Context: an optimization exercise on an open-source flow, tuned for small area. The choices shown serve that exercise and are no tape-out recipe.
Where RTL was checked, it was by simulation tests only, not by an equivalence proof against the original.
The series may have gaps, and a smaller design here may also do less where the tests do not look.
Function not checked in runs 2 to 6 and 10: the RTL went through the layout flow alone.

**Run 1: cell outlines without signal wires**

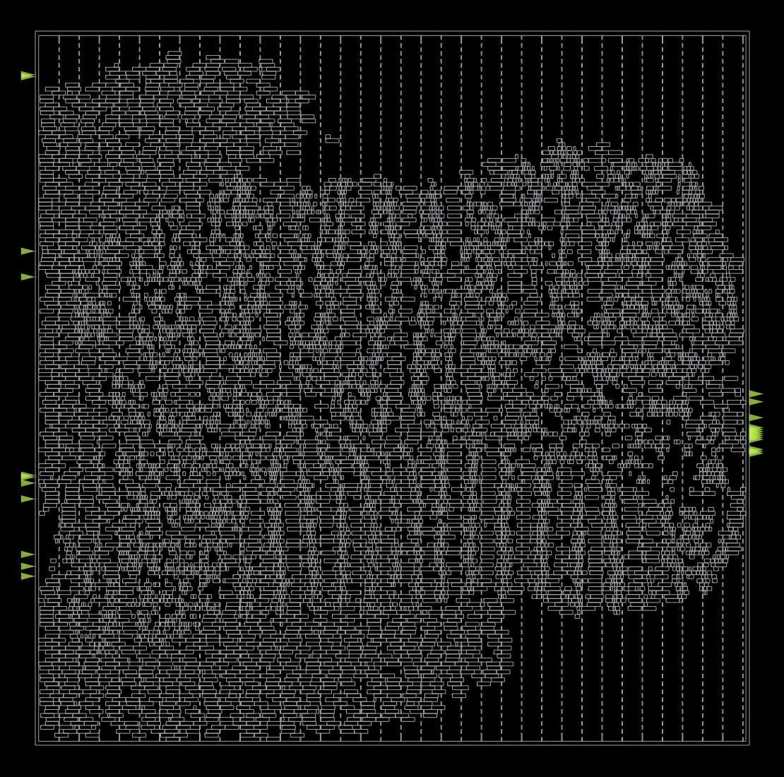
**Run 1: wires at chosen ports, followed through buffers**

(1 px per um)
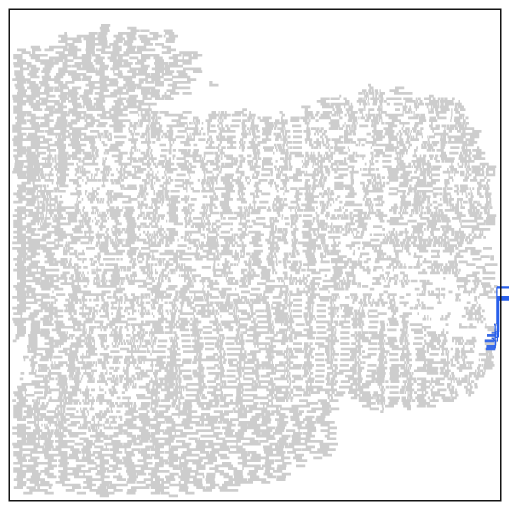
**Run 1: routed clock nets over the placement**

(1 px per um)
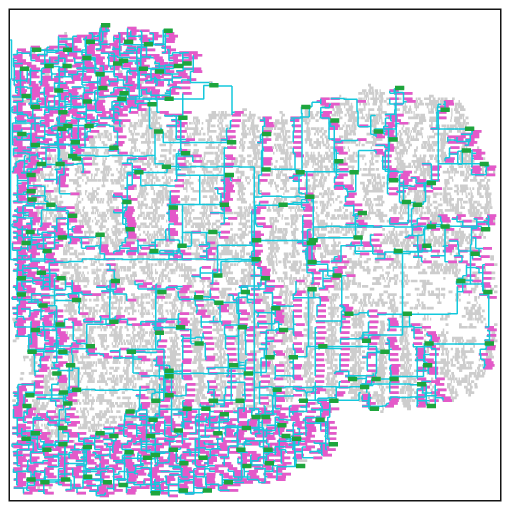
$ cat config.mk
export PLATFORM = sky130hd
export DESIGN_NAME = Sobel
export DESIGN_NICKNAME = Sobel
export VERILOG_FILES = /design/flow/design.v
export SDC_FILE = /design/flow/constraint.sdc
export NUM_CORES = 4
export LEC_CHECK = 0
export CAP_MARGIN = 20
export CORE_MARGIN = 2
export CORE_UTILIZATION = 40
export SLEW_MARGIN = 20
$ cat design.v
`timescale 1ns / 1ps
module Sobel(
	clk, rst,
	valid_in,
	data_in,
	valid_sob,
	mor,
	the
    );
parameter  WIDE = 64,
					  HIGN = 64,
					  DW = 8,
					  CNT_DW = 16;
input clk, rst;
input valid_in;
input [DW-1:0] data_in;
output reg valid_sob;
output reg [DW-1:0] mor;
output reg [3:0] the;
reg valid_row[0:5];
reg [DW-1:0] data_row[0:5];
wire valid_cal[0:1];
wire [DW-1:0] data_cal[0:1];
reg [CNT_DW-1:0] cnt_w, cnt_h;
wire valid_xy;
reg valid_mor;
reg signed [DW-1:0] data_x, data_y;
Line_buff #(.NUM(WIDE), .DW(DW)) buff1(
 .clk(clk) ,
 .rst(rst),
 .valid_in(valid_in),
 .data_in(data_in),
 .valid_out(valid_cal[0]),
 .data_out(data_cal[0])
			 );
Line_buff #(.NUM(WIDE), .DW(DW)) buff2(
 .clk(clk) ,
 .rst(rst),
 .valid_in(valid_cal[0]),
 .data_in(data_cal[0]),
 .valid_out(valid_cal[1]),
 .data_out(data_cal[1])
			 );
generate
genvar j;
  for(j=0;j<6;j=j+1)
	  	begin
		  always@(posedge clk or negedge rst)
			if(!rst)
				begin
				data_row[j]<={DW{1'b0}};
				valid_row[j]<=1'b0;
				end
			else if(j==0)
				begin
				data_row[j]<=data_in;
				valid_row[j]<=valid_in;
				end		
			else if(j==2)
				begin
				data_row[j]<=data_cal[0];
				valid_row[j]<=valid_cal[0];
				end	
			else if(j==4)
				begin
				data_row[j]<=data_cal[1];
				valid_row[j]<=valid_cal[1];
				end			
			else 
				begin
				data_row[j]<=data_row[j-1];
				valid_row[j]<=valid_row[j-1];
				end									
			end
	endgenerate
	always @(posedge clk or negedge rst)
		if(!rst)
			begin
			cnt_h<={CNT_DW{1'b0}};
			cnt_w<={CNT_DW{1'b0}};
			end
		else if(!valid_row[2])
			begin
			cnt_h<={CNT_DW{1'b0}};
			cnt_w<={CNT_DW{1'b0}};
			end
		else if(cnt_h==(HIGN-1)&&cnt_w==(WIDE-1))
			begin
			cnt_h<={CNT_DW{1'b0}};
			cnt_w<={CNT_DW{1'b0}};
			end
		else if(cnt_w==(WIDE-1))
			begin
			cnt_h<=cnt_h+1'd1;
			cnt_w<={CNT_DW{1'b0}};
			end
		else 
			begin
			cnt_h<=cnt_h;
			cnt_w<=cnt_w+1;
			end
	assign valid_xy = (valid_row[2]&&(cnt_w>0)&&(cnt_h>0)&&(cnt_w<WIDE-1)&&(cnt_h<HIGN-1))?1:0;
	always@(posedge clk or negedge rst)
		if(!rst)
			valid_mor<=1'b0;
		else
			valid_mor<=valid_row[2];
	always@(posedge clk or negedge rst)
		if(!rst)
			begin
			data_x<=0;
			data_y<=0;
			end
		else if(valid_xy)
			begin
			data_x<=data_cal[0]-data_row[3];
			data_y<=data_row[4]-data_row[0];
			end
		else
			begin
			data_x<=0;
			data_y<=0;
			end
	wire signed [19:0] cor_the;
	wire signed [DW-1:0] cor_mor;
	wire valid_cor;
	Cordic_top #(.DW(DW)) cor(
		   .rst(rst), 
		   .clk(clk),
		   .in_x(data_x), 
		   .in_y(data_y), 
		   .in_z(20'b0),
		   .in_valid(valid_mor),
		   .out_x(cor_mor), 
		   .out_z(cor_the),
		   .out_valid(valid_cor)
			);	
	always@(posedge clk or negedge rst)
		if(!rst)
			begin
			mor<=20'b0;
			valid_sob<=1'b0;
			end
		else
			begin
			mor<=	cor_mor;
			valid_sob<=valid_cor;
			end
	always@(posedge clk or negedge rst)
		if(!rst)
			the<=4'd0;
		else if(cor_the>=20'h0&&cor_the<20'h8000)
			the<=4'd0;
		else if(cor_the>=20'h8000&&cor_the<20'h18000)
			the<=4'd1;			
		else if(cor_the>=20'h18000&&cor_the<20'h28000)
			the<=4'd2;    
		else if(cor_the>=20'h28000&&cor_the<20'h38000)	
			the<=4'd3;     
		else if(cor_the>=20'h38000&&cor_the<20'h48000)	
			the<=4'd4;     
		else if(cor_the>=20'h48000&&cor_the<20'h58000)	
			the<=4'd5;    
		else if(cor_the>=20'h58000&&cor_the<20'h68000)	
			the<=4'd6;     
		else if(cor_the>=20'h68000&&cor_the<20'h78000)	
			the<=4'd7;	
		else if(cor_the>=20'h78000&&cor_the<20'h88000)	
			the<=4'd8;     
		else if(cor_the>=20'h88000&&cor_the<20'h98000)	
			the<=4'd9;		
		else if(cor_the>=20'h98000&&cor_the<20'ha8000)	
			the<=4'd10;     
		else if(cor_the>=20'ha8000&&cor_the<20'hb8000)	
			the<=4'd11;		
		else if(cor_the>=20'hb8000&&cor_the<20'hc8000)	
			the<=4'd12;			
		else if(cor_the>=20'hc8000&&cor_the<20'hd8000)
			the<=4'd13;    
		else if(cor_the>=20'hd8000&&cor_the<20'he8000)	
			the<=4'd14;    
		else if(cor_the>=20'he8000&&cor_the<20'hf8000)	
			the<=4'd15;      
		else if(cor_the>=20'hf8000&&cor_the<=20'hfffff)	
			the<=4'd0; 			
		else
			the<=4'd0;		
endmodule
`timescale 1ns / 1ps
module Line_buff(
	clk ,rst,
	valid_in,
	data_in,
	valid_out,
	data_out
    );
    parameter NUM = 160,
                        DW = 16;
    input clk, rst;
    input valid_in;
    input [DW-1:0] data_in;
    output reg valid_out;
    output reg [DW-1:0] data_out;    
    reg [DW-1:0] data_tem[0:NUM-1];       
    reg valid_tem[0:NUM-1]; 
    generate
    genvar i;
    for(i=0;i<NUM-1;i=i+1)
    	begin
    	always@(posedge clk or negedge rst)
    		if(!rst)
    			begin
    			valid_tem[i]<=1'b0;
    			data_tem[i]<= {DW{1'b0}};
    			end
		   else if(i==0)
    			begin
				valid_tem[i]<=valid_in;
				data_tem[i]<=data_in;
			    end	
		   else 
    			begin
				valid_tem[i]<=valid_tem[i-1];
				data_tem[i]<=data_tem[i-1];
			    end	
		end
   endgenerate
   always@(posedge clk or negedge rst)
		if(!rst)
			begin
			valid_out<=1'b0;
			data_out<={DW{1'b0}};
			end
	   else 
			begin
			valid_out<=valid_tem[NUM-2];
			data_out<=data_tem[NUM-2];
			end	
endmodule
`timescale 1ns / 1ps
module Cordic_top(
   rst, clk,
   in_x, in_y, in_z,
   in_valid,
   out_x, out_z,
   out_valid
    );
    parameter DW = 16,
                         NORM = 20;
    input clk, rst;
    input signed [DW-1:0] in_x, in_y;
    input signed [NORM-1:0] in_z;
    input in_valid;
    output [DW-1:0] out_x;
    output [NORM-1:0] out_z;
    output out_valid;
    wire pre_out_valid;
    wire [DW-1:0] pre_out_x, pre_out_y;
    wire [NORM-1:0] core_out_x, core_out_z;
    wire [NORM-1:0] post_out_x, post_out_z;
    wire core_out_valid;
    wire [2:0] inf;
		   Coridc_pre #(.DW(DW)) pre(
		    .rst(rst), 
		    .clk(clk),
		    .in_valid(in_valid),
		    .in_x(in_x), 
		    .in_y(in_y),
		    .out_x(pre_out_x), 
		    .out_y(pre_out_y),
		    .inf(inf),
		    .out_valid(pre_out_valid)
		     );   
		    Cordic_core #(.DW(DW)) core(
		         .rst(rst),
		         .clk(clk),
		         .in_x(pre_out_x), 
		         .in_y(pre_out_y), 
		         .in_z(in_z),
		         .in_valid(pre_out_valid),
		         .out_x(core_out_x),
		         .out_z(core_out_z),
		         .out_valid(core_out_valid)
		         );
		 Cordic_post #(.DW(DW)) post(
				  .rst(rst), 
				  .clk(clk),
				  .in_x(core_out_x), 
				  .in_z(core_out_z),
				  .in_valid(core_out_valid),
				  .inf(inf),
				  .out_x(post_out_x), 
				  .out_z(post_out_z),
				  .out_valid(out_valid)
				 );      
		 assign out_z = post_out_z;
		 assign out_x = post_out_x[NORM-1:NORM-DW];
endmodule
`timescale 1ns / 1ps
module Coridc_pre(
    rst, clk,
    in_valid,
    in_x, in_y,
    out_x, out_y,
    inf,
    out_valid
    );
    parameter DW = 16;
    input rst, clk;
    input in_valid;
    input signed [DW-1:0] in_x, in_y;
    output signed [DW-1:0] out_x, out_y;
    output [2:0] inf;
    output reg out_valid;
    reg signed [DW-1:0] out_x_r, out_y_r;
    reg sign_x, sign_y;
    wire flag;
always @(posedge clk or negedge rst)
	if(!rst)
		 begin
		 sign_x<=0;
		 sign_y<=0;
		 end
	else if(!in_valid)
		 begin
		 sign_x<=0;
		 sign_y<=0;
		 end
	 else 
		 begin
		 sign_x<=in_x[DW-1]; 
		 sign_y<=in_y[DW-1];
		 end
always @(posedge clk or negedge rst)
	if(!rst)
		out_x_r<={DW{1'B0}};
	else if(!in_valid)
		out_x_r<={DW{1'B0}};
	else if(in_x[DW-1])
         out_x_r<=~in_x+1;
    else
    	 out_x_r<= in_x;
always @(posedge clk or negedge rst)
	if(!rst)
		out_y_r<={DW{1'B0}};
	else if(!in_valid)
		out_y_r<={DW{1'B0}};
	else if(in_y[DW-1])
         out_y_r<=~in_y+1;
    else
    	 out_y_r<= in_y;    	 
    always @(posedge clk or negedge rst)
       if(!rst)   
          out_valid<=1'b0;
       else
          out_valid<=in_valid;      
    assign out_x=(out_x_r>=out_y_r)?out_x_r:out_y_r;
    assign out_y=(out_x_r>=out_y_r)?out_y_r:out_x_r;  
    assign flag= (out_x_r>=out_y_r)?0:1;        
    assign inf={sign_x,sign_y,flag};      
endmodule
`timescale 1ns / 1ps
module Cordic_core(
    rst,clk,
    in_x, in_y, in_z,
    in_valid,
    out_x,
    out_z,
    out_valid
    );
     parameter    PIPELINE = 15, 
                            NORM = 20, 
                            DW = 16,
                            SUB = NORM - DW; 
     input rst, clk;
     input [DW-1:0] in_x, in_y;
     input [NORM-1:0] in_z;
     input in_valid;
     output reg signed [NORM-1:0] out_x, out_z;
     output reg out_valid;
     wire signed [NORM-1:0] in_x_r[PIPELINE:0], in_y_r[PIPELINE:0], in_z_r[PIPELINE:0];  
     wire in_valid_r[PIPELINE:1];
     wire out_valid_r;
     integer i;
     assign in_x_r[0] =(SUB>0)?{in_x, {SUB{1'b0}}}:in_x;    
     assign in_y_r[0] =(SUB>0)?{in_y, {SUB{1'b0}}}:in_y;
     assign in_z_r[0]=in_z; 
     assign in_x_r[1] =in_x_r[0]+in_y_r[0];    
     assign in_y_r[1] =in_y_r[0]-in_x_r[0];       
     assign in_z_r[1] = (in_y||in_x)?(in_z_r[0]+20'h20000):0;
     assign in_valid_r[1]=in_valid;
     assign out_valid_r=in_valid_r[PIPELINE];  
     always@(posedge clk or negedge rst)
        if(!rst)
           begin
           out_valid<=0;
		   out_x<=20'b0;
		   out_z<=20'b0;           
           end
        else if(!out_valid_r)
           begin
           out_valid<=0;
		   out_x<=20'b0;
		   out_z<=20'b0;           
           end
        else
           begin
		   out_valid<=out_valid_r;
           out_x<=in_x_r[PIPELINE];
           out_z<=in_z_r[PIPELINE];
			end       
        generate
        genvar n;
           begin
			   for(n=1;n<PIPELINE;n=n+1)
			   begin
				Cordic_ir_unit #(.DW(DW), .PIPENOW(n)) unit(
				  .rst(rst), 
				  .clk(clk),
				  .in_x(in_x_r[n]), 
				  .in_y(in_y_r[n]), 
				  .in_z(in_z_r[n]),
				  .in_valid(in_valid_r[n]),
				  .out_x(in_x_r[n+1]), 
				  .out_y(in_y_r[n+1]), 
				  .out_z(in_z_r[n+1]),
				  .out_valid(in_valid_r[n+1])
					 );
			 end 
		 end  
     endgenerate                                    
endmodule
`timescale 1ns / 1ps
module Cordic_ir_unit(
    rst, clk,
    in_x, in_y, in_z,
    in_valid,
    out_x, out_y, out_z,
    out_valid
    );
    parameter PIPELINE = 15, 
                         PIPENOW=1,
                         NORM = 20,
                         DW = 16, 
                         SUB = NORM - DW; 
   input clk, rst;
   input signed [NORM-1:0] in_z;
   input signed [NORM-1:0] in_x, in_y;
   input in_valid;
   output reg signed [NORM-1:0] out_x, out_y, out_z;
   output reg out_valid;
   reg signed [NORM-1:0] disp_x, disp_y, disp_z;
   always @(*)
 	   if(!rst)
 	   	    disp_x = {NORM{1'b0}};
 	   else if(in_x[NORM-1])
 	   	    disp_x = {{PIPENOW{1'b1}},in_x[NORM-1:PIPENOW]};
 	   else
 	   	    disp_x = {{PIPENOW{1'b0}},in_x[NORM-1:PIPENOW]};
   always @(*)
 	   if(!rst)
 	   	    disp_y = {NORM{1'b0}};
 	   else if(in_y[NORM-1])
 	   	    disp_y = {{PIPENOW{1'b1}},in_y[NORM-1:PIPENOW]};
 	   else
 	   	    disp_y = {{PIPENOW{1'b0}},in_y[NORM-1:PIPENOW]};
   always @(*)
 	   if(!rst)
 	   	    disp_z = {NORM{1'b0}};
 	   else if(in_y||in_x)
 	   	    disp_z = z_atan(PIPENOW);
 	   else
 	   	    disp_z = {NORM{1'b0}};
   function [NORM-1:0] z_atan;
   input [3:0] i;
   begin
      case(i)
      0: z_atan=20'h20000;
      1: z_atan=20'h12e40;
      2: z_atan=20'h9fb4;
      3: z_atan=20'h5111;
      4: z_atan=20'h28b1;
      5: z_atan=20'h145d;
      6: z_atan=20'ha2f;
      7: z_atan=20'h518;
      8: z_atan=20'h28c;
      9: z_atan=20'h146;
      10: z_atan=20'ha3;
      11: z_atan=20'h51;
      12: z_atan=20'h29;
      13: z_atan=20'h14;
      14: z_atan=20'ha;
      15: z_atan=20'h5;
      16: z_atan=20'h3;
      17: z_atan=20'h1;
      default:z_atan=0;
      endcase
   end
   endfunction
 always @(posedge clk or negedge rst)
    if(!rst)
         begin
         out_x<={NORM{1'b0}};
         out_y<={NORM{1'b0}};
         out_z<={NORM{1'b0}};
         out_valid<=1'b0;
         end
     else if(in_y[NORM-1])
         begin
         out_x<=(in_x-disp_y);
         out_y<=(in_y+disp_x);
         out_z<=(in_z-disp_z);
         out_valid<=in_valid;
         end
     else
         begin
         out_x<=(in_x+disp_y);
         out_y<=(in_y-disp_x);
         out_z<=(in_z+disp_z);
         out_valid<=in_valid;
         end     
endmodule
`timescale 1ns / 1ps
module Cordic_post(
     rst, clk,
     in_x, in_z,
     in_valid,
     inf,
     out_x, out_z,
     out_valid
    );
    parameter    PIPELINE = 15, 
                            NORM = 20,
                            DW = 16, 
                            SUB = NORM - DW; 
   parameter    NUM_90 = 20'h40000, 
                          NUM_180 = 20'h80000, 
                          NUM_360=20'h0;                      
   input rst, clk;
   input signed [NORM-1:0] in_x, in_z;
   input in_valid;
   input [2:0] inf;
   output reg signed [NORM-1:0] out_x;
   output reg signed [NORM-1:0] out_z;
   output reg out_valid;
   reg [2:0] inf_r[0:PIPELINE-1];
   wire signed [NORM-1:0] in_x1, in_x2, in_x3, in_x4;
   reg signed [NORM-1:0] out_x_r;
   wire signed [NORM-1:0] in_z1, in_z2, in_z3;
   assign in_x1 = (in_x[NORM-1]==0)?({1'b0,{in_x[NORM-1:1]}}+{3'b0,{in_x[NORM-1:3]}}):({1'b1,{in_x[NORM-1:1]}}+{3'b1,{in_x[NORM-1:3]}});
   assign in_x2 = (in_x[NORM-1]==0)?({6'b0,{in_x[NORM-1:6]}}+{9'b0,{in_x[NORM-1:9]}}):({6'b1,{in_x[NORM-1:6]}}+{9'b1,{in_x[NORM-1:9]}}); 
   assign in_x3 = in_x1-in_x2;
   assign in_x4 = (in_x3[NORM-1]==0)?{12'b0,{in_x3[NORM-1:12]}}:{12'b1,{in_x3[NORM-1:12]}};
   assign in_z1 = (inf_r[PIPELINE-1][0])?(NUM_90-in_z):in_z;             
   assign in_z2 = (inf_r[PIPELINE-1][2])?(NUM_180-in_z1):in_z1; 
   assign in_z3 = (inf_r[PIPELINE-1][1])?(NUM_360-in_z2):in_z2;  
   always @(posedge clk or negedge rst)
      if(!rst)
         begin
         out_x<=0; 
		 out_z<=0;  
		 out_valid<=0;        
         end     
      else if(!in_valid)
         begin
         out_x<=0; 
		 out_z<=0;  
		 out_valid<=0;        
         end     
      else
         begin
		 out_x<=(in_x3-in_x4); 
         out_z<=in_z3;  
         out_valid<=in_valid; 
         end
   generate
   genvar i;
   	  for(i=0;i<PIPELINE;i=i+1)  
   	  	  begin
   	  	  always @(posedge clk or negedge rst)  
			  if(!rst)   
				  inf_r[i]<=0;  
			  else if(i==0)
				  inf_r[i]<=inf;   
			  else
			  	  inf_r[i]<=inf_r[i-1];   
		  end
	endgenerate
      endmodule
$ cat constraint.sdc
create_clock -name core_clock -period 7.0 [get_ports {clk}]
set_input_delay 1.4000 -clock core_clock [delete_from_list [all_inputs] [get_ports {clk}]]
set_output_delay 1.4000 -clock core_clock [all_outputs]
set_load 0.01 [all_outputs]
$ cat run.sh
#!/bin/bash
# synth_recipe.tcl (not shown) runs the flow's synth.tcl, then flattens the netlist and writes it again
# the make line also repeats each setting of config.mk as NAME=value (left out here)
make -C /OpenROAD-flow-scripts/flow DESIGN_CONFIG=/design/flow/config.mk WORK_HOME=/design/flow/orfs CLKGATE_MAP_FILE= SYNTH_SCRIPT=/design/flow/synth_recipe.tcl finish
==> run notes, run 1 <==
* N_taps at ~3,200
* XOR/XNOR Fraction of Synth Area at 7.43%
* Fin. max-slew vios at 0
* Top FF cell, synth: dfrtp_1
* Synth Warn # at 26
* GPL Wtd Cong at 0.915
* Largest regs: buff1.data_tem: 504 flops, buff2.data_tem: 504 flops, cor.core.genblk0.genblk1.unit.out_z: 264 flops
* Routed length per instance at 16.4 um
* Worst Max-Slew Pin Slew at 953 ps
* Hpwl dp at 143,000 um
* Final cycle utilization of the critical path at 91.7%
* RSZ-0062 raised after global routing: false
* Fill cells at ~21,000
* Post-synthesis register bit count at 2,038
* Hold violation count in the final report at 0
* Most common cell after layout, fill and taps aside: dfrtp_1
* Met3 usage at under 10%
* Fin Hold WS at 280 ps
* Yosys cell types at just under 90
* Vias at 61,692
* Global Route met2 Usage at between 20 and 30%
* Number of synthesized flops with an enable pin at 0
* GR Util All Layers at ~16%
* Worst path depth at 30
* Critical path's top delay family: compound AO/OA/AOI/OAI gates
* Synth Area in Simple Gates at a little under an eighth
* Reg2reg setup slack at 580 ps
* Seq/Total Area, Yosys at 54.0%
* Nets at 9,550
* Crit Path Category: reg2reg
* CTS Hold Bufs at 0
* Die ar. at around 0.24 mm^2
* Initial antenna violation count at 6
* Clock buffer count at around 300
* CP Max Fanout at 5
* DR DRC count at 0
* Logic inverters at 397
* Root Driver: clkbuf_16
* Global routing usage on met1 at 22.0%
* M1 WL at approximately 90,000 um
* WL final at 197,000 um
* Postcts setup bufs at 0
* Yosys top cell area share at 54.0%
* DP Area at about 0.099 mm^2
* Syn_area_per_cell at 11.0 um^2
* Synth Cell Area at 0.0945 mm^2
* ClkCell Share at 6.83%
* TritonCTS buffer count at 207
* Initial Util at 40.2%
* Largest family of logic cells by synthesized area: compound AO/OA/AOI/OAI gates
* Relative slew slack at 36.4%
* Max-Cap Viols at 0
* Placed insts at 11,645
* Fraction of standard cell area in multi-input logic at roughly two fifths
* Hold WC Path Type: reg2reg
* Register Area at 0.0510 mm^2
* Worst r2r src: cor.core.out_x[6]
* Status: timing/DRC/antenna clean
* Buffers & Inverters on Critical Path at 2
* Top layer in use: met4
* Clk sink count at 2,038
* Bufs w/o clock at 101
* Die Height at 490 um
* Final setup fails at 0
* 1st-pass router iterations at 6
* Post-synthesis adder-cell area fraction at 11.4%
* Multi-input gates at around 6,000
* Chip width at 490 um
* Core ar. at 0.235 mm^2
* Hold Path Sink: buff1.data_tem[18][2]
Notes on 'cell outlines without signal wires' above:
Core Util, Final: 45.1%
Non-Filler Instances: 12,030
Row Count: 178

Notes on 'wires at chosen ports, followed through buffers' above:
Key: blue = the [direction output, edge right, end cells 4, buffers 4, wire 207 um]
PortBufs: 23
# IOs: 24

Notes on 'routed clock nets over the placement' above:
Key: green = clock-net drivers [count 207]; cyan = clock wires [length 23.8 mm]; magenta = flip-flops [count 2,038]
There are 208 routed clock nets.
clock skew: 88.4 ps
Clk Latency, worst-skew pair: 870 ps

--- run 2 (changed files replaced; the others as in run 1) ---
removed: run.sh
==> design.v <==
`timescale 1ns / 1ps
module Sobel(
	clk, rst,
	valid_in,
	data_in,
	valid_sob,
	mor,
	the
    );
parameter WIDE = 64,
          HIGN = 64,
          DW = 8;
input clk, rst;
input valid_in;
input [DW-1:0] data_in;
output reg valid_sob;
output [DW-1:0] mor;
output [3:0] the;
localparam [15:0] REGS = 16'h5554;
localparam integer NREG = 0 + REGS[0]+REGS[1]+REGS[2]+REGS[3]+REGS[4]+REGS[5]+REGS[6]+REGS[7]
                + REGS[8]+REGS[9]+REGS[10]+REGS[11]+REGS[12]+REGS[13]+REGS[14]+REGS[15];
localparam LAT = WIDE + NREG - 1;
wire [DW-1:0] tap_r1, tap_r1m, tap_r2;
Line_buff #(.NUM(2*WIDE), .DW(DW)) lb(
	.clk(clk),
	.data_in(data_in),
	.tap_a(tap_r1),     
	.tap_b(tap_r1m),    
	.tap_c(tap_r2)      
	);
reg [5:0] col, row;
always @(posedge clk or negedge rst)
	if(!rst) begin
		col <= 6'd0;
		row <= 6'd0;
	end else if(valid_in) begin
		col <= col + 1'b1;
		if(col == WIDE-1)
			row <= row + 1'b1;
	end
wire inner = valid_in && (row >= 2) && (col != 0) && (col != WIDE-1);
wire [DW-1:0] gx = inner ? tap_r1 - tap_r1m : {DW{1'b0}};
wire [DW-1:0] gy = inner ? tap_r2 - data_in : {DW{1'b0}};
Cordic_top #(.REGS(REGS)) cor(
	.clk(clk),
	.gx(gx),
	.gy(gy),
	.mag(mor),
	.bin(the)
	);
reg [6:0] since_end;
wire frame_end = valid_in && (row == HIGN-1) && (col == WIDE-1);
always @(posedge clk or negedge rst)
	if(!rst)
		since_end <= 7'h7f;
	else if(frame_end)
		since_end <= 7'd1;
	else if(since_end != 7'h7f)
		since_end <= since_end + 1'b1;
wire valid_lat = (valid_in && ({row, col} >= LAT)) || (since_end <= LAT);
always @(posedge clk or negedge rst)
	if(!rst)
		valid_sob <= 1'b0;
	else
		valid_sob <= valid_lat;
endmodule
`timescale 1ns / 1ps
module Line_buff(
	clk,
	data_in,
	tap_a,
	tap_b,
	tap_c
    );
parameter NUM = 128,
          DW = 8;
input clk;
input [DW-1:0] data_in;
output [DW-1:0] tap_a, tap_b, tap_c;
reg [DW-1:0] sr[1:NUM];
integer i;
always @(posedge clk) begin
	sr[1] <= data_in;
	for(i = 2; i <= NUM; i = i + 1)
		sr[i] <= sr[i-1];
end
assign tap_a = sr[NUM/2-1];
assign tap_b = sr[NUM/2+1];
assign tap_c = sr[NUM];
endmodule
`timescale 1ns / 1ps
module Cordic_top(
	clk,
	gx, gy,
	mag, bin
    );
parameter [15:0] REGS = 16'hffff;
input clk;
input [7:0] gx, gy;
output [7:0] mag;
output [3:0] bin;
wire sx = gx[7], sy = gy[7];
wire [7:0] ax = sx ? 8'd0 - gx : gx;
wire [7:0] ay = sy ? 8'd0 - gy : gy;
wire fl = ax < ay;
wire [7:0] ox = fl ? ay : ax;
wire [7:0] oy = fl ? ax : ay;
wire [7:0] x0 = ox + oy;
wire [7:0] y0 = oy - ox;
wire z00  = ~|{ax, ay};
wire b128 = ax[7] & ay[7];
wire [19:0] xw[0:14], yw[0:14];
wire [8:0]  sw[0:14];
wire [4:0]  fw[0:14];    
Cordic_pipe #(.W(54), .EN(REGS[0])) p0(.clk(clk),
	.d({{x0, 12'b0}, {y0, 12'b0}, 9'b0, fl, sx, sy, z00, b128}),
	.q({xw[0], yw[0], sw[0], fw[0]}));
genvar n;
generate
for(n = 1; n <= 14; n = n + 1) begin : step
	wire [19:0] xo, yo;
	wire [8:0] so;
	wire [4:0] fo;
	Cordic_ir_unit #(.N(n)) u(
		.in_x(xw[n-1]), .in_y(yw[n-1]),
		.out_x(xo), .out_y(yo));
	if(n <= 9)
		assign so = {sw[n-1][7:0], ~yw[n-1][19]};
	else
		assign so = sw[n-1];
	if(n == 9) begin : binning
		wire [3:0] b;
		Cordic_post bp(.sig(so), .flags(fw[n-1]), .bin(b));
		assign fo = {b, 1'b0};
	end else begin : keep
		assign fo = fw[n-1];
	end
	Cordic_pipe #(.W(54), .EN(REGS[n])) p(.clk(clk),
		.d({xo, yo, so, fo}), .q({xw[n], yw[n], sw[n], fw[n]}));
end
endgenerate
wire [7:0] m;
Coridc_pre sc(.x(xw[14]), .mag(m));
Cordic_pipe #(.W(12), .EN(REGS[15])) po(.clk(clk),
	.d({m, fw[14][4:1]}), .q({mag, bin}));
endmodule
module Cordic_pipe(clk, d, q);
parameter W = 1, EN = 1;
input clk;
input [W-1:0] d;
output [W-1:0] q;
generate
if(EN) begin : r
	reg [W-1:0] q_r;
	always @(posedge clk)
		q_r <= d;
	assign q = q_r;
end else begin : w
	assign q = d;
end
endgenerate
endmodule
`timescale 1ns / 1ps
module Coridc_pre(x, mag);
input [19:0] x;
output [7:0] mag;
wire s = x[19];
wire [19:0] x1 = {s, x[19:1]} + {2'b00, s, x[19:3]};
wire [19:0] x2 = {5'b0, s, x[19:6]} + {8'b0, s, x[19:9]};
wire [19:0] x3 = x1 - x2;
wire [19:0] x4 = {11'b0, x3[19], x3[19:12]};
wire [19:0] x5 = x3 - x4;
assign mag = x5[19:12];
endmodule
`timescale 1ns / 1ps
`timescale 1ns / 1ps
module Cordic_ir_unit(
	in_x, in_y,
	out_x, out_y
    );
parameter N = 1;
input [19:0] in_x, in_y;
output [19:0] out_x, out_y;
wire neg = in_y[19];
wire [19:0] dx = $signed(in_x) >>> N;
wire [19:0] dy = $signed(in_y) >>> N;
assign out_x = add_c(in_x, dy ^ {20{neg}}, neg);
assign out_y = add_c(in_y, dx ^ {20{~neg}}, ~neg);
function [19:0] add_c;
	input [19:0] a, b;
	input ci;
	integer i;
	reg c;
	begin
		c = ci;
		for(i = 0; i < 20; i = i + 1) begin
			add_c[i] = a[i] ^ b[i] ^ c;
			c = (a[i] & b[i]) | (a[i] & c) | (b[i] & c);
		end
	end
endfunction
endmodule
`timescale 1ns / 1ps
module Cordic_post(sig, flags, bin);
input [8:0] sig;
input [4:0] flags;       
output [3:0] bin;
wire fl = flags[4], sx = flags[3], sy = flags[2], z00 = flags[1], b128 = flags[0];
wire [2:0] base =
	z00          ? 3'd0 :
	b128         ? 3'd2 :
	(sig[8] & sig[7]) ? 3'd4 :
	(sig >= 9'b011000110) ? 3'd2 :
	(sig >= 9'b001011111) ? 3'd1 : 3'd0;
wire [3:0] v1 = fl ? 4'd4 - base : {1'b0, base};
wire [3:0] v2 = sx ? 4'd8 - v1 : v1;
assign bin = sy ? 4'd0 - v2 : v2;
endmodule
==> flow/run.sh <==
#!/bin/bash
# The standard layout (standard.sh), with one change: Yosys does not
# extract full adders (ADDER_MAP_FILE empty), so ABC maps the adders.
set -euo pipefail
bash standard.sh ADDER_MAP_FILE= finish > standard.log 2>&1
==> standard.sh <==
#!/bin/bash
# synth_recipe.tcl (not shown) runs the flow's synth.tcl, then flattens the netlist and writes it again
# the make line also repeats each setting of config.mk as NAME=value (left out here)
make -C /OpenROAD-flow-scripts/flow DESIGN_CONFIG=/design/flow/config.mk WORK_HOME=/design/flow/orfs CLKGATE_MAP_FILE= SYNTH_SCRIPT=/design/flow/synth_recipe.tcl "${@:-finish}"
==> config.mk <==
export PLATFORM = sky130hd
export DESIGN_NAME = Sobel
export DESIGN_NICKNAME = Sobel
export VERILOG_FILES = /design/flow/design.v
export SDC_FILE = /design/flow/constraint.sdc
export NUM_CORES = 4
export LEC_CHECK = 0
export ABC_AREA = 1
export CAP_MARGIN = 20
export CORE_MARGIN = 2
export CORE_UTILIZATION = 40
export SLEW_MARGIN = 20
**Run 2: gate-type map**

(1.5 px per um)
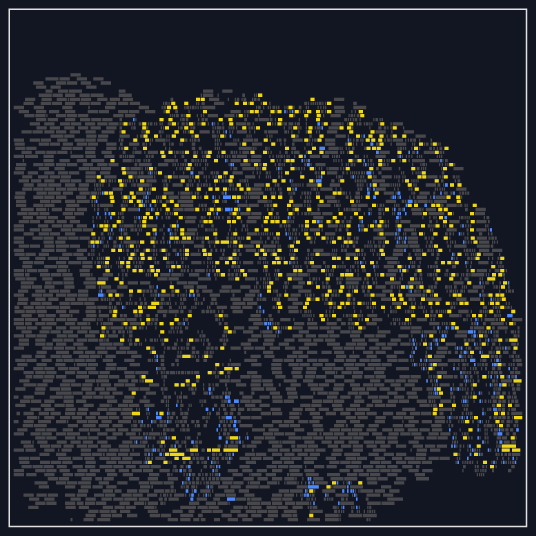
Key: yellow = xor and xnor cells [cells 654, most used xor2_1]; blue = nor cells [cells 322, most used nor2_1]
fraction of standard cell area in multi-input logic: 32.1%
most common cell after layout, fill and taps aside: nand2_1
Non-Filler Instances: 7,007

**Run 2: wires at chosen ports, followed through buffers**

(1 px per um)
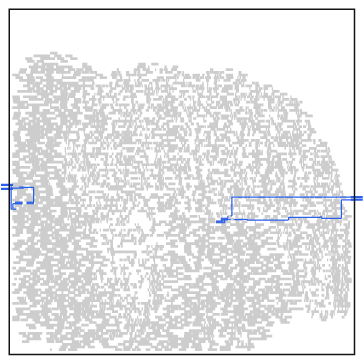
Key: blue = the [direction output, edge 2 left, 2 right, end cells 4, buffers 4, wire 386 um]

==> run 2 against run 1 <==
Compared with the run above:
- now fails the layout checks on setup timing
- routed wire length fell by 61%
- clock-buffer cell count fell by 125
- worst hold slack improved by 5.0 ps
- largest cell class unchanged
- non-clock buffer count rose by 185
==> run notes, run 2 <==
* Worst Path Required at roughly 5600 ps
* RR Endpoint: cor.step[2].p.r.q_r[52]
* Seq/total area at 49.1%
* Crit Path Category: reg2out
* Hold Crit Depth at 0
* Buffers & Inverters on Critical Path at 11 (+9)
* H-Tree Depth at 3
* Fill cells at 10,681 (-50%)
* Met3 wire length at 2230 um
* Post-synthesis register bit count at 1,332 (-35%)
* Syn_area_per_cell at 9.18 um^2 (-17%)
* ClkCell Share at 7.50% (+0.67 points)
* Post-synthesis mux area share at 0%
* Final cycle utilization of the critical path at 103% (+11 points)
* First-pass GRT wire length at 128,000 um
* Worst reg-to-reg path cell count at 55
* Die ar. at 0.118 mm^2 (-51%)
* Met2 WL post-DR at 35,300 um
* Cells after synthesis at a little over 5,000
* Min cycle time layout at between 7000 and 8000 ps
* Clock skew at 51.4 ps (-37.0 ps)
* Met3 usage at 2.31% (+0.051 points)
* Postcts setup bufs at 26 (+26)
* GR Util All Layers at 13.2% (-3.2 points)
* Compound-Gate Fraction of Synth Area at 2.72%
* Largest family of logic cells by synthesized area: simple AND/OR/NAND/NOR gates
* Layout Check Fails: setup timing
* Clock buffer count at 171 (-42%)
* Count leader, synth: nand2_1
* Hold WC Path Type: reg2reg
* Async S/R FF share, synth at 1.50%
* # IOs at 24 (unchanged)
* Commonest non-fill, non-tap cells in the layout: nand2_1 (1,337), dfxtp_1 (1,302), inv_1 (514)
* DR DRC count at 0 (unchanged)
* N_taps at 1,512 (-52%)
* Synth Net Count at 5,044
* Seq/Total Area, Yosys at 58.0% (+4.0 points)
* Core Util, Final at 47.7% (+2.6 points)
* GPL Wtd Cong at 0.797 (-13%)
* Critical Path End: mor[4]
* PortBufs at 23 (unchanged)
* WL final at 77,200 um (-61%)
* TritonCTS clock tree: done
* CP Max Fanout at 4 (-1)
* Fin. max-slew vios at 0 (unchanged)
* Area contributors post-synth: dfxtp_1 (57%), nand2_1 (11%), xor2_1 (7.3%), xnor2_1 (4.8%), inv_1 (4.2%)
* Maximum clock frequency at 139 MHz
* Clk sink count at 1,332 (-35%)
* Vias at 28,963 (-53%)
* Pin count of the biggest net entering global routing at 24
* Row Count at 124 (-30%)
* Setup TNS at -444 ps
* Worst Max-Slew Pin Slew at 895 ps (-58.6 ps)
* Logic inverters at 548 (+38%)
* Multi-input gates at 3,109 (-48%)
* Hold Path Sink: lb.sr[124][6]
* DP Area at 0.0495 mm^2 (-50%)
* Placed insts at 6,720 (-42%)
* Register Area at 0.0268 mm^2 (-47%)
* Hold path startpoint: lb.sr[123][6]
* Reg2reg setup slack at 710 ps (+130 ps)
* RSZ-0062 raised after global routing: true
* Crit path launch: cor.step[14].p.r.q_r[43]
* Seq_cells at 1,332
* Footprint of the multi-input gates at 0.0175 mm^2
* Avg Vias per Cell at 4.13
* Most frequent cells after synthesis: nand2_1 (1,354), dfxtp_1 (1,312), inv_1 (518)
* Die Height at 344 um (-30%)
* Global Route met2 Usage at 22.4% (-5.0 points)
* CP endpoint kind: primary output
* Worst path slowest cell: dfxtp_4
* Synth Warn # at 18 (-31%)
* M1 WL at 37,500 um (-58%)
* Vias in the first global route at 27,382
* Core ar. at 0.115 mm^2 (-51%)
* Initial antenna violation count at 0 (-6)
* Clk slew on worst S/H paths at 70 ps
* Root Driver: clkbuf_16
* CTS Hold Bufs at 0 (unchanged)
* Hold violation count in the final report at 0 (unchanged)
* Largest regs: lb.sr: 1024 flops, cor.step.p.r.q_r: 288 flops, since_end: 7 flops
* TritonCTS buffer count at 119 (-43%)
* Top layer in use: met4
* CP arrival at 5780 ps
* Relative slew slack at 40.2% (+3.7 points)
* Top FF cell, synth: dfxtp_1
* Post-CTS resize count at 67
* Critical path's top delay family: simple AND/OR/NAND/NOR gates
* Max-Cap Viols at 0 (unchanged)
* 1st-pass router iterations at 7 (+1)
* Chip width at 344 um (-30%)
* Yosys top cell area share at 56.9% (+2.9 points)
* Pre-CTS setup slack at -738 ps
* Nets at 5,407 (-43%)
* Synth Cell Area at 0.0462 mm^2 (-51%)
* GR peak layer: met2
* Buffering overhead at 4.13%
* Number of synthesized flops with an enable pin at 0 (unchanged)
* Routed length per instance at 11.0 um (-33%)
* Post-synth top area cell: dfxtp_1
* Post-synthesis adder-cell area fraction at 0.0650% (-11 points)
* Fin Hold WS at 285 ps (+5.03 ps)
* Hpwl dp at 55,800 um (-61%)
* Worst setup SP type: flop
* Starting DRT DRC Count at between 700 and 800
* Worst r2r src: col[0]
* Synth Area in Simple Gates at 21.5% (+9.5 points)
* ANT nets after route at 0
* Final setup fails at 4 (+4)
* Clk Latency, worst-skew pair at 730 ps (-140 ps)
* Yosys cell types at 64 (-27%)
* Worst path depth at 38 (+27%)
* Total global routing overflow at 0
* Final worst slack at -181 ps
* Max clock buf depth at 3
* Initial Util at 40.3% (+0.13 points)
* XOR/XNOR Fraction of Synth Area at 12.6% (+5.2 points)
* Status: finished with violations
* Max stage delay on crit path at roughly 380 ps
* Top reg by flops: lb.sr
* Max reg flops at about 1,000
* Largest cell class: registers
* Global routing usage on met1 at 17.0% (-5.0 points)
* Layout cells sized above 1 at 19.8%
* N_diodes at 0
**Run 2: drive-strength map**

(1.5 px per um)
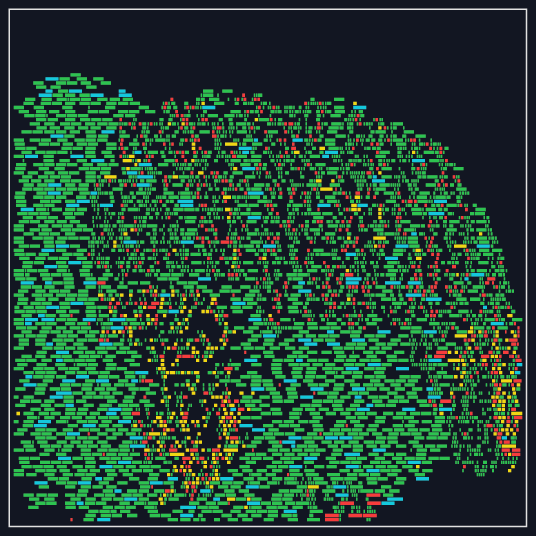
Key: red = x2 [cells 596, share 11%, most used or2_2]; yellow = x3 and x4 [cells 315, share 5.7%, most used buf_4]; green = x1 and smaller [cells 4,407, share 80%, most used nand2_1]; cyan = x6 and larger [cells 177, share 3.2%, most used clkbuf_16]
bufs w/o clock: 286
final worst slack: -181 ps
Layout area overhead: 18.3%
post-route cell area: 0.0546 mm^2

**Run 2: cell outlines without signal wires**

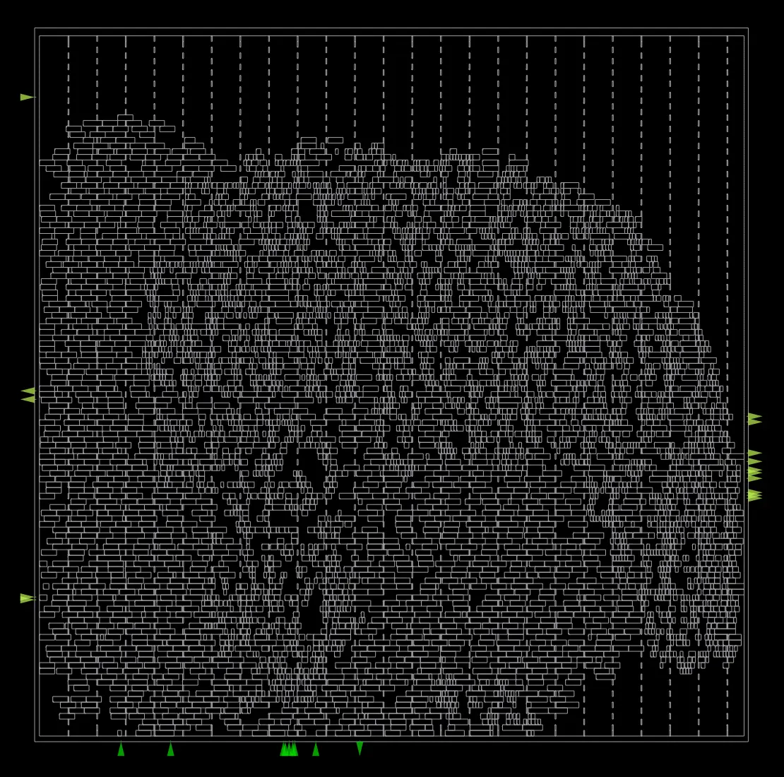

--- run 3 (changed files replaced; the others as in run 2) ---
==> design.v <==
`timescale 1ns / 1ps
module Sobel(
	clk, rst,
	valid_in,
	data_in,
	valid_sob,
	mor,
	the
    );
parameter WIDE = 64,
          HIGN = 64,
          DW = 8;
input clk, rst;
input valid_in;
input [DW-1:0] data_in;
output reg valid_sob;
output [DW-1:0] mor;
output [3:0] the;
localparam [15:0] REGS = 16'h5554;
localparam integer NREG = 0 + REGS[0]+REGS[1]+REGS[2]+REGS[3]+REGS[4]+REGS[5]+REGS[6]+REGS[7]
                + REGS[8]+REGS[9]+REGS[10]+REGS[11]+REGS[12]+REGS[13]+REGS[14]+REGS[15];
localparam LAT = WIDE + NREG - 1;
wire [DW-1:0] tap_r1, tap_r1m, tap_r2;
Line_buff #(.NUM(2*WIDE), .DW(DW)) lb(
	.clk(clk),
	.data_in(data_in),
	.tap_a(tap_r1),     
	.tap_b(tap_r1m),    
	.tap_c(tap_r2)      
	);
reg [5:0] col, row;
always @(posedge clk or negedge rst)
	if(!rst) begin
		col <= 6'd0;
		row <= 6'd0;
	end else if(valid_in) begin
		col <= col + 1'b1;
		if(col == WIDE-1)
			row <= row + 1'b1;
	end
wire inner = valid_in && (row >= 2) && (col != 0) && (col != WIDE-1);
wire [DW-1:0] gx = inner ? tap_r1 - tap_r1m : {DW{1'b0}};
wire [DW-1:0] gy = inner ? tap_r2 - data_in : {DW{1'b0}};
Cordic_top #(.REGS(REGS)) cor(
	.clk(clk),
	.gx(gx),
	.gy(gy),
	.mag(mor),
	.bin(the)
	);
reg [6:0] since_end;
wire frame_end = valid_in && (row == HIGN-1) && (col == WIDE-1);
always @(posedge clk or negedge rst)
	if(!rst)
		since_end <= 7'h7f;
	else if(frame_end)
		since_end <= 7'd1;
	else if(since_end != 7'h7f)
		since_end <= since_end + 1'b1;
wire valid_lat = (valid_in && ({row, col} >= LAT)) || (since_end <= LAT);
always @(posedge clk or negedge rst)
	if(!rst)
		valid_sob <= 1'b0;
	else
		valid_sob <= valid_lat;
endmodule
`timescale 1ns / 1ps
module Line_buff(
	clk,
	data_in,
	tap_a,
	tap_b,
	tap_c
    );
parameter NUM = 128,
          DW = 8;
input clk;
input [DW-1:0] data_in;
output [DW-1:0] tap_a, tap_b, tap_c;
reg [DW-1:0] sr[1:NUM];
integer i;
always @(posedge clk) begin
	sr[1] <= data_in;
	for(i = 2; i <= NUM; i = i + 1)
		sr[i] <= sr[i-1];
end
assign tap_a = sr[NUM/2-1];
assign tap_b = sr[NUM/2+1];
assign tap_c = sr[NUM];
endmodule
`timescale 1ns / 1ps
module Cordic_top(
	clk,
	gx, gy,
	mag, bin
    );
parameter [15:0] REGS = 16'h5554;
parameter KW = 5;
input clk;
input [7:0] gx, gy;
output [7:0] mag;
output [3:0] bin;
wire sx = gx[7], sy = gy[7];
wire [7:0] ax = add8(gx ^ {8{sx}}, 8'd0, sx);
wire [7:0] ay = add8(gy ^ {8{sy}}, 8'd0, sy);
wire [8:0] dd = add9({1'b0, ax}, {1'b0, ~ay}, 1'b1);
wire fl = ~dd[8];                      
wire [7:0] x0 = add8(ax, ay, 1'b0);    
wire [7:0] y0 = add8(dd[7:0] ^ {8{~fl}}, 8'd0, ~fl);
wire xy0 = ~|{ax, ay} | (ax[7] & ay[7]);
wire [19:0] xw[0:14], yw[0:14];
wire [8:0]  sw[0:14];
wire [3:0]  fw[0:14];    
Cordic_pipe #(.W(53), .EN(REGS[0])) p0(.clk(clk),
	.d({{x0, 12'b0}, {y0, 12'b0}, 9'b0, fl, sx, sy, xy0}),
	.q({xw[0], yw[0], sw[0], fw[0]}));
genvar n;
generate
for(n = 1; n <= 14; n = n + 1) begin : step
	wire [19:0] xo, yo;
	wire [8:0] so;
	wire [3:0] fo;
	wire sgn;    
	if(n < KW) begin : std
		Cordic_ir_unit #(.N(n)) u(
			.in_x(xw[n-1]), .in_y(yw[n-1]),
			.out_x(xo), .out_y(yo));
		assign sgn = yw[n-1][19];
	end else begin : mag
		wire [19:0] v;
		if(n == KW)
			assign v = {yw[n-1][19], yw[n-1][18:0] ^ {19{yw[n-1][19]}}};
		else
			assign v = yw[n-1];
		Cordic_core #(.N(n)) u(
			.in_x(xw[n-1]), .in_v(v),
			.out_x(xo), .out_v(yo));
		assign sgn = v[19];
	end
	if(n <= 9)
		assign so = {sw[n-1][7:0], ~sgn};
	else
		assign so = sw[n-1];
	if(n == 9) begin : binning
		Cordic_post bp(.sig(so), .flags(fw[n-1]), .bin(fo));
	end else begin : keep
		assign fo = fw[n-1];
	end
	Cordic_pipe #(.W(53), .EN(REGS[n])) p(.clk(clk),
		.d({xo, yo, so, fo}), .q({xw[n], yw[n], sw[n], fw[n]}));
end
endgenerate
wire [7:0] m;
Coridc_pre sc(.x(xw[14]), .mag(m));
Cordic_pipe #(.W(12), .EN(REGS[15])) po(.clk(clk),
	.d({m, fw[14]}), .q({mag, bin}));
function [7:0] add8;
	input [7:0] a, b;
	input ci;
	integer i;
	reg c;
	begin
		c = ci;
		for(i = 0; i < 8; i = i + 1) begin
			add8[i] = a[i] ^ b[i] ^ c;
			c = (a[i] & b[i]) | (a[i] & c) | (b[i] & c);
		end
	end
endfunction
function [8:0] add9;
	input [8:0] a, b;
	input ci;
	integer i;
	reg c;
	begin
		c = ci;
		for(i = 0; i < 9; i = i + 1) begin
			add9[i] = a[i] ^ b[i] ^ c;
			c = (a[i] & b[i]) | (a[i] & c) | (b[i] & c);
		end
	end
endfunction
endmodule
module Cordic_pipe(clk, d, q);
parameter W = 1, EN = 1;
input clk;
input [W-1:0] d;
output [W-1:0] q;
generate
if(EN) begin : r
	reg [W-1:0] q_r;
	always @(posedge clk)
		q_r <= d;
	assign q = q_r;
end else begin : w
	assign q = d;
end
endgenerate
endmodule
`timescale 1ns / 1ps
module Coridc_pre(x, mag);
input [19:0] x;
output [7:0] mag;
wire s = x[19];
wire [19:0] t1 = x >> 1;
wire [19:0] t2 = x >> 3;
wire [19:0] t3 = ~(x >> 6);
wire [19:0] t4 = ~(x >> 9);
wire [19:0] k = (s ? 20'h9b800 : 20'h0) + 20'd2;
wire [19:0] u = t1 ^ t2 ^ t3;
wire [19:0] v = {(t1[18:0] & t2[18:0]) | (t1[18:0] & t3[18:0]) | (t2[18:0] & t3[18:0]), 1'b0};
wire [19:0] p = u ^ v ^ t4;
wire [19:0] q = {(u[18:0] & v[18:0]) | (u[18:0] & t4[18:0]) | (v[18:0] & t4[18:0]), 1'b0};
wire [19:0] r = p ^ q ^ k;
wire [19:0] c = {(p[18:0] & q[18:0]) | (p[18:0] & k[18:0]) | (q[18:0] & k[18:0]), 1'b0};
wire [19:0] x3 = add20(r, c);
wire [7:0] h = x3[19:12];
wire lt = x3[11:0] < {3'b0, x3[19], h};
assign mag = lt ? add8(h, 8'hff, 1'b0) : h;
function [19:0] add20;
	input [19:0] a, b;
	integer i;
	reg c;
	begin
		c = 1'b0;
		for(i = 0; i < 20; i = i + 1) begin
			add20[i] = a[i] ^ b[i] ^ c;
			c = (a[i] & b[i]) | (a[i] & c) | (b[i] & c);
		end
	end
endfunction
function [7:0] add8;
	input [7:0] a, b;
	input ci;
	integer i;
	reg c;
	begin
		c = ci;
		for(i = 0; i < 8; i = i + 1) begin
			add8[i] = a[i] ^ b[i] ^ c;
			c = (a[i] & b[i]) | (a[i] & c) | (b[i] & c);
		end
	end
endfunction
endmodule
`timescale 1ns / 1ps
module Cordic_core(
	in_x, in_v,
	out_x, out_v
    );
parameter N = 5;
input [19:0] in_x, in_v;
output [19:0] out_x, out_v;
wire s = in_v[19];
wire [19:0] w = {1'b0, in_v[18:0]};
wire [19:0] dx = $signed(in_x) >>> N;
assign out_x = add_c(in_x, w >> N, s);
wire [19:0] d = add_c(w, ~dx, 1'b1);
assign out_v = {s ^ d[19], d[18:0] ^ {19{d[19]}}};
function [19:0] add_c;
	input [19:0] a, b;
	input ci;
	integer i;
	reg c;
	begin
		c = ci;
		for(i = 0; i < 20; i = i + 1) begin
			add_c[i] = a[i] ^ b[i] ^ c;
			c = (a[i] & b[i]) | (a[i] & c) | (b[i] & c);
		end
	end
endfunction
endmodule
`timescale 1ns / 1ps
module Cordic_ir_unit(
	in_x, in_y,
	out_x, out_y
    );
parameter N = 1;
input [19:0] in_x, in_y;
output [19:0] out_x, out_y;
wire neg = in_y[19];
wire [19:0] dx = $signed(in_x) >>> N;
wire [19:0] dy = $signed(in_y) >>> N;
assign out_x = add_c(in_x, dy ^ {20{neg}}, neg);
assign out_y = add_c(in_y, dx ^ {20{~neg}}, ~neg);
function [19:0] add_c;
	input [19:0] a, b;
	input ci;
	integer i;
	reg c;
	begin
		c = ci;
		for(i = 0; i < 20; i = i + 1) begin
			add_c[i] = a[i] ^ b[i] ^ c;
			c = (a[i] & b[i]) | (a[i] & c) | (b[i] & c);
		end
	end
endfunction
endmodule
`timescale 1ns / 1ps
module Cordic_post(sig, flags, bin);
input [8:0] sig;
input [3:0] flags;       
output [3:0] bin;
wire fl = flags[3], sx = flags[2], sy = flags[1], xy0 = flags[0];
wire [2:0] base =
	xy0               ? {1'b0, sx, 1'b0} :
	(sig[8] & sig[7]) ? 3'd4 :
	(sig >= 9'b011000110) ? 3'd2 :
	(sig >= 9'b001011111) ? 3'd1 : 3'd0;
wire [3:0] v1 = fl ? 4'd4 - base : {1'b0, base};
wire [3:0] v2 = sx ? 4'd8 - v1 : v1;
assign bin = sy ? 4'd0 - v2 : v2;
endmodule
**Run 3: cell outlines without signal wires**

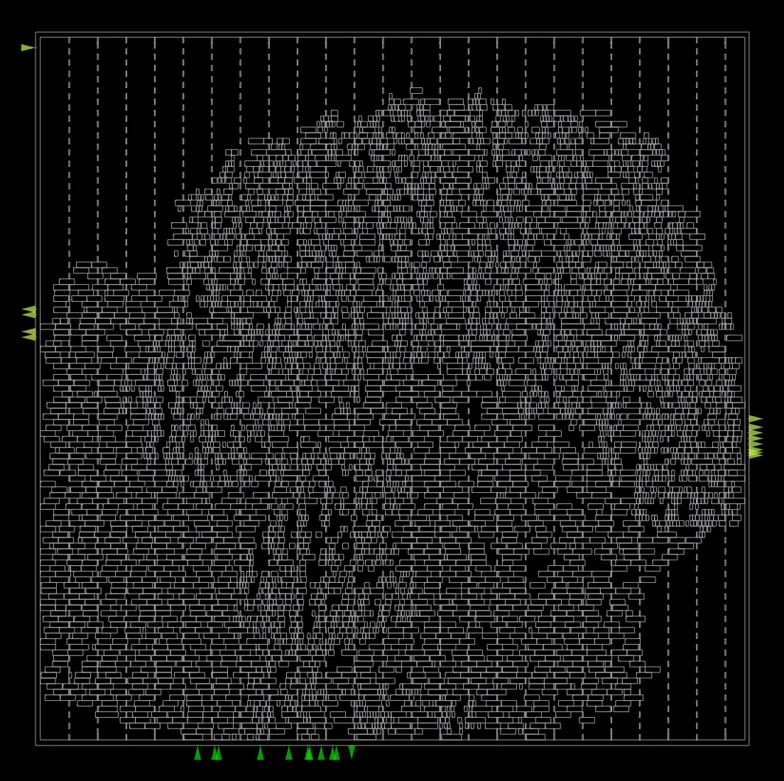
Row Count: 125
Core ar.: 0.116 mm^2
Seq/total area: 46.2%

**Run 3: drive-strength map**

(1.5 px per um)
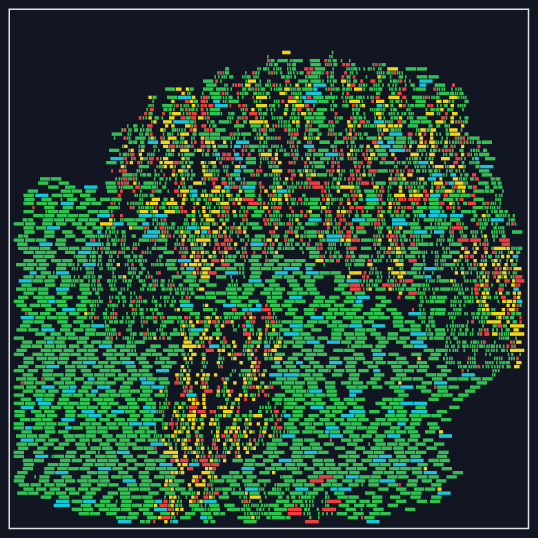
Key: green = x1 and smaller [cells 4,251, share 74%, most used dfxtp_1]; cyan = x6 and larger [cells 214, share 3.7%, most used clkbuf_16]; yellow = x3 and x4 [cells 586, share 10%, most used buf_4]; red = x2 [cells 656, share 11%, most used nand2_2]
post-route cell area: 0.0578 mm^2
bufs w/o clock: 463
Layout area overhead: 24.1%
final worst slack: -71.7 ps

**Run 3: gate-type map**

(1.5 px per um)
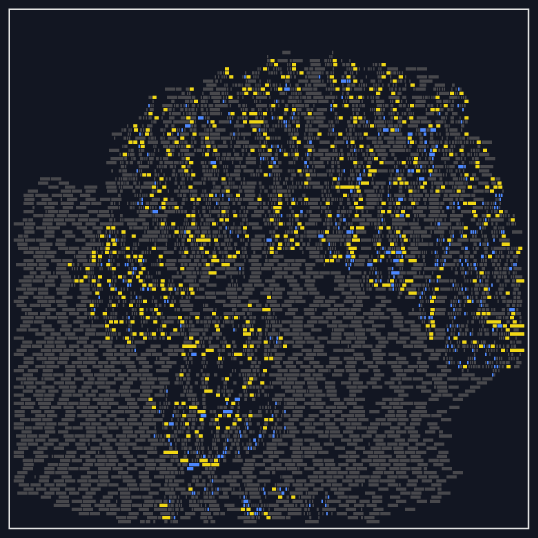
most common cell after layout, fill and taps aside: dfxtp_1
fraction of standard cell area in multi-input logic: 33.0%
Non-Filler Instances: 7,231

==> run 3 against run 2 <==
Compared with the run above:
- still fails the layout checks on setup timing
- routed wire length up 7.5%
- design area up 5.8%
- register-to-register slack worse by 610 ps
- critical endpoint is now mor[6]
- highest routed layer unchanged
==> run notes, run 3 <==
* Status: finished with violations
* Layout Check Fails: setup timing
* Logic inverters at 578 (+5.5%)
* Avg Vias per Cell at 4.25 (+2.8%)
* TritonCTS buffer count at 119 (unchanged)
* Die Height at 345 um (+0.41%)
* Worst reg-to-reg path cell count at 68 (+24%)
* CTS Hold Bufs at 0 (unchanged)
* Clk slew on worst S/H paths at 60 ps (about the same)
* Synth Warn # at 20 (+2)
* Yosys top cell area share at 56.2% (-0.64 points)
* Starting DRT DRC Count at 994 (+30%)
* Root Driver: clkbuf_16
* Final cycle utilization of the critical path at 101% (-1.6 points)
* Hold Path Sink: lb.sr[34][2]
* Vias in the first global route at 28,593 (+4.4%)
* Fill cells at 10,542 (-1.3%)
* Critical Path End: mor[6]
* Top FF cell, synth: dfxtp_1
* Max stage delay on crit path at 420 ps (+40 ps)
* Compound-Gate Fraction of Synth Area at 4.17% (+1.4 points)
* Worst Path Required at 5600 ps (about the same)
* Met2 WL post-DR at 39,200 um (+11%)
* Clk Latency, worst-skew pair at 710 ps (-20 ps)
* Chip width at 345 um (+0.41%)
* Crit Path Category: reg2out
* CP arrival at 5670 ps (-110 ps)
* Worst path slowest cell: or3_4
* Seq/Total Area, Yosys at 57.3% (-0.65 points)
* Worst setup SP type: flop
* Clock skew at 37.9 ps (-13.4 ps)
* PortBufs at 23 (unchanged)
* Met3 wire length at 2050 um (-8.1%)
* Async S/R FF share, synth at 1.51% (+0.0045 points)
* Post-synthesis register bit count at 1,328 (-0.30%)
* Total global routing overflow at 0 (unchanged)
* Max reg flops at 1,024 (unchanged)
* Global routing usage on met1 at 17.4% (+0.38 points)
* Worst path depth at 41 (+7.9%)
* DR DRC count at 0 (unchanged)
* Area contributors post-synth: dfxtp_1 (56%), nand2_1 (11%), xor2_1 (7.0%), inv_1 (4.4%), xnor2_1 (3.0%)
* Max-Cap Viols at 0 (unchanged)
* Max clock buf depth at 3 (unchanged)
* Initial Util at 40.2% (-0.15 points)
* Largest family of logic cells by synthesized area: simple AND/OR/NAND/NOR gates
* CP Max Fanout at 3 (-1)
* Setup TNS at -116 ps (+328 ps)
* Placed insts at 6,840 (+1.8%)
* Cells after synthesis at 5,069 (+0.72%)
* Vias at 30,712 (+6.0%)
* GPL Wtd Cong at 0.819 (+2.7%)
* Core Util, Final at 49.9% (+2.1 points)
* Register Area at 0.0267 mm^2 (-0.32%)
* Synth Area in Simple Gates at 22.3% (+0.87 points)
* RSZ-0062 raised after global routing: true
* # IOs at 24 (unchanged)
* Initial antenna violation count at 2 (+2)
* Maximum clock frequency at 141 MHz (+1.5%)
* Final worst slack at -71.7 ps (+109 ps)
* Met3 usage at 1.98% (-0.33 points)
* Reg2reg setup slack at 100 ps (-610 ps)
* Synth Net Count at 5,080 (+0.71%)
* Syn_area_per_cell at 9.19 um^2 (+0.12%)
* M1 WL at 39,400 um (+4.9%)
* RR Endpoint: cor.step[6].p.r.q_r[21]
* Worst Max-Slew Pin Slew at 951 ps (+56.2 ps)
* Fin. max-slew vios at 0 (unchanged)
* Pre-CTS setup slack at -995 ps (-257 ps)
* Crit path launch: cor.step[14].p.r.q_r[36]
* Clk sink count at 1,328 (-0.30%)
* Min cycle time layout at 7070 ps (-109 ps)
* Largest regs: lb.sr: 1024 flops, cor.step.p.r.q_r: 284 flops, since_end: 7 flops
* Hpwl dp at 58,200 um (+4.5%)
* Postcts setup bufs at 35 (+35%)
* Seq_cells at 1,328 (-0.30%)
* GR peak layer: met2
* Post-synthesis mux area share at 0% (unchanged)
* Final setup fails at 3 (-1)
* Most frequent cells after synthesis: nand2_1 (1,336), dfxtp_1 (1,308), inv_1 (543)
* CP endpoint kind: primary output
* Global Route met2 Usage at 22.6% (+0.25 points)
* Pin count of the biggest net entering global routing at 21 (-13%)
* Footprint of the multi-input gates at 0.0191 mm^2 (+8.9%)
* Buffering overhead at 6.48% (+2.3 points)
* Synth Cell Area at 0.0466 mm^2 (+0.83%)
* TritonCTS clock tree: done
* GR Util All Layers at 13.4% (+0.19 points)
* WL final at 83,000 um (+7.5%)
* Clock buffer count at 167 (-2.3%)
* Buffers & Inverters on Critical Path at 2 (-9)
* Number of synthesized flops with an enable pin at 0 (unchanged)
* Multi-input gates at 3,119 (+0.32%)
* Layout cells sized above 1 at 25.5% (+5.7 points)
* Hold violation count in the final report at 0 (unchanged)
* Nets at 5,620 (+3.9%)
* Top layer in use: met4
* 1st-pass router iterations at 5 (-2)
* N_diodes at 0 (unchanged)
* Post-synthesis adder-cell area fraction at 0.150% (+0.085 points)
* Die ar. at 0.119 mm^2 (+0.82%)
* Hold Crit Depth at 0 (unchanged)
* N_taps at 1,524 (+0.79%)
* Post-CTS resize count at 81 (+21%)
* Commonest non-fill, non-tap cells in the layout: dfxtp_1 (1,295), nand2_1 (1,211), inv_1 (532)
* H-Tree Depth at 3 (unchanged)
**Run 3: routed clock nets over the placement**

(1 px per um)
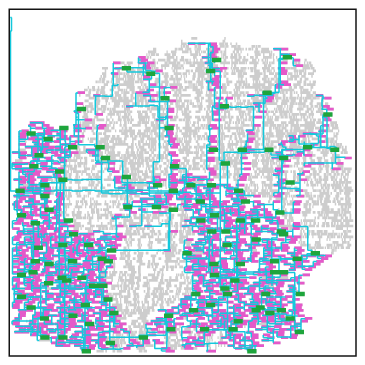

==> inputs of run 4 (changes only) <==
--- a/config.mk
+++ b/config.mk
@@ -10,3 +10,4 @@
 export CORE_MARGIN = 2
 export CORE_UTILIZATION = 40
+export CTS_BUF_LIST = sky130_fd_sc_hd__clkbuf_4
 export SLEW_MARGIN = 20
**Run 4: routed clock nets over the placement**

(1 px per um)
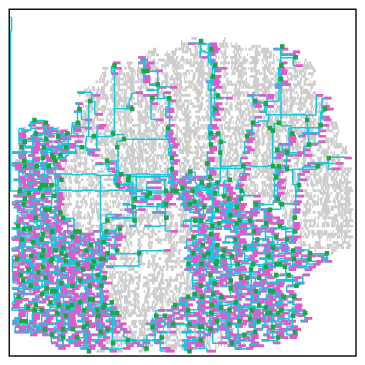
Key: cyan = clock wires [length 15,000 um]; magenta = flip-flops [count 1,328]; green = clock-net drivers [count 327]
There are 328 routed clock nets.
clock skew: 88.1 ps
Clk Latency, worst-skew pair: 1110 ps

**Run 4: gate-type map**

(1.5 px per um)
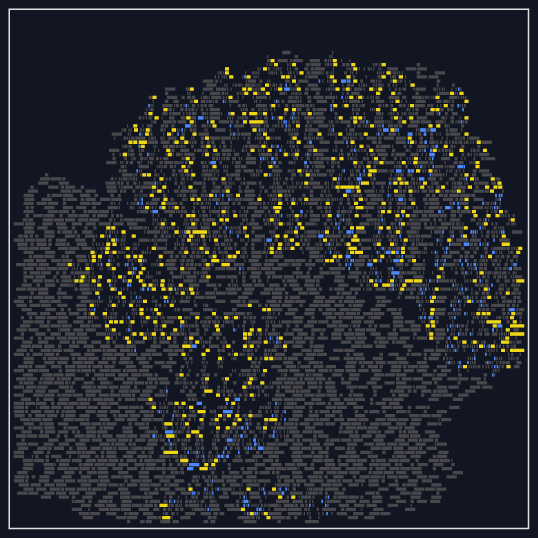
Key: yellow = xor and xnor cells [cells 546, most used xor2_1]; blue = nor cells [cells 346, most used nor2_1, where widely spread]
fraction of standard cell area in multi-input logic: 33.1%
Non-Filler Instances: 7,544

**Run 4: drive-strength map**

(1.5 px per um)
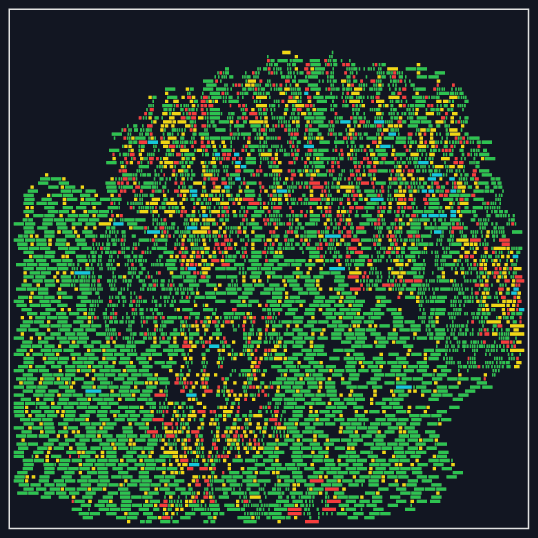
Key: green = x1 and smaller [cells 4,281, share 71%, most used dfxtp_1]; cyan = x6 and larger [cells 47, share 0.78%, most used buf_6]; yellow = x3 and x4 [cells 1,033, share 17%, most used clkbuf_4]; red = x2 [cells 654, share 11%, most used nand2_2]
post-route cell area: 0.0574 mm^2
bufs w/o clock: 457
final worst slack: -448 ps

==> run 4 against run 3 <==
Compared with the run above:
- the layout still fails its checks (setup timing)
- critical endpoint unchanged
- design area down 0.62%
- non-clock buffer count down 6
- utilization down 0.31 points
- global-route usage up 0.35 points
==> run notes, run 4 <==
* Fill cells at 10,786 (+2.3%)
* Syn_area_per_cell at 9.19 um^2 (unchanged)
* 1st-pass router iterations at 4 (-1)
* Largest family of logic cells by synthesized area: simple AND/OR/NAND/NOR gates
* TritonCTS buffer count at 327 (+170%)
* Area contributors post-synth: dfxtp_1 (56%), nand2_1 (11%), xor2_1 (7.0%), inv_1 (4.4%), xnor2_1 (3.0%)
* WL final at 84,000 um (+1.3%)
* Nets at 5,820 (+3.6%)
* Footprint of the multi-input gates at 0.0190 mm^2 (-0.24%)
* Max stage delay on crit path at 420 ps (about the same)
* GR Util All Layers at 13.8% (+0.35 points)
* Met3 wire length at 2060 um (+0.54%)
* First-pass GRT wire length at 138,000 um
* DR DRC count at 0 (unchanged)
* Post-CTS resize count at 69 (-15%)
* Most common cell after layout, fill and taps aside: dfxtp_1
* Post-synthesis adder-cell area fraction at 0.150% (unchanged)
* Number of synthesized flops with an enable pin at 0 (unchanged)
* Global Route met2 Usage at 22.7% (+0.066 points)
* Fin. max-slew vios at 0 (unchanged)
* Clock buffer count at 461 (+180%)
* Max-Cap Viols at 0 (unchanged)
* Postcts setup bufs at 20 (-43%)
* Avg Vias per Cell at 4.20 (-1.0%)
* Multi-input gates at 3,118 (-0.032%)
* Post-synthesis register bit count at 1,328 (unchanged)
* Maximum clock frequency at 134 MHz (-5.0%)
* Hold WC Path Type: reg2reg
* Worst Path Required at 5600 ps (about the same)
* Layout area overhead at 23.4%
* Count leader, synth: nand2_1
* Root Driver: clkbuf_4
* N_diodes at 5 (+5)
* Setup TNS at -2340 ps (-2220 ps)
* Die Height at 345 um (unchanged)
* Hpwl dp at 58,200 um (unchanged)
* Async S/R FF share, synth at 1.51% (unchanged)
* Fin Hold WS at ~260 ps
* Pin count of the biggest net entering global routing at 21 (unchanged)
* Seq_cells at 1,328 (unchanged)
* Yosys cell types at 80
* Relative slew slack at 35.0%
* M1 WL at 39,900 um (+1.4%)
* Met3 usage at 2.97% (+0.99 points)
* Synth Area in Simple Gates at 22.3% (unchanged)
* Worst Max-Slew Pin Slew at 964 ps (+13.3 ps)
* Vias at 31,718 (+3.3%)
* Final worst slack at -448 ps (-376 ps)
* Top FF cell, synth: dfxtp_1
* Compound-Gate Fraction of Synth Area at 4.17% (unchanged)
* Critical path's top delay family: simple AND/OR/NAND/NOR gates
* TritonCTS clock tree: done
* CP endpoint kind: primary output
* Top reg by flops: lb.sr
* Seq/Total Area, Yosys at 57.3% (unchanged)
* Total global routing overflow at 0 (unchanged)
* Buffers & Inverters on Critical Path at 4 (+2)
* Post-synthesis mux area share at 0% (unchanged)
* H-Tree Depth at 5 (+2)
* Initial Util at 40.2% (unchanged)
* Largest regs: lb.sr: 1024 flops, cor.step.p.r.q_r: 284 flops, since_end: 7 flops
* RR Endpoint: cor.step[6].p.r.q_r[15]
* Register Area at 0.0267 mm^2 (about the same)
* Worst path slowest cell: or3_4
* Final cycle utilization of the critical path at 106% (+5.4 points)
* Min cycle time layout at 7450 ps (+376 ps)
* Worst path depth at 42 (+2.4%)
* Synth Net Count at 5,080 (unchanged)
* XOR/XNOR Fraction of Synth Area at a little over a tenth
* Layout Check Fails: setup timing
* CP Max Fanout at 3 (unchanged)
* Crit path launch: cor.step[14].p.r.q_r[37]
* GR peak layer: met2
* CP arrival at 6050 ps (+380 ps)
* Starting DRT DRC Count at 907 (-8.8%)
* Yosys top cell area share at 56.2% (unchanged)
* Row Count at 125 (unchanged)
* Hold path startpoint: lb.sr[97][5]
* # IOs at 24 (unchanged)
* Hold Crit Depth at 0 (unchanged)
* DP Area at 0.0505 mm^2
* Placed insts at 6,840 (unchanged)
* Cells after synthesis at 5,069 (unchanged)
* Vias in the first global route at 30,300 (+6.0%)
* Worst r2r src: cor.step[4].p.r.q_r[32]
* ClkCell Share at 6.77%
* Max clock buf depth at 4 (+1)
* Synth Cell Area at 0.0466 mm^2 (unchanged)
* Post-synth top area cell: dfxtp_1
* Crit Path Category: reg2out
* GPL Wtd Cong at 0.819 (unchanged)
* Core ar. at 0.116 mm^2 (unchanged)
* Routed length per instance at 11.1 um
* Reg2reg setup slack at 60 ps (-40 ps)
* Final setup fails at 7 (+4)
* Synth Warn # at 20 (unchanged)
* Largest cell class: registers
* Chip width at 345 um (unchanged)
* Clk sink count at 1,328 (unchanged)
* Die ar. at 0.119 mm^2 (unchanged)
* RSZ-0062 raised after global routing: true
* Initial antenna violation count at 4 (+2)
* CTS Hold Bufs at 0 (unchanged)
* Max reg flops at 1,024 (unchanged)
* Commonest non-fill, non-tap cells in the layout: dfxtp_1 (1,291), nand2_1 (1,213), inv_1 (532)
* Pre-CTS setup slack at -995 ps (unchanged)
* Worst setup SP type: flop
* Top layer in use: met4
* Worst reg-to-reg path cell count at 67 (-1.5%)
* Hold violation count in the final report at 0 (unchanged)
* Seq/total area at 46.5% (+0.30 points)
* Core Util, Final at 49.6% (-0.31 points)
* Clk slew on worst S/H paths at 70 ps (about the same)
* Status: finished with violations
* Layout cells sized above 1 at 28.8% (+3.3 points)
* N_taps at 1,524 (unchanged)
* Met2 WL post-DR at 40,200 um (+2.4%)
* Logic inverters at 577 (-0.17%)
* Buffering overhead at 6.40% (-0.079 points)
* Global routing usage on met1 at 17.2% (-0.18 points)
* PortBufs at 23 (unchanged)
* Most frequent cells after synthesis: nand2_1 (1,336), dfxtp_1 (1,308), inv_1 (543)
* Critical Path End: mor[6]
* Hold Path Sink: lb.sr[98][5]
**Run 4: wires at chosen ports, followed through buffers**

(1 px per um)
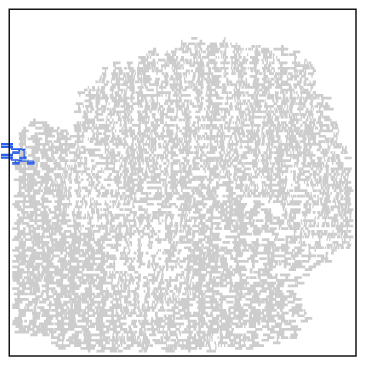

==> inputs of run 5 (changes only) <==
--- a/design.v
+++ b/design.v
@@ -17,5 +17,5 @@
 output [DW-1:0] mor;
 output [3:0] the;
-localparam [15:0] REGS = 16'h5554;
+localparam [15:0] REGS = 16'hd554;
 localparam integer NREG = 0 + REGS[0]+REGS[1]+REGS[2]+REGS[3]+REGS[4]+REGS[5]+REGS[6]+REGS[7]
                 + REGS[8]+REGS[9]+REGS[10]+REGS[11]+REGS[12]+REGS[13]+REGS[14]+REGS[15];
@@ -95,6 +95,6 @@
 	mag, bin
     );
-parameter [15:0] REGS = 16'h5554;
-parameter KW = 5;
+parameter [15:0] REGS = 16'hd554;
+parameter KW = 15;
 input clk;
 input [7:0] gx, gy;
--- a/config.mk
+++ b/config.mk
@@ -9,5 +9,4 @@
 export CAP_MARGIN = 20
 export CORE_MARGIN = 2
-export CORE_UTILIZATION = 40
-export CTS_BUF_LIST = sky130_fd_sc_hd__clkbuf_4
+export CORE_UTILIZATION = 70
 export SLEW_MARGIN = 20
**Run 5: wires at chosen ports, followed through buffers**

(1.5 px per um)
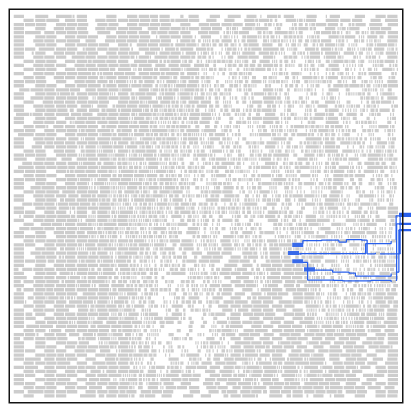
Key: blue = the [direction output, edge right, end cells 4, buffers 4, wire 396 um]

**Run 5: cell outlines without signal wires**

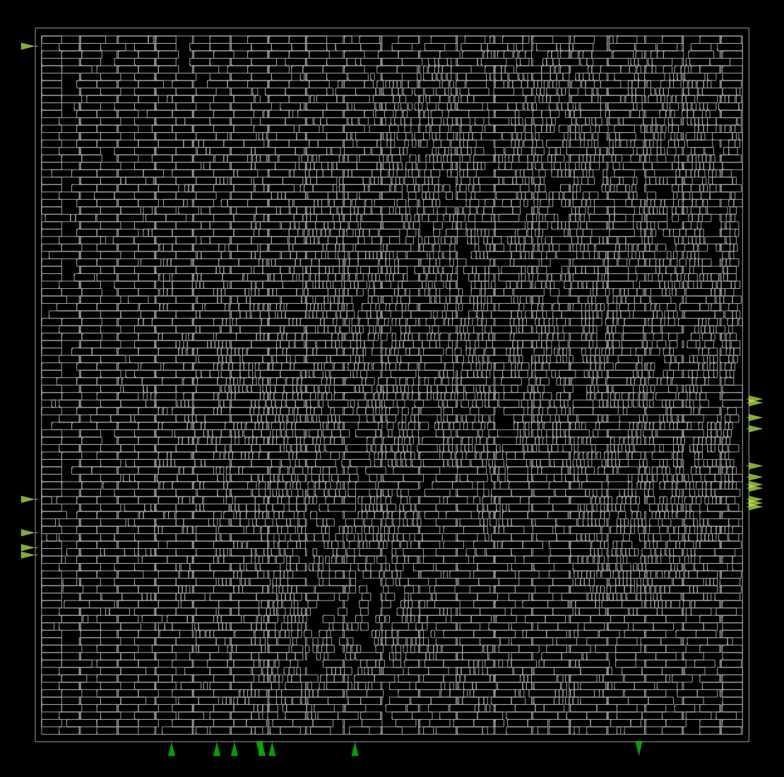
seq_cells: 1,340
Fill cells: 3,784
Core ar.: 0.0656 mm^2

**Run 5: gate-type map**

(2 px per um)
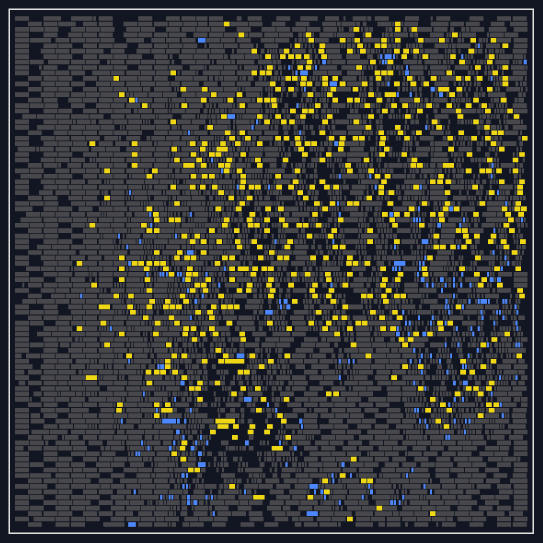
Key: blue = nor cells [cells 277, most used nor2_1, where widely spread]; yellow = xor and xnor cells [cells 659, most used xor2_1]
fraction of standard cell area in multi-input logic: 33.0%
Non-Filler Instances: 6,189
most common cell after layout, fill and taps aside: nand2_1

==> run 5 against run 4 <==
Compared with the run above:
- the layout still fails its checks (setup timing)
- worst hold slack better by 27 ps
- global-route usage is 15 points higher
- clock-buffer cell count shrank 308
- cell count shrank 18%
- fmax up 1.3%
- clock skew up 33 ps
- via count shrank 0.73%
- flip-flop and latch count increased by 12
- area after synthesis is 0.48% lower
- critical path type is now reg2reg
- highest routed layer is now met5
==> run notes, run 5 <==
* Status: finished with violations
* Layout Check Fails: setup timing
* H-Tree Depth at 3 (-2)
* Post-route cell area at 0.0530 mm^2 (-7.8%)
* TritonCTS buffer count at 118 (-64%)
* Most used cell, CP: nand2_1
* Global Route met2 Usage at 51.4% (+29 points)
* Most frequent cells after synthesis: nand2_1 (1,357), dfxtp_1 (1,320), inv_1 (461)
* Synth Cell Area at 0.0463 mm^2 (-0.48%)
* Final cycle utilization of the critical path at 105% (-1.4 points)
* Pre-CTS setup slack at -415 ps (+580 ps)
* Setup TNS at -787 ps (+1550 ps)
* Total global routing overflow at 0 (unchanged)
* Max stage delay on crit path at 610 ps (+190 ps)
* Post-synthesis adder-cell area fraction at 0.0432% (-0.11 points)
* Relative slew slack at 24.0% (-11 points)
* CP arrival at 7940 ps (+1890 ps)
* Register Area at 0.0269 mm^2 (+0.83%)
* Maximum clock frequency at 136 MHz (+1.3%)
* Seq/total area at 50.9% (+4.3 points)
* Hold violation count in the final report at 0 (unchanged)
* Row Count at 94 (-25%)
* Final setup fails at 3 (-4)
* Worst Path Required at 7590 ps (+1990 ps)
* Min cycle time layout at 7350 ps (-94.7 ps)
* Global routing usage on met1 at 33.4% (+16 points)
* M1 WL at 40,200 um (+0.64%)
* Critical path's top delay family: simple AND/OR/NAND/NOR gates
* Worst setup SP type: flop
* Die Height at 261 um (-24%)
* Critical Path End: cor.step[4].p.r.q_r[32]
* Worst r2r src: cor.step[2].p.r.q_r[32]
* Clock skew at 121 ps (+32.7 ps)
* Final worst slack at -353 ps (+94.7 ps)
* Layout cells sized above 1 at 17.7% (-11 points)
* Initial antenna violation count at 4 (unchanged)
* Core Util, Final at 80.7% (+31 points)
* Cells after synthesis at 4,984 (-1.7%)
* # IOs at 24 (unchanged)
* Routed length per instance at 16.9 um (+52%)
* Root Driver: clkbuf_16
* Post-synthesis register bit count at 1,340 (+0.90%)
* Clock buffer count at 153 (-67%)
* TritonCTS clock tree: done
* Worst path depth at 40 (-4.8%)
* Post-synthesis mux area share at 0% (unchanged)
* Vias at 31,488 (-0.73%)
* Worst Max-Slew Pin Slew at 1130 ps (+167 ps)
* Clk sink count at 1,340 (+0.90%)
* Top reg by flops: lb.sr
* Hpwl dp at 60,000 um (+3.1%)
* N_taps at 864 (-43%)
* PortBufs at 23 (unchanged)
* Synth Area in Simple Gates at 21.5% (-0.80 points)
* Fin. max-slew vios at 0 (unchanged)
* N_diodes at 3 (-2)
* Compound-Gate Fraction of Synth Area at 2.92% (-1.2 points)
* Max clock buf depth at 3 (-1)
* 1st-pass router iterations at 9 (+5)
* Seq/Total Area, Yosys at 58.1% (+0.80 points)
* Commonest non-fill, non-tap cells in the layout: nand2_1 (1,333), dfxtp_1 (1,315), inv_1 (456)
* DR DRC count at 0 (unchanged)
* Met2 WL post-DR at 51,600 um (+28%)
* Hold path startpoint: lb.sr[36][6]
* Number of synthesized flops with an enable pin at 0 (unchanged)
* Die ar. at 0.0683 mm^2 (-43%)
* Hold Crit Depth at 0 (unchanged)
* Crit path launch: cor.step[2].p.r.q_r[32]
* Async S/R FF share, synth at 1.49% (-0.013 points)
* Nets at 5,230 (-10%)
* Hold Path Sink: lb.sr[37][6]
* Multi-input gates at 3,101 (-0.55%)
* Clk slew on worst S/H paths at 80 ps (about the same)
* Chip width at 261 um (-24%)
* Clk Latency, worst-skew pair at 740 ps (-370 ps)
* Top layer in use: met5
* Hold WC Path Type: reg2reg
* Synth Net Count at 4,995 (-1.7%)
* Post-synth top area cell: dfxtp_1
* Worst path slowest cell: dfxtp_1
* Logic inverters at 498 (-14%)
* Largest cell class: registers
* Top FF cell, synth: dfxtp_1
* Count leader, synth: nand2_1
* CP endpoint kind: flop
* Reg2reg setup slack at -350 ps (-410 ps)
* Post-CTS resize count at 7 (-90%)
* ClkCell Share at 7.98% (+1.2 points)
* Initial Util at 70.6% (+30 points)
* Crit Path Category: reg2reg
* Max reg flops at 1,024 (unchanged)
* Synth Warn # at 21 (+5.0%)
* Met3 wire length at 6820 um (+230%)
* Buffers & Inverters on Critical Path at 5 (+1)
* Largest family of logic cells by synthesized area: simple AND/OR/NAND/NOR gates
* GR Util All Layers at 28.8% (+15 points)
* Largest regs: lb.sr: 1024 flops, cor.step.p.r.q_r: 284 flops, cor.po.r.q_r: 12 flops
* Yosys cell types at 75 (-6.3%)
* CTS Hold Bufs at 0 (unchanged)
* Vias in the first global route at 30,650 (+1.2%)
* Pin count of the biggest net entering global routing at 22 (+4.8%)
* Worst reg-to-reg path cell count at 40 (-40%)
* Bufs w/o clock at 160 (-65%)
* Met3 usage at 5.32% (+2.4 points)
* GR peak layer: met2
* Avg Vias per Cell at 5.09 (+21%)
* First-pass GRT wire length at 155,000 um (+13%)
* ANT nets after route at 0
* GPL Wtd Cong at 0.864 (+5.5%)
* Fin Hold WS at 282 ps (+26.5 ps)
* Postcts setup bufs at 5 (-75%)
* Syn_area_per_cell at 9.30 um^2 (+1.2%)
* XOR/XNOR Fraction of Synth Area at 12.6% (+2.0 points)
* Footprint of the multi-input gates at 0.0175 mm^2 (-8.1%)
* WL final at 105,000 um (+25%)
* Buffering overhead at 2.50% (-3.9 points)
* DP Area at 0.0481 mm^2 (-4.6%)
* Area contributors post-synth: dfxtp_1 (57%), nand2_1 (11%), xor2_1 (7.2%), xnor2_1 (5.1%), inv_1 (3.7%)
* Max-Cap Viols at 0 (unchanged)
* CP Max Fanout at 13 (+10)
* Layout area overhead at 14.3%
* RR Endpoint: cor.step[4].p.r.q_r[32]
* Placed insts at 5,935 (-13%)
* Yosys top cell area share at 57.0% (+0.79 points)
* Starting DRT DRC Count at 2,471 (+170%)
**Run 5: drive-strength map**

(2 px per um)
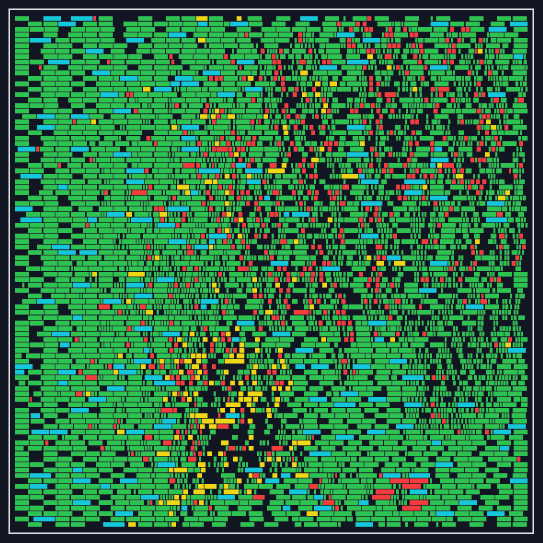

==> inputs of run 6 (changes only) <==
--- a/config.mk
+++ b/config.mk
@@ -10,3 +10,7 @@
 export CORE_MARGIN = 2
 export CORE_UTILIZATION = 70
+export CTS_BUF_LIST = sky130_fd_sc_hd__clkbuf_8
+export CTS_CLUSTER_DIAMETER = 60
+export CTS_CLUSTER_SIZE = 18
+export GPL_TIMING_DRIVEN = 0
 export SLEW_MARGIN = 20
**Run 6: drive-strength map**

(2 px per um)
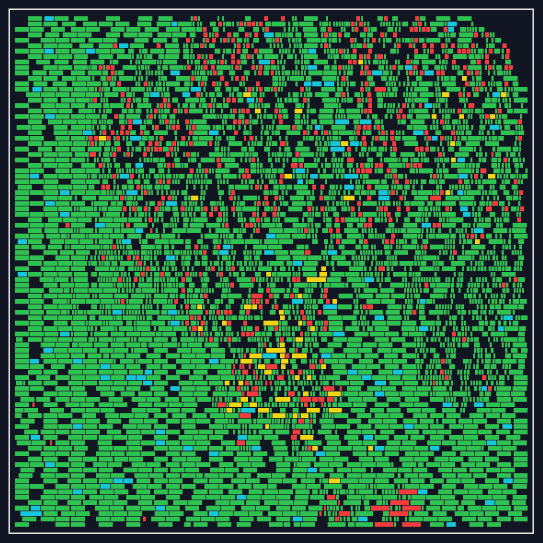
Key: red = x2 [cells 533, share 10%, most used or2_2]; green = x1 and smaller [cells 4,418, share 86%, most used nand2_1]; yellow = x3 and x4 [cells 70, share 1.4%, most used buf_4]; cyan = x6 and larger [cells 140, share 2.7%, most used clkbuf_8]
bufs w/o clock: 92
post-route cell area: 0.0497 mm^2

**Run 6: gate-type map**

(2 px per um)
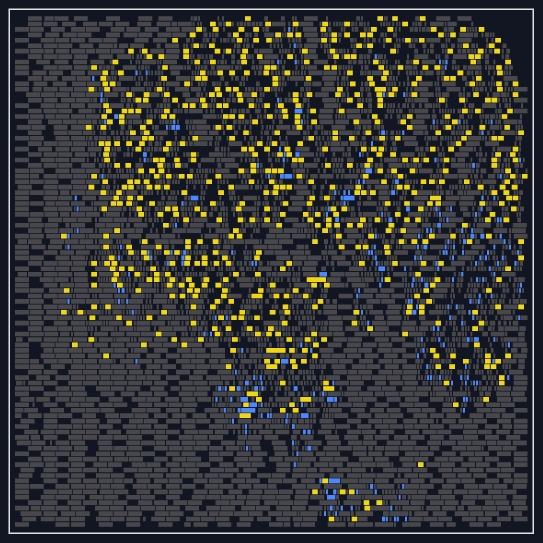
Non-Filler Instances: 6,027
fraction of standard cell area in multi-input logic: 34.9%

**Run 6: wires at chosen ports, followed through buffers**

(1.5 px per um)
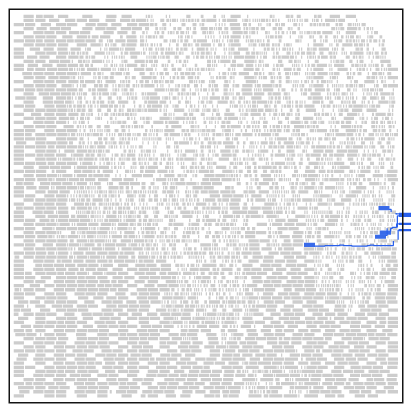
Key: blue = the [direction output, edge right, end cells 4, buffers 4, wire 101 um]

==> run 6 against run 5 <==
Compared with the run above:
- sequential share of layout area up 3.3 points
- flip-flop and latch count unchanged
- register-to-register slack gained 940 ps
- via count down 8.3%
- clock skew down 70 ps
- synthesized cell count did not move
- non-clock buffer count is 68 lower
- routed wire length fell by 25%
- clock-buffer cell count decreased by 58
- the run now finishes clean
- critical path depth grew 20
- critical endpoint is now cor.step[2].p.r.q_r[51]
- first-iteration DRC count decreased by 45%
==> run notes, run 6 <==
* Status: timing/DRC/antenna clean
* CTS Hold Bufs at 0 (unchanged)
* Max-Cap Viols at 0 (unchanged)
* Hold Crit Depth at 0 (unchanged)
* Most used cell, CP: nand2_2
* Synth Area in Simple Gates at 21.5% (unchanged)
* Yosys cell types at 75 (unchanged)
* Chip width at 261 um (unchanged)
* Register Area at 0.0269 mm^2 (about the same)
* Area contributors post-synth: dfxtp_1 (57%), nand2_1 (11%), xor2_1 (7.2%), xnor2_1 (5.1%), inv_1 (3.7%)
* Clk sink count at 1,340 (unchanged)
* Root Driver: clkbuf_8
* Post-synth top area cell: dfxtp_1
* Min cycle time layout at 6660 ps (-694 ps)
* GPL Wtd Cong at 0.837 (-3.1%)
* Vias in the first global route at 26,942 (-12%)
* Max stage delay on crit path at 280 ps (-330 ps)
* Worst Path Required at 7620 ps (+30 ps)
* Clock buffer count at 95 (-38%)
* Buffers & Inverters on Critical Path at 5 (unchanged)
* Top layer in use: met4
* Nets at 5,139 (-1.7%)
* Synth Warn # at 21 (unchanged)
* Yosys top cell area share at 57.0% (unchanged)
* Hold WC Path Type: reg2reg
* Most frequent cells after synthesis: nand2_1 (1,357), dfxtp_1 (1,320), inv_1 (461)
* Footprint of the multi-input gates at 0.0173 mm^2 (-0.85%)
* Largest regs: lb.sr: 1024 flops, cor.step.p.r.q_r: 284 flops, cor.po.r.q_r: 12 flops
* CP endpoint kind: flop
* Relative slew slack at 37.3% (+13 points)
* Fin Hold WS at 306 ps (+24.3 ps)
* Buffering overhead at 1.53% (-0.97 points)
* Top reg by flops: lb.sr
* Pre-CTS setup slack at -802 ps (-387 ps)
* CP Max Fanout at 6 (-7)
* Row Count at 94 (unchanged)
* DR DRC count at 0 (unchanged)
* Postcts setup bufs at 0 (-5)
* Synth Net Count at 4,995 (unchanged)
* Count leader, synth: nand2_1
* Final setup fails at 0 (-3)
* Most common cell after layout, fill and taps aside: nand2_1
* Layout cells sized above 1 at 14.4% (-3.3 points)
* Routed length per instance at 13.1 um (-23%)
* Syn_area_per_cell at 9.30 um^2 (unchanged)
* M1 WL at 37,000 um (-7.8%)
* Met3 wire length at 2690 um (-61%)
* Seq_cells at 1,340 (unchanged)
* GR peak layer: met2
* 1st-pass router iterations at 5 (-4)
* Crit path launch: data_in[1]
* Total global routing overflow at 0 (unchanged)
* Clk slew on worst S/H paths at 110 ps (+30 ps)
* Pin count of the biggest net entering global routing at 21 (-4.5%)
* H-Tree Depth at 3 (unchanged)
* Hold path startpoint: lb.sr[61][6]
* Worst path slowest cell: or2_4
* Final worst slack at 341 ps (+694 ps)
* Worst Max-Slew Pin Slew at 938 ps (-193 ps)
* Max clock buf depth at 3 (unchanged)
* Post-synthesis mux area share at 0% (unchanged)
* Largest cell class: registers
* Clock skew at 50.4 ps (-70.3 ps)
* Hold violation count in the final report at 0 (unchanged)
* Core ar. at 0.0656 mm^2 (unchanged)
* Max reg flops at 1,024 (unchanged)
* Worst setup SP type: input port
* TritonCTS clock tree: done
* DP Area at 0.0477 mm^2 (-1.0%)
* Logic inverters at 498 (unchanged)
* Setup TNS at 0 ps (+787 ps)
* Final cycle utilization of the critical path at 95.1% (-9.9 points)
* Critical path's top delay family: simple AND/OR/NAND/NOR gates
* Post-synthesis adder-cell area fraction at 0.0432% (unchanged)
* Compound-Gate Fraction of Synth Area at 2.92% (unchanged)
* Initial antenna violation count at 4 (unchanged)
* N_diodes at 2 (-1)
* ClkCell Share at 3.38% (-4.6 points)
* Post-synthesis register bit count at 1,340 (unchanged)
* Avg Vias per Cell at 4.79 (-5.8%)
* Layout area overhead at 7.23%
* Global Route met2 Usage at 40.1% (-11 points)
* Clk Latency, worst-skew pair at 760 ps (+20 ps)
* ANT nets after route at 0 (unchanged)
* Worst path depth at 60 (+50%)
* Met2 WL post-DR at 37,300 um (-28%)
* Reg2reg setup slack at 590 ps (+940 ps)
* Worst r2r src: cor.step[2].p.r.q_r[32]
* Starting DRT DRC Count at 1,361 (-45%)
* N_taps at 864 (unchanged)
* Global routing usage on met1 at 30.5% (-2.9 points)
* Synth Cell Area at 0.0463 mm^2 (unchanged)
* Maximum clock frequency at 150 MHz (+10%)
* Critical Path End: cor.step[2].p.r.q_r[51]
* Vias at 28,885 (-8.3%)
* Top FF cell, synth: dfxtp_1
* Fill cells at 4,531 (+20%)
* Cells after synthesis at 4,984 (unchanged)
* PortBufs at 23 (unchanged)
* Seq/Total Area, Yosys at 58.1% (unchanged)
* Crit Path Category: in2reg
* WL final at 78,900 um (-25%)
**Run 6: routed clock nets over the placement**

(1.5 px per um)
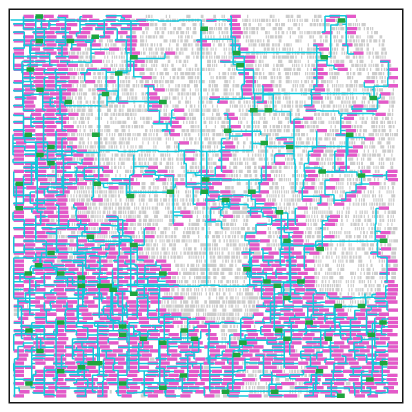

==> inputs of run 7 (changes only) <==
--- a/design.v
+++ b/design.v
@@ -96,5 +96,4 @@
     );
 parameter [15:0] REGS = 16'hd554;
-parameter KW = 15;
 input clk;
 input [7:0] gx, gy;
@@ -121,21 +120,8 @@
 	wire [8:0] so;
 	wire [3:0] fo;
-	wire sgn;    
-	if(n < KW) begin : std
-		Cordic_ir_unit #(.N(n)) u(
-			.in_x(xw[n-1]), .in_y(yw[n-1]),
-			.out_x(xo), .out_y(yo));
-		assign sgn = yw[n-1][19];
-	end else begin : mag
-		wire [19:0] v;
-		if(n == KW)
-			assign v = {yw[n-1][19], yw[n-1][18:0] ^ {19{yw[n-1][19]}}};
-		else
-			assign v = yw[n-1];
-		Cordic_core #(.N(n)) u(
-			.in_x(xw[n-1]), .in_v(v),
-			.out_x(xo), .out_v(yo));
-		assign sgn = v[19];
-	end
+	Cordic_ir_unit #(.N(n)) u(
+		.in_x(xw[n-1]), .in_y(yw[n-1]),
+		.out_x(xo), .out_y(yo));
+	wire sgn = yw[n-1][19];    
 	if(n <= 9)
 		assign so = {sw[n-1][7:0], ~sgn};
@@ -245,31 +231,4 @@
 endmodule
 `timescale 1ns / 1ps
-module Cordic_core(
-	in_x, in_v,
-	out_x, out_v
-    );
-parameter N = 5;
-input [19:0] in_x, in_v;
-output [19:0] out_x, out_v;
-wire s = in_v[19];
-wire [19:0] w = {1'b0, in_v[18:0]};
-wire [19:0] dx = $signed(in_x) >>> N;
-assign out_x = add_c(in_x, w >> N, s);
-wire [19:0] d = add_c(w, ~dx, 1'b1);
-assign out_v = {s ^ d[19], d[18:0] ^ {19{d[19]}}};
-function [19:0] add_c;
-	input [19:0] a, b;
-	input ci;
-	integer i;
-	reg c;
-	begin
-		c = ci;
-		for(i = 0; i < 20; i = i + 1) begin
-			add_c[i] = a[i] ^ b[i] ^ c;
-			c = (a[i] & b[i]) | (a[i] & c) | (b[i] & c);
-		end
-	end
-endfunction
-endmodule
 `timescale 1ns / 1ps
 module Cordic_ir_unit(
@@ -281,6 +240,6 @@
 output [19:0] out_x, out_y;
 wire neg = in_y[19];
-wire [19:0] dx = $signed(in_x) >>> N;
-wire [19:0] dy = $signed(in_y) >>> N;
+wire [19:0] dx = {{N{in_x[19]}}, in_x[19:N]};
+wire [19:0] dy = {{N{in_y[19]}}, in_y[19:N]};
 assign out_x = add_c(in_x, dy ^ {20{neg}}, neg);
 assign out_y = add_c(in_y, dx ^ {20{~neg}}, ~neg);
**Run 7: routed clock nets over the placement**

(1.5 px per um)
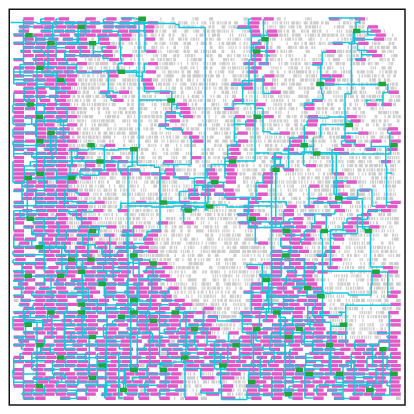
Key: cyan = clock wires [length 12,000 um]; magenta = flip-flops [count 1,340]; green = clock-net drivers [count 92]
Position of the flops: widely spread.
Clk Latency, worst-skew pair: 760 ps
clock skew: 70.8 ps

**Run 7: cell outlines without signal wires**

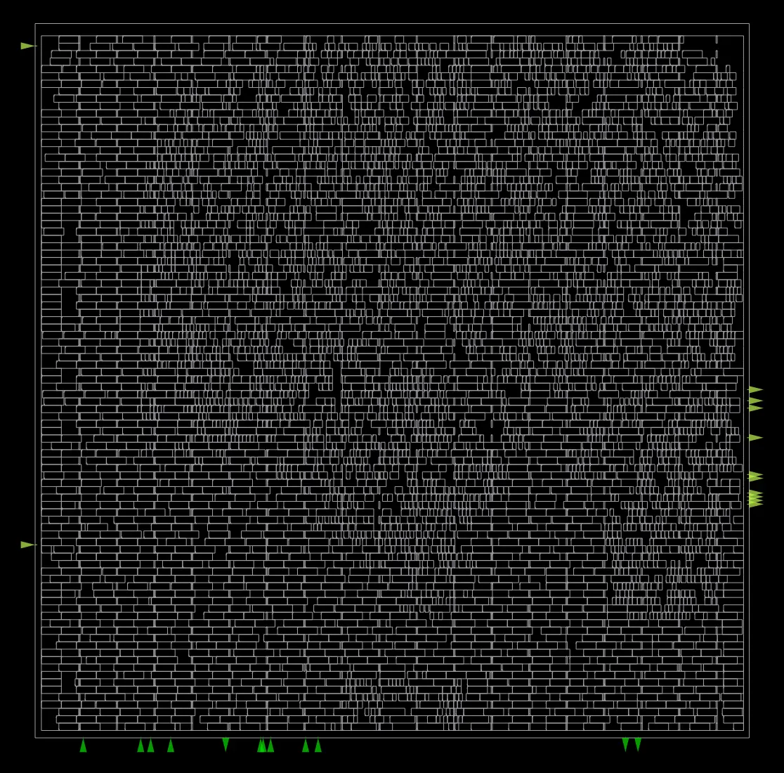
Core Util, Final: 75.6%
n_taps: 864
Seq/total area: 53.9%
Core ar.: 0.0661 mm^2

==> run 7 against run 6 <==
Compared with the run above:
- area after synthesis is 1.3% higher
- critical endpoint is now cor.step[2].p.r.q_r[31]
- global-route usage is 0.16 points lower
- design area is 0.52% higher
- worst hold slack worse by 1.1 ps
- flip-flop and latch count stayed put
- routed wire length is 0.54% lower
- still clean
- clock-buffer cell count is 3 lower
- sequential share of layout area is 0.28 points lower
- die area is 1.2% higher
- setup slack better by 130 ps
- clock skew is 20 ps higher
==> run notes, run 7 <==
* Worst setup SP type: input port
* Worst path slowest cell: clkdlybuf4s50_1
* Post-route cell area at 0.0500 mm^2 (+0.52%)
* Global Route met2 Usage at 40.2% (+0.12 points)
* Setup TNS at 0 ps (unchanged)
* Final cycle utilization of the critical path at 93.3% (-1.8 points)
* Routed length per instance at 13.0 um (-0.67%)
* GPL Wtd Cong at 0.859 (+2.7%)
* Largest cell class: registers
* Worst Path Required at 7620 ps (about the same)
* Avg Vias per Cell at 4.74 (-1.1%)
* GR peak layer: met2
* DP Area at 0.0482 mm^2 (+1.2%)
* Area contributors post-synth: dfxtp_1 (56%), nand2_1 (10%), xor2_1 (7.4%), xnor2_1 (4.6%), inv_1 (4.0%)
* Hold WC Path Type: reg2reg
* Vias in the first global route at 27,231 (+1.1%)
* Pin count of the biggest net entering global routing at 21 (unchanged)
* DR DRC count at 0 (unchanged)
* Global routing usage on met1 at 30.3% (-0.13 points)
* Hold Crit Depth at 0 (unchanged)
* Buffering overhead at 1.30% (-0.23 points)
* Seq_cells at 1,340 (unchanged)
* Syn_area_per_cell at 9.35 um^2 (+0.59%)
* ANT nets after route at 0 (unchanged)
* Pre-CTS setup slack at -711 ps (+91.0 ps)
* CTS Hold Bufs at 0 (unchanged)
* Clock buffer count at 92 (-3.2%)
* Non-Filler Instances at 6,035 (+0.13%)
* Synth Area in Simple Gates at 22.4% (+0.90 points)
* Post-synthesis adder-cell area fraction at 0.224% (+0.18 points)
* Count leader, synth: dfxtp_1
* Compound-Gate Fraction of Synth Area at 2.67% (-0.25 points)
* Post-synthesis mux area share at 0% (unchanged)
* Row Count at 94 (unchanged)
* Nets at 5,151 (+0.23%)
* Vias at 28,602 (-0.98%)
* Crit path launch: data_in[4]
* Fin Hold WS at 305 ps (-1.13 ps)
* Starting DRT DRC Count at 1,166 (-14%)
* Total global routing overflow at 0 (unchanged)
* Crit Path Category: in2reg
* Maximum clock frequency at 153 MHz (+1.9%)
* TritonCTS clock tree: done
* Bufs w/o clock at 75 (-18%)
* Status: timing/DRC/antenna clean
* Chip width at 263 um (+0.62%)
* Top reg by flops: lb.sr
* Met3 wire length at 2140 um (-20%)
* Postcts setup bufs at 0 (unchanged)
* Top FF cell, synth: dfxtp_1
* Yosys cell types at 70 (-6.7%)
* Max stage delay on crit path at 580 ps (+300 ps)
* Logic inverters at 530 (+6.4%)
* Critical Path End: cor.step[2].p.r.q_r[31]
* PortBufs at 23 (unchanged)
* N_diodes at 2 (unchanged)
* Largest regs: lb.sr: 1024 flops, cor.step.p.r.q_r: 284 flops, cor.po.r.q_r: 12 flops
* Clk sink count at 1,340 (unchanged)
* Top layer in use: met4
* Hold path startpoint: lb.sr[118][3]
* Worst Max-Slew Pin Slew at 924 ps (-14.0 ps)
* Root Driver: clkbuf_8
* Fill cells at 4,561 (+0.66%)
* Met2 WL post-DR at 37,200 um (-0.14%)
* Max reg flops at 1,024 (unchanged)
* Hold violation count in the final report at 0 (unchanged)
* Cells after synthesis at 5,017 (+0.66%)
* Buffers & Inverters on Critical Path at 4 (-1)
* Clk slew on worst S/H paths at 110 ps (about the same)
* Worst path depth at 54 (-10%)
* Most frequent cells after synthesis: dfxtp_1 (1,320), nand2_1 (1,256), inv_1 (499)
* Final setup fails at 0 (unchanged)
* 1st-pass router iterations at 7 (+2)
* Synth Cell Area at 0.0469 mm^2 (+1.3%)
* CP endpoint kind: flop
* Most used cell, CP: nand2_2
* Final worst slack at 467 ps (+126 ps)
* Yosys top cell area share at 56.3% (-0.71 points)
* Worst r2r src: cor.step[2].p.r.q_r[32]
* ClkCell Share at 3.21% (-0.17 points)
* Critical path's top delay family: simple AND/OR/NAND/NOR gates
* H-Tree Depth at 3 (unchanged)
* Post-synthesis register bit count at 1,340 (unchanged)
* Max-Cap Viols at 0 (unchanged)
* Initial antenna violation count at 2 (-2)
* CP Max Fanout at 10 (+4)
* Reg2reg setup slack at 550 ps (-40 ps)
* Min cycle time layout at 6530 ps (-126 ps)
**Run 7: gate-type map**

(2 px per um)
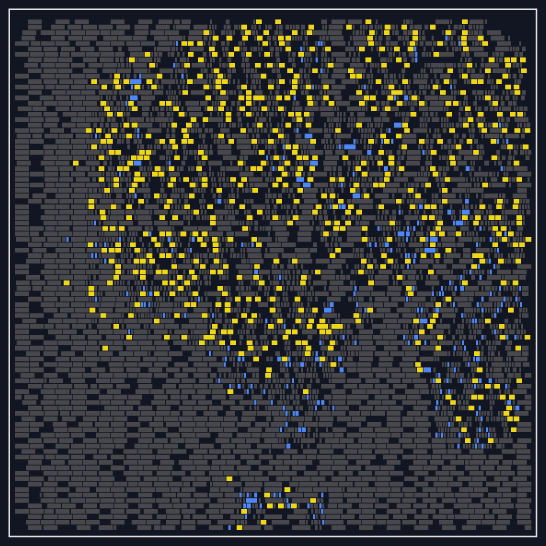
fraction of standard cell area in multi-input logic: 35.4%
most common cell after layout, fill and taps aside: dfxtp_1

==> inputs of run 8 (changes only) <==
--- a/design.v
+++ b/design.v
@@ -40,6 +40,18 @@
 	end
 wire inner = valid_in && (row >= 2) && (col != 0) && (col != WIDE-1);
-wire [DW-1:0] gx = inner ? tap_r1 - tap_r1m : {DW{1'b0}};
-wire [DW-1:0] gy = inner ? tap_r2 - data_in : {DW{1'b0}};
+wire [DW-1:0] gx = inner ? sub8(tap_r1, tap_r1m) : {DW{1'b0}};
+wire [DW-1:0] gy = inner ? sub8(tap_r2, data_in) : {DW{1'b0}};
+function [7:0] sub8;
+	input [7:0] a, b;
+	integer i;
+	reg c;
+	begin
+		c = 1'b1;
+		for(i = 0; i < 8; i = i + 1) begin
+			sub8[i] = a[i] ^ ~b[i] ^ c;
+			c = (a[i] & ~b[i]) | (a[i] & c) | (~b[i] & c);
+		end
+	end
+endfunction
 Cordic_top #(.REGS(REGS)) cor(
 	.clk(clk),
@@ -109,8 +121,8 @@
 wire xy0 = ~|{ax, ay} | (ax[7] & ay[7]);
 wire [19:0] xw[0:14], yw[0:14];
-wire [8:0]  sw[0:14];
+wire [2:0]  sw[0:14];    
 wire [3:0]  fw[0:14];    
-Cordic_pipe #(.W(53), .EN(REGS[0])) p0(.clk(clk),
-	.d({{x0, 12'b0}, {y0, 12'b0}, 9'b0, fl, sx, sy, xy0}),
+Cordic_pipe #(.W(47), .EN(REGS[0])) p0(.clk(clk),
+	.d({{x0, 12'b0}, {y0, 12'b0}, 3'b0, fl, sx, sy, xy0}),
 	.q({xw[0], yw[0], sw[0], fw[0]}));
 genvar n;
@@ -118,5 +130,5 @@
 for(n = 1; n <= 14; n = n + 1) begin : step
 	wire [19:0] xo, yo;
-	wire [8:0] so;
+	wire [2:0] so;
 	wire [3:0] fo;
 	Cordic_ir_unit #(.N(n)) u(
@@ -124,14 +136,18 @@
 		.out_x(xo), .out_y(yo));
 	wire sgn = yw[n-1][19];    
-	if(n <= 9)
-		assign so = {sw[n-1][7:0], ~sgn};
+	if(n <= 3)
+		assign so = {sw[n-1][1:0], ~sgn};
+	else if(n == 4)
+		assign so = cls_init({sw[n-1], ~sgn});
+	else if(n <= 9)
+		assign so = cls_step(sw[n-1], ~sgn, T1[9-n], T2[9-n]);
 	else
 		assign so = sw[n-1];
 	if(n == 9) begin : binning
-		Cordic_post bp(.sig(so), .flags(fw[n-1]), .bin(fo));
+		Cordic_post bp(.cls(so), .flags(fw[n-1]), .bin(fo));
 	end else begin : keep
 		assign fo = fw[n-1];
 	end
-	Cordic_pipe #(.W(53), .EN(REGS[n])) p(.clk(clk),
+	Cordic_pipe #(.W(47), .EN(REGS[n])) p(.clk(clk),
 		.d({xo, yo, so, fo}), .q({xw[n], yw[n], sw[n], fw[n]}));
 end
@@ -141,4 +157,28 @@
 Cordic_pipe #(.W(12), .EN(REGS[15])) po(.clk(clk),
 	.d({m, fw[14]}), .q({mag, bin}));
+localparam [8:0] T1 = 9'b001011111, T2 = 9'b011000110;
+function [2:0] cls_init;      
+	input [3:0] p;
+	begin
+		if(p[3] & p[2])            cls_init = 3'd5;
+		else if(p > T2[8:5])       cls_init = 3'd4;
+		else if(p == T2[8:5])      cls_init = 3'd3;
+		else if(p > T1[8:5])       cls_init = 3'd2;
+		else if(p == T1[8:5])      cls_init = 3'd1;
+		else                       cls_init = 3'd0;
+	end
+endfunction
+function [2:0] cls_step;
+	input [2:0] c;
+	input b, t1, t2;
+	begin
+		if(c == 3'd1)
+			cls_step = (b == t1) ? 3'd1 : (b ? 3'd2 : 3'd0);
+		else if(c == 3'd3)
+			cls_step = (b == t2) ? 3'd3 : (b ? 3'd4 : 3'd2);
+		else
+			cls_step = c;
+	end
+endfunction
 function [7:0] add8;
 	input [7:0] a, b;
@@ -259,14 +299,14 @@
 endmodule
 `timescale 1ns / 1ps
-module Cordic_post(sig, flags, bin);
-input [8:0] sig;
+module Cordic_post(cls, flags, bin);
+input [2:0] cls;
 input [3:0] flags;       
 output [3:0] bin;
 wire fl = flags[3], sx = flags[2], sy = flags[1], xy0 = flags[0];
 wire [2:0] base =
-	xy0               ? {1'b0, sx, 1'b0} :
-	(sig[8] & sig[7]) ? 3'd4 :
-	(sig >= 9'b011000110) ? 3'd2 :
-	(sig >= 9'b001011111) ? 3'd1 : 3'd0;
+	xy0          ? {1'b0, sx, 1'b0} :
+	(cls == 3'd5) ? 3'd4 :
+	(cls >= 3'd3) ? 3'd2 :
+	(cls >= 3'd1) ? 3'd1 : 3'd0;
 wire [3:0] v1 = fl ? 4'd4 - base : {1'b0, base};
 wire [3:0] v2 = sx ? 4'd8 - v1 : v1;
--- a/config.mk
+++ b/config.mk
@@ -9,5 +9,5 @@
 export CAP_MARGIN = 20
 export CORE_MARGIN = 2
-export CORE_UTILIZATION = 70
+export CORE_UTILIZATION = 80
 export CTS_BUF_LIST = sky130_fd_sc_hd__clkbuf_8
 export CTS_CLUSTER_DIAMETER = 60
==> run 8 against run 7 <==
Compared with the run above:
- the flow now stops in global routing
- synthesized cell count about the same
- area after synthesis decreased by 2.0%
==> run notes, run 8 <==
* Synth Area in Simple Gates at 21.5% (-0.91 points)
* Max clock buf depth at 3
* Synth Warn # at 21
* Syn_area_per_cell at 9.17 um^2 (-2.0%)
* Total global routing overflow at 5
* Top FF cell, synth: dfxtp_1
* Compound-Gate Fraction of Synth Area at 2.41% (-0.26 points)
* Async S/R FF share, synth at approximately 1.5%
* Synth Net Count at 5,027
* Global routing usage on met1 at 54.5%
* DP Area at 0.0472 mm^2 (-2.2%)
* Hpwl dp at 70,100 um
* Initial antenna violation count at 31
* Row Count at 87 (-7.4%)
* Post-synthesis register bit count at 1,331 (-0.67%)
* Initial Util at 81.2%
* Area contributors post-synth: dfxtp_1 (57%), nand2_1 (12%), xor2_1 (7.4%), xnor2_1 (5.2%), inv_1 (4.1%)
* Die Height at 244 um
* Post-CTS resize count at 24
* GPL Wtd Cong at 0.861 (+0.16%)
* Post-synthesis mux area share at 0.0218% (+0.022 points)
* Postcts setup bufs at 14 (+14)
* XOR/XNOR Fraction of Synth Area at 12.8%
* CTS Hold Bufs at 0 (unchanged)
* # IOs at 24
* Largest family of logic cells by synthesized area: simple AND/OR/NAND/NOR gates
* Most frequent cells after synthesis: nand2_1 (1,426), dfxtp_1 (1,311), inv_1 (501)
* Yosys top cell area share at 57.1% (+0.76 points)
* Pin count of the biggest net entering global routing at 21
* Clk sink count at 1,331 (-0.67%)
* Run Error: [ERROR GRT-0232] Routing congestion too high. Check the congestion heatmap in the GUI.
* Synth Cell Area at 0.0460 mm^2 (-2.0%)
* Number of synthesized flops with an enable pin at 0
* Global Route met2 Usage at 72.9%
* GR peak layer: met2
* Cells after synthesis at 5,016 (-0.020%)
* Met3 usage at 36.9%
* H-Tree Depth at 3 (unchanged)
* GR Util All Layers at between 50% and 60%
* Post-synthesis adder-cell area fraction at 0.177% (-0.047 points)
* Worst ep type: register input
* Root Driver: clkbuf_8
* TritonCTS buffer count at 87
* Seq/Total Area, Yosys at 58.2%
* Placed insts at 5,795
* Chip width at 244 um (-7.3%)
* Yosys cell types at 60 (-14%)
* Pre-CTS setup slack at -1350 ps (-643 ps)
* Exit stage: global routing
* Worst_ep grt: cor.step[2].p.r.q_r[45]$_DFF_P_/D
* Status: did not finish
* Count leader, synth: nand2_1
* Post-synth top area cell: dfxtp_1
* PortBufs at 23 (unchanged)
==> inputs of run 9 (changes only) <==
--- a/config.mk
+++ b/config.mk
@@ -9,5 +9,5 @@
 export CAP_MARGIN = 20
 export CORE_MARGIN = 2
-export CORE_UTILIZATION = 80
+export CORE_UTILIZATION = 70
 export CTS_BUF_LIST = sky130_fd_sc_hd__clkbuf_8
 export CTS_CLUSTER_DIAMETER = 60
**Run 9: gate-type map**

(2 px per um)
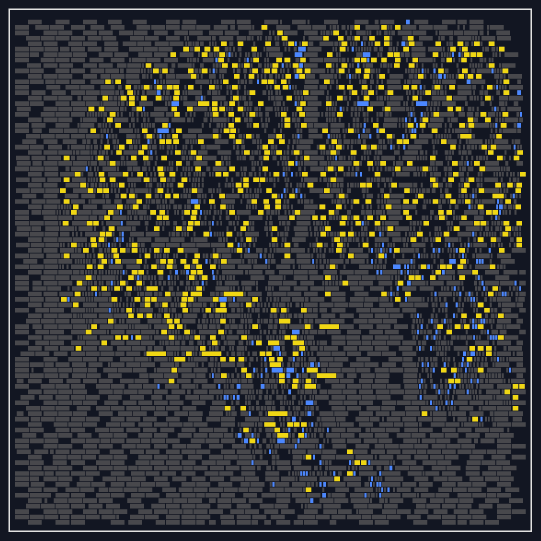
Key: yellow = xor and xnor cells [cells 666, most used xor2_1]; blue = nor cells [cells 291, most used nor2_1]
fraction of standard cell area in multi-input logic: 35.1%
Non-Filler Instances: 6,078

**Run 9: routed clock nets over the placement**

(1.5 px per um)
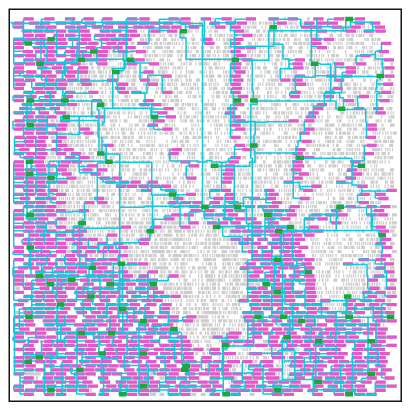
Key: green = clock-net drivers [count 88]; cyan = clock wires [length 11,800 um]; magenta = flip-flops [count 1,331]
Position of the flops: widely spread. There are 89 routed clock nets.
clock skew: 65.8 ps

**Run 9: wires at chosen ports, followed through buffers**

(1.5 px per um)
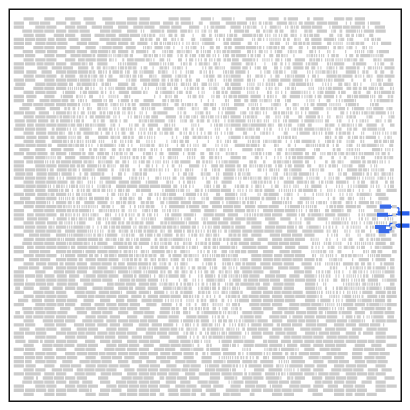
Key: blue = the [direction output, edge right, end cells 4, buffers 4, wire 28.5 um]

==> run 9 against run 8 <==
Compared with the run above:
- synthesized cell count stayed put
- now clean on timing, DRC and antenna
- area after synthesis stayed put
==> run notes, run 9 <==
* Final setup fails at 0
* Most common cell after layout, fill and taps aside: nand2_1
* Hold violation count in the final report at 0
* Met3 usage at 3.12%
* Final cycle utilization of the critical path at 97.1%
* H-Tree Depth at 3 (unchanged)
* Synth Cell Area at 0.0460 mm^2 (unchanged)
* Pin count of the biggest net entering global routing at 21
* Nets at between 5,000 and 6,000
* Multi-input gates at 3,119
* Hold Crit Depth at 0
* Worst reg-to-reg path cell count at 53
* Count leader, synth: nand2_1
* DP Area at 0.0473 mm^2 (+0.26%)
* Initial Util at 71.1% (-10 points)
* PortBufs at 23 (unchanged)
* Critical Path End: cor.step[2].p.r.q_r[45]
* Seq/total area at 53.6%
* GR peak layer: met2
* Starting DRT DRC Count at 1,189
* Fill cells at 4,443
* First-pass GRT wire length at 125,000 um
* Largest cell class: registers
* Crit Path Category: in2reg
* Global Route met2 Usage at between 30% and 40%
* Seq_cells at 1,331
* Postcts setup bufs at 6 (-8)
* Number of synthesized flops with an enable pin at 0 (unchanged)
* Placed insts at 5,894 (+1.7%)
* Compound-Gate Fraction of Synth Area at 2.41% (unchanged)
* Footprint of the multi-input gates at 0.0175 mm^2
* Bufs w/o clock at 131
* Post-synthesis adder-cell area fraction at 0.177% (unchanged)
* Post-synthesis mux area share at 0.0218% (unchanged)
* Maximum clock frequency at 147 MHz
* Avg Vias per Cell at around 4.7
* CP arrival at about 7400 ps
* TritonCTS buffer count at 88 (+1.1%)
* Pre-CTS setup slack at -1040 ps (+310 ps)
* Top FF cell, synth: dfxtp_1
* Yosys top cell area share at 57.1% (unchanged)
* 1st-pass router iterations at 6
* Row Count at 93 (+6.9%)
* Post-synthesis register bit count at 1,331 (unchanged)
* GR Util All Layers at between 20% and 30%
* Met2 WL post-DR at 37,100 um
* Max-Cap Viols at 0
* Buffers & Inverters on Critical Path at 6
* Worst path slowest cell: xnor2_1
* Core Util, Final at 77.1%
* Synth Area in Simple Gates at 21.5% (unchanged)
* Yosys cell types at 60 (unchanged)
* Synth Net Count at 5,027 (unchanged)
* GPL Wtd Cong at 0.848 (-1.5%)
* WL final at 78,300 um
* Commonest non-fill, non-tap cells in the layout: nand2_1 (1,387), dfxtp_1 (1,310), inv_1 (502)
* TritonCTS clock tree: done
* Layout area overhead at 8.48%
* Max clock buf depth at 3 (unchanged)
* Most frequent cells after synthesis: nand2_1 (1,426), dfxtp_1 (1,311), inv_1 (501)
* Die Height at 260 um (+6.8%)
* Largest family of logic cells by synthesized area: simple AND/OR/NAND/NOR gates
* Cells after synthesis at 5,016 (unchanged)
* DR DRC count at 0
* CP Max Fanout at 7
* Top layer in use: met4
* Hold path startpoint: lb.sr[46][2]
* # IOs at 24 (unchanged)
* Initial antenna violation count at 3
* Total global routing overflow at 0
* Clk Latency, worst-skew pair at 760 ps
* Min cycle time layout at 6800 ps
* Core ar. at 0.0647 mm^2
* Synth Warn # at 21 (unchanged)
* Routed length per instance at approximately 13 um
* Async S/R FF share, synth at 1.50% (unchanged)
* Worst Path Required at 7610 ps
* Seq/Total Area, Yosys at 58.2% (unchanged)
* Worst r2r src: lb.sr[63][2]
* Status: timing/DRC/antenna clean
* Fin Hold WS at between 200 and 300 ps
* CTS Hold Bufs at 0 (unchanged)
* XOR/XNOR Fraction of Synth Area at 12.8% (unchanged)
* Area contributors post-synth: dfxtp_1 (57%), nand2_1 (12%), xor2_1 (7.4%), xnor2_1 (5.2%), inv_1 (4.1%)
* Clock buffer count at 91
* Clk sink count at 1,331 (unchanged)
* Logic inverters at approximately 520
* Hpwl dp at 57,200 um (-18%)
* Hold Path Sink: lb.sr[47][2]
* Post-CTS resize count at 10 (-58%)
* CP endpoint kind: flop
* Post-route cell area at 0.0499 mm^2
* Root Driver: clkbuf_8
* Chip width at 260 um (+6.8%)
* Hold WC Path Type: reg2reg
* Top reg by flops: lb.sr
* Post-synth top area cell: dfxtp_1
* Global routing usage on met1 at 29.6%
* Syn_area_per_cell at 9.17 um^2 (unchanged)
**Run 9: drive-strength map**

(2 px per um)
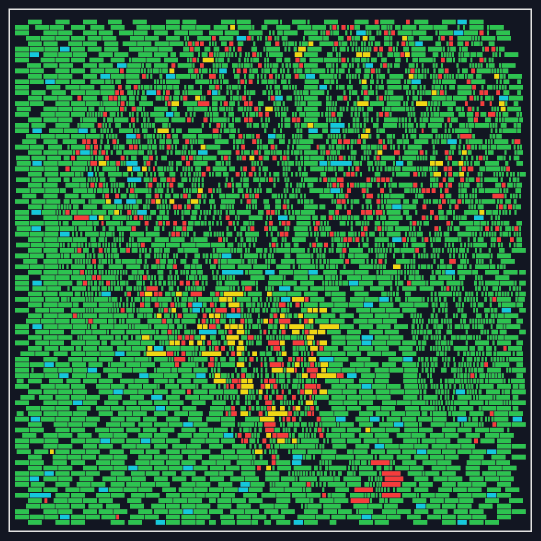

==> inputs of run 10 (changes only) <==
--- a/design.v
+++ b/design.v
@@ -20,12 +20,13 @@
 localparam integer NREG = 0 + REGS[0]+REGS[1]+REGS[2]+REGS[3]+REGS[4]+REGS[5]+REGS[6]+REGS[7]
                 + REGS[8]+REGS[9]+REGS[10]+REGS[11]+REGS[12]+REGS[13]+REGS[14]+REGS[15];
-localparam LAT = WIDE + NREG - 1;
-wire [DW-1:0] tap_r1, tap_r1m, tap_r2;
-Line_buff #(.NUM(2*WIDE), .DW(DW)) lb(
+localparam LAT = WIDE + NREG;
+wire [DW-1:0] tap_r1, tap_r1m, tap_r2, tap_r0;
+Line_buff #(.NUM(2*WIDE+1), .DW(DW)) lb(
 	.clk(clk),
 	.data_in(data_in),
 	.tap_a(tap_r1),     
 	.tap_b(tap_r1m),    
-	.tap_c(tap_r2)      
+	.tap_c(tap_r2),     
+	.tap_d(tap_r0)      
 	);
 reg [5:0] col, row;
@@ -39,7 +40,12 @@
 			row <= row + 1'b1;
 	end
-wire inner = valid_in && (row >= 2) && (col != 0) && (col != WIDE-1);
+reg inner;
+always @(posedge clk or negedge rst)
+	if(!rst)
+		inner <= 1'b0;
+	else
+		inner <= valid_in && (row >= 2) && (col != 0) && (col != WIDE-1);
 wire [DW-1:0] gx = inner ? sub8(tap_r1, tap_r1m) : {DW{1'b0}};
-wire [DW-1:0] gy = inner ? sub8(tap_r2, data_in) : {DW{1'b0}};
+wire [DW-1:0] gy = inner ? sub8(tap_r2, tap_r0) : {DW{1'b0}};
 function [7:0] sub8;
 	input [7:0] a, b;
@@ -83,11 +89,12 @@
 	tap_a,
 	tap_b,
-	tap_c
+	tap_c,
+	tap_d
     );
-parameter NUM = 128,
+parameter NUM = 129,
           DW = 8;
 input clk;
 input [DW-1:0] data_in;
-output [DW-1:0] tap_a, tap_b, tap_c;
+output [DW-1:0] tap_a, tap_b, tap_c, tap_d;
 reg [DW-1:0] sr[1:NUM];
 integer i;
@@ -97,7 +104,8 @@
 		sr[i] <= sr[i-1];
 end
-assign tap_a = sr[NUM/2-1];
-assign tap_b = sr[NUM/2+1];
+assign tap_a = sr[(NUM+1)/2-1];
+assign tap_b = sr[(NUM+1)/2+1];
 assign tap_c = sr[NUM];
+assign tap_d = sr[1];
 endmodule
 `timescale 1ns / 1ps
@@ -135,5 +143,9 @@
 		.in_x(xw[n-1]), .in_y(yw[n-1]),
 		.out_x(xo), .out_y(yo));
-	wire sgn = yw[n-1][19];    
+	wire sgn;
+	if(n == 1 && !REGS[0])
+		assign sgn = ~(ax == ay);
+	else
+		assign sgn = yw[n-1][19];
 	if(n <= 3)
 		assign so = {sw[n-1][1:0], ~sgn};
**Run 10: drive-strength map**

(2 px per um)
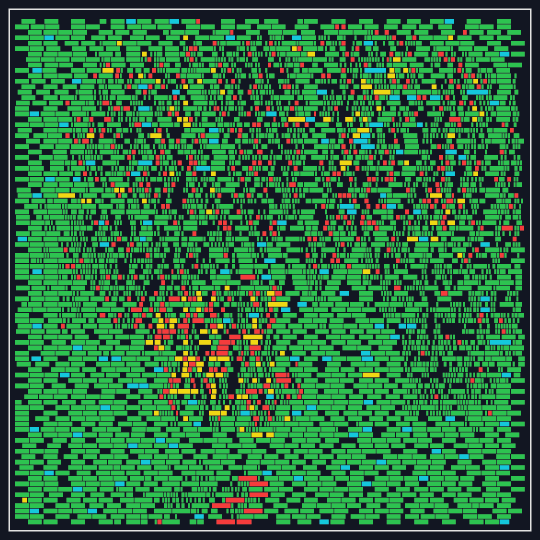
post-route cell area: 0.0500 mm^2
final worst slack: 396 ps

**Run 10: cell outlines without signal wires**

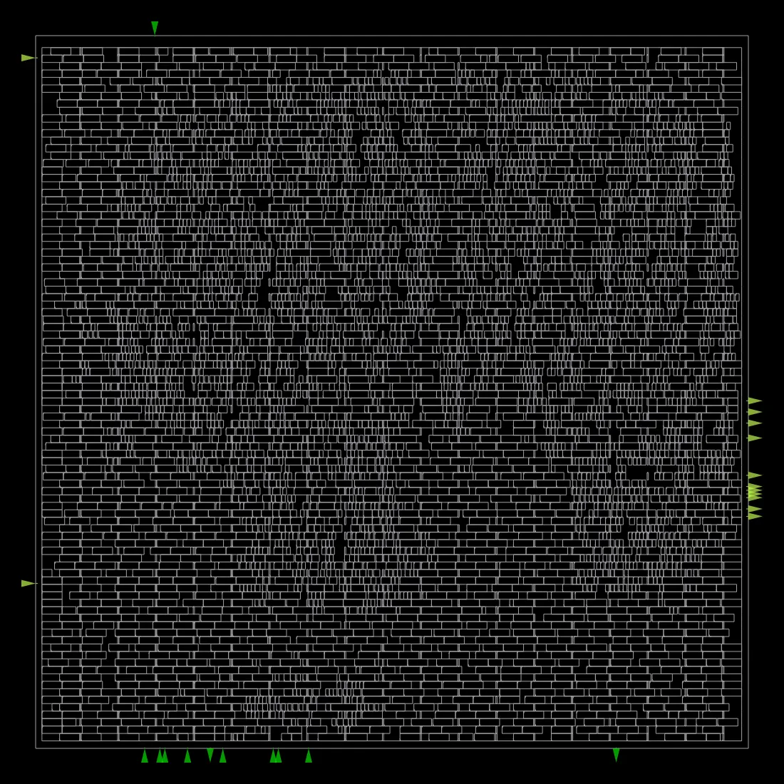
Core ar.: 0.0646 mm^2
Seq/total area: 53.9%
Non-Filler Instances: 6,093

==> run 10 against run 9 <==
Compared with the run above:
- routed wire length is 1.5% lower
- critical endpoint unchanged
- first-iteration DRC count shrank 4.1%
- cell count increased by 0.25%
- still clean
- worst hold slack got worse by 10 ps
- critical path type is now reg2reg
- largest cell class unchanged
- fmax is 2.9% higher
- utilization is 0.32 points higher
- setup slack improved by 190 ps
==> run notes, run 10 <==
* Top layer in use: met4
* Clk Latency, worst-skew pair at 760 ps (about the same)
* Final setup fails at 0 (unchanged)
* Area contributors post-synth: dfxtp_1 (58%), nand2_1 (12%), xor2_1 (7.3%), xnor2_1 (5.2%), inv_1 (4.0%)
* CTS Hold Bufs at 0 (unchanged)
* Yosys cell types at 61 (+1.7%)
* Nets at 5,221 (+0.35%)
* Hold Crit Depth at 0 (unchanged)
* First-pass GRT wire length at 125,000 um (-0.30%)
* Initial antenna violation count at 2 (-1)
* GPL Wtd Cong at 0.794 (-6.4%)
* Total global routing overflow at 0 (unchanged)
* Chip width at 260 um (about the same)
* Synth Cell Area at 0.0459 mm^2 (-0.20%)
* DP Area at 0.0472 mm^2 (-0.20%)
* Synth Area in Simple Gates at 21.1% (-0.38 points)
* Hold WC Path Type: reg2reg
* Seq/Total Area, Yosys at 58.7% (+0.52 points)
* Fill cells at 4,452 (+0.20%)
* Fin Hold WS at 278 ps (-10.0 ps)
* Cells after synthesis at 5,028 (+0.24%)
* Logic inverters at 521 (unchanged)
* Post-synthesis adder-cell area fraction at 0% (-0.18 points)
* Hold violation count in the final report at 0 (unchanged)
* GR Util All Layers at 22.7% (-0.24 points)
* Critical Path End: cor.step[2].p.r.q_r[45]
* Synth Net Count at 5,039 (+0.24%)
* Bufs w/o clock at 136 (+3.8%)
* Row Count at 93 (unchanged)
* Most common cell after layout, fill and taps aside: nand2_1
* Final cycle utilization of the critical path at 94.3% (-2.8 points)
* Worst path slowest cell: dfxtp_4
* Buffers & Inverters on Critical Path at 8 (+2)
* Count leader, synth: nand2_1
* Min cycle time layout at 6600 ps (-193 ps)
* PortBufs at 23 (unchanged)
* Async S/R FF share, synth at 1.57% (+0.065 points)
* TritonCTS clock tree: done
* Hold path startpoint: lb.sr[6][6]
* Core Util, Final at 77.4% (+0.32 points)
* Routed length per instance at 12.7 um (-1.7%)
* Footprint of the multi-input gates at 0.0173 mm^2 (-0.85%)
* CP arrival at 7180 ps (-220 ps)
* Postcts setup bufs at 0 (-6)
* Die Height at 260 um (about the same)
* GR peak layer: met2
* Worst r2r src: lb.sr[64][0]
* Pin count of the biggest net entering global routing at 22 (+4.8%)
* Largest family of logic cells by synthesized area: simple AND/OR/NAND/NOR gates
* TritonCTS buffer count at 89 (+1.1%)
* Clk slew on worst S/H paths at ~100 ps
* Compound-Gate Fraction of Synth Area at 2.69% (+0.28 points)
* CP Max Fanout at 6 (-1)
* Crit Path Category: reg2reg
* Multi-input gates at 3,122 (+0.096%)
* Synth Warn # at 21 (unchanged)
* Commonest non-fill, non-tap cells in the layout: nand2_1 (1,421), dfxtp_1 (1,312), inv_1 (491)
* Seq_cells at 1,340 (+0.68%)
* Clk sink count at 1,340 (+0.68%)
* Avg Vias per Cell at 4.74 (about the same)
* ANT nets after route at 0
* Post-synthesis mux area share at 0% (-0.022 points)
* Max-Cap Viols at 0 (unchanged)
* Global routing usage on met1 at 29.7% (+0.091 points)
* Yosys top cell area share at 57.5% (+0.47 points)
* Max clock buf depth at 3 (unchanged)
* Syn_area_per_cell at 9.13 um^2 (-0.44%)
* Status: timing/DRC/antenna clean
* Top FF cell, synth: dfxtp_1
* Pre-CTS setup slack at 49.1 ps (+1090 ps)
* WL final at 77,100 um (-1.5%)
* Clock buffer count at 92 (+1.1%)
* H-Tree Depth at 3 (unchanged)
* Top reg by flops: lb.sr
* Worst Path Required at 7580 ps (-30 ps)
* Placed insts at 5,906 (+0.20%)
* # IOs at 24 (unchanged)
* 1st-pass router iterations at 6 (unchanged)
* Worst reg-to-reg path cell count at 57 (+7.5%)
* Met3 usage at 2.93% (-0.18 points)
* Hpwl dp at 56,900 um (-0.44%)
* Post-synth top area cell: dfxtp_1
* Die ar. at 0.0676 mm^2
* Most frequent cells after synthesis: nand2_1 (1,474), dfxtp_1 (1,319), inv_1 (494)
* Initial Util at 71.1% (about the same)
* Fraction of standard cell area in multi-input logic at 34.7% (-0.38 points)
* DR DRC count at 0 (unchanged)
* Hold Path Sink: lb.sr[7][6]
* XOR/XNOR Fraction of Synth Area at 12.6% (-0.21 points)
**Run 10: routed clock nets over the placement**

(1.5 px per um)
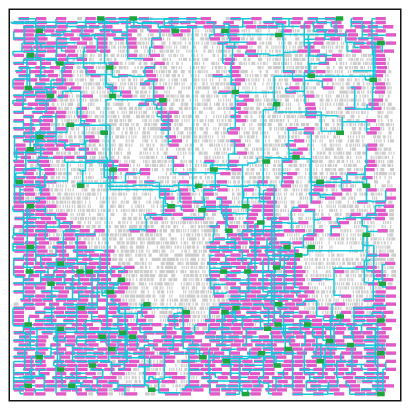
Key: cyan = clock wires [length 11,800 um]; magenta = flip-flops [count 1,340]; green = clock-net drivers [count 89]
Position of the flops: widely spread. There are 90 routed clock nets.
clock skew: 78.4 ps

-- re-timing with driven ports --
How much do the figures lean on ideal ports? The routed layouts below were timed once more, with nothing changed but the port constraints.
Step 1: set_driving_cell puts a clkbuf_16 on clk and a buf_2 on each other input, an assumption about the parent block.
Step 2 adds t to the input delays and takes it off the output delays; t is the mean of the earliest and latest rising clock arrival at the registers after step 1. Input paths then give back, and output paths get back, about the clock's delay inside the block.
a / b / c = ideal ports / drivers / drivers and shift; a / b = the first two.
| run | shift t [ns] | setup WS [ns] | worst hold slack (ns) | clock arrival spread, ns | worst register clock-pin slew, ns |
|---|---|---|---|---|---|
| run 1 | 0.919 | 0.584 / 0.584 / 0.584 | 0.280 / 0.280 / 0.280 | 0.118 / 0.118 | 0.07 / 0.07 |
| run 2 | 0.771 | -0.181 / -0.249 / -0.222 | 0.285 / 0.285 / 0.285 | 0.054 / 0.054 | 0.07 / 0.07 |
| run 3 | 0.758 | -0.072 / -0.140 / -0.516 | 0.309 / 0.309 / 0.309 | 0.039 / 0.039 | 0.07 / 0.07 |
| run 4 | 1.122 | -0.448 / -0.513 / -0.669 | 0.255 / 0.255 / 0.255 | 0.104 / 0.103 | 0.08 / 0.08 |
| run 5 | 0.752 | -0.353 / -0.353 / -0.436 | 0.282 / 0.282 / 0.282 | 0.130 / 0.130 | 0.08 / 0.08 |
| run 6 | 0.785 | 0.341 / 0.381 / -0.404 | 0.306 / 0.306 / 0.306 | 0.063 / 0.062 | 0.11 / 0.11 |
| run 7 | 0.787 | 0.467 / 0.504 / -0.283 | 0.305 / 0.305 / 0.305 | 0.071 / 0.071 | 0.11 / 0.11 |
| run 9 | 0.785 | 0.202 / 0.239 / -0.547 | 0.288 / 0.288 / 0.288 | 0.067 / 0.067 | 0.11 / 0.11 |
| run 10 | 0.784 | 0.396 / 0.396 / 0.396 | 0.278 / 0.278 / 0.278 | 0.079 / 0.078 | 0.11 / 0.11 |
Met with ideal ports but missed after step 2: setup timing in run 6, run 7 and run 9. For run 7, which loses most, drivers alone change the setup slack by +0.037 ns; drivers and shift together by -0.750 ns.
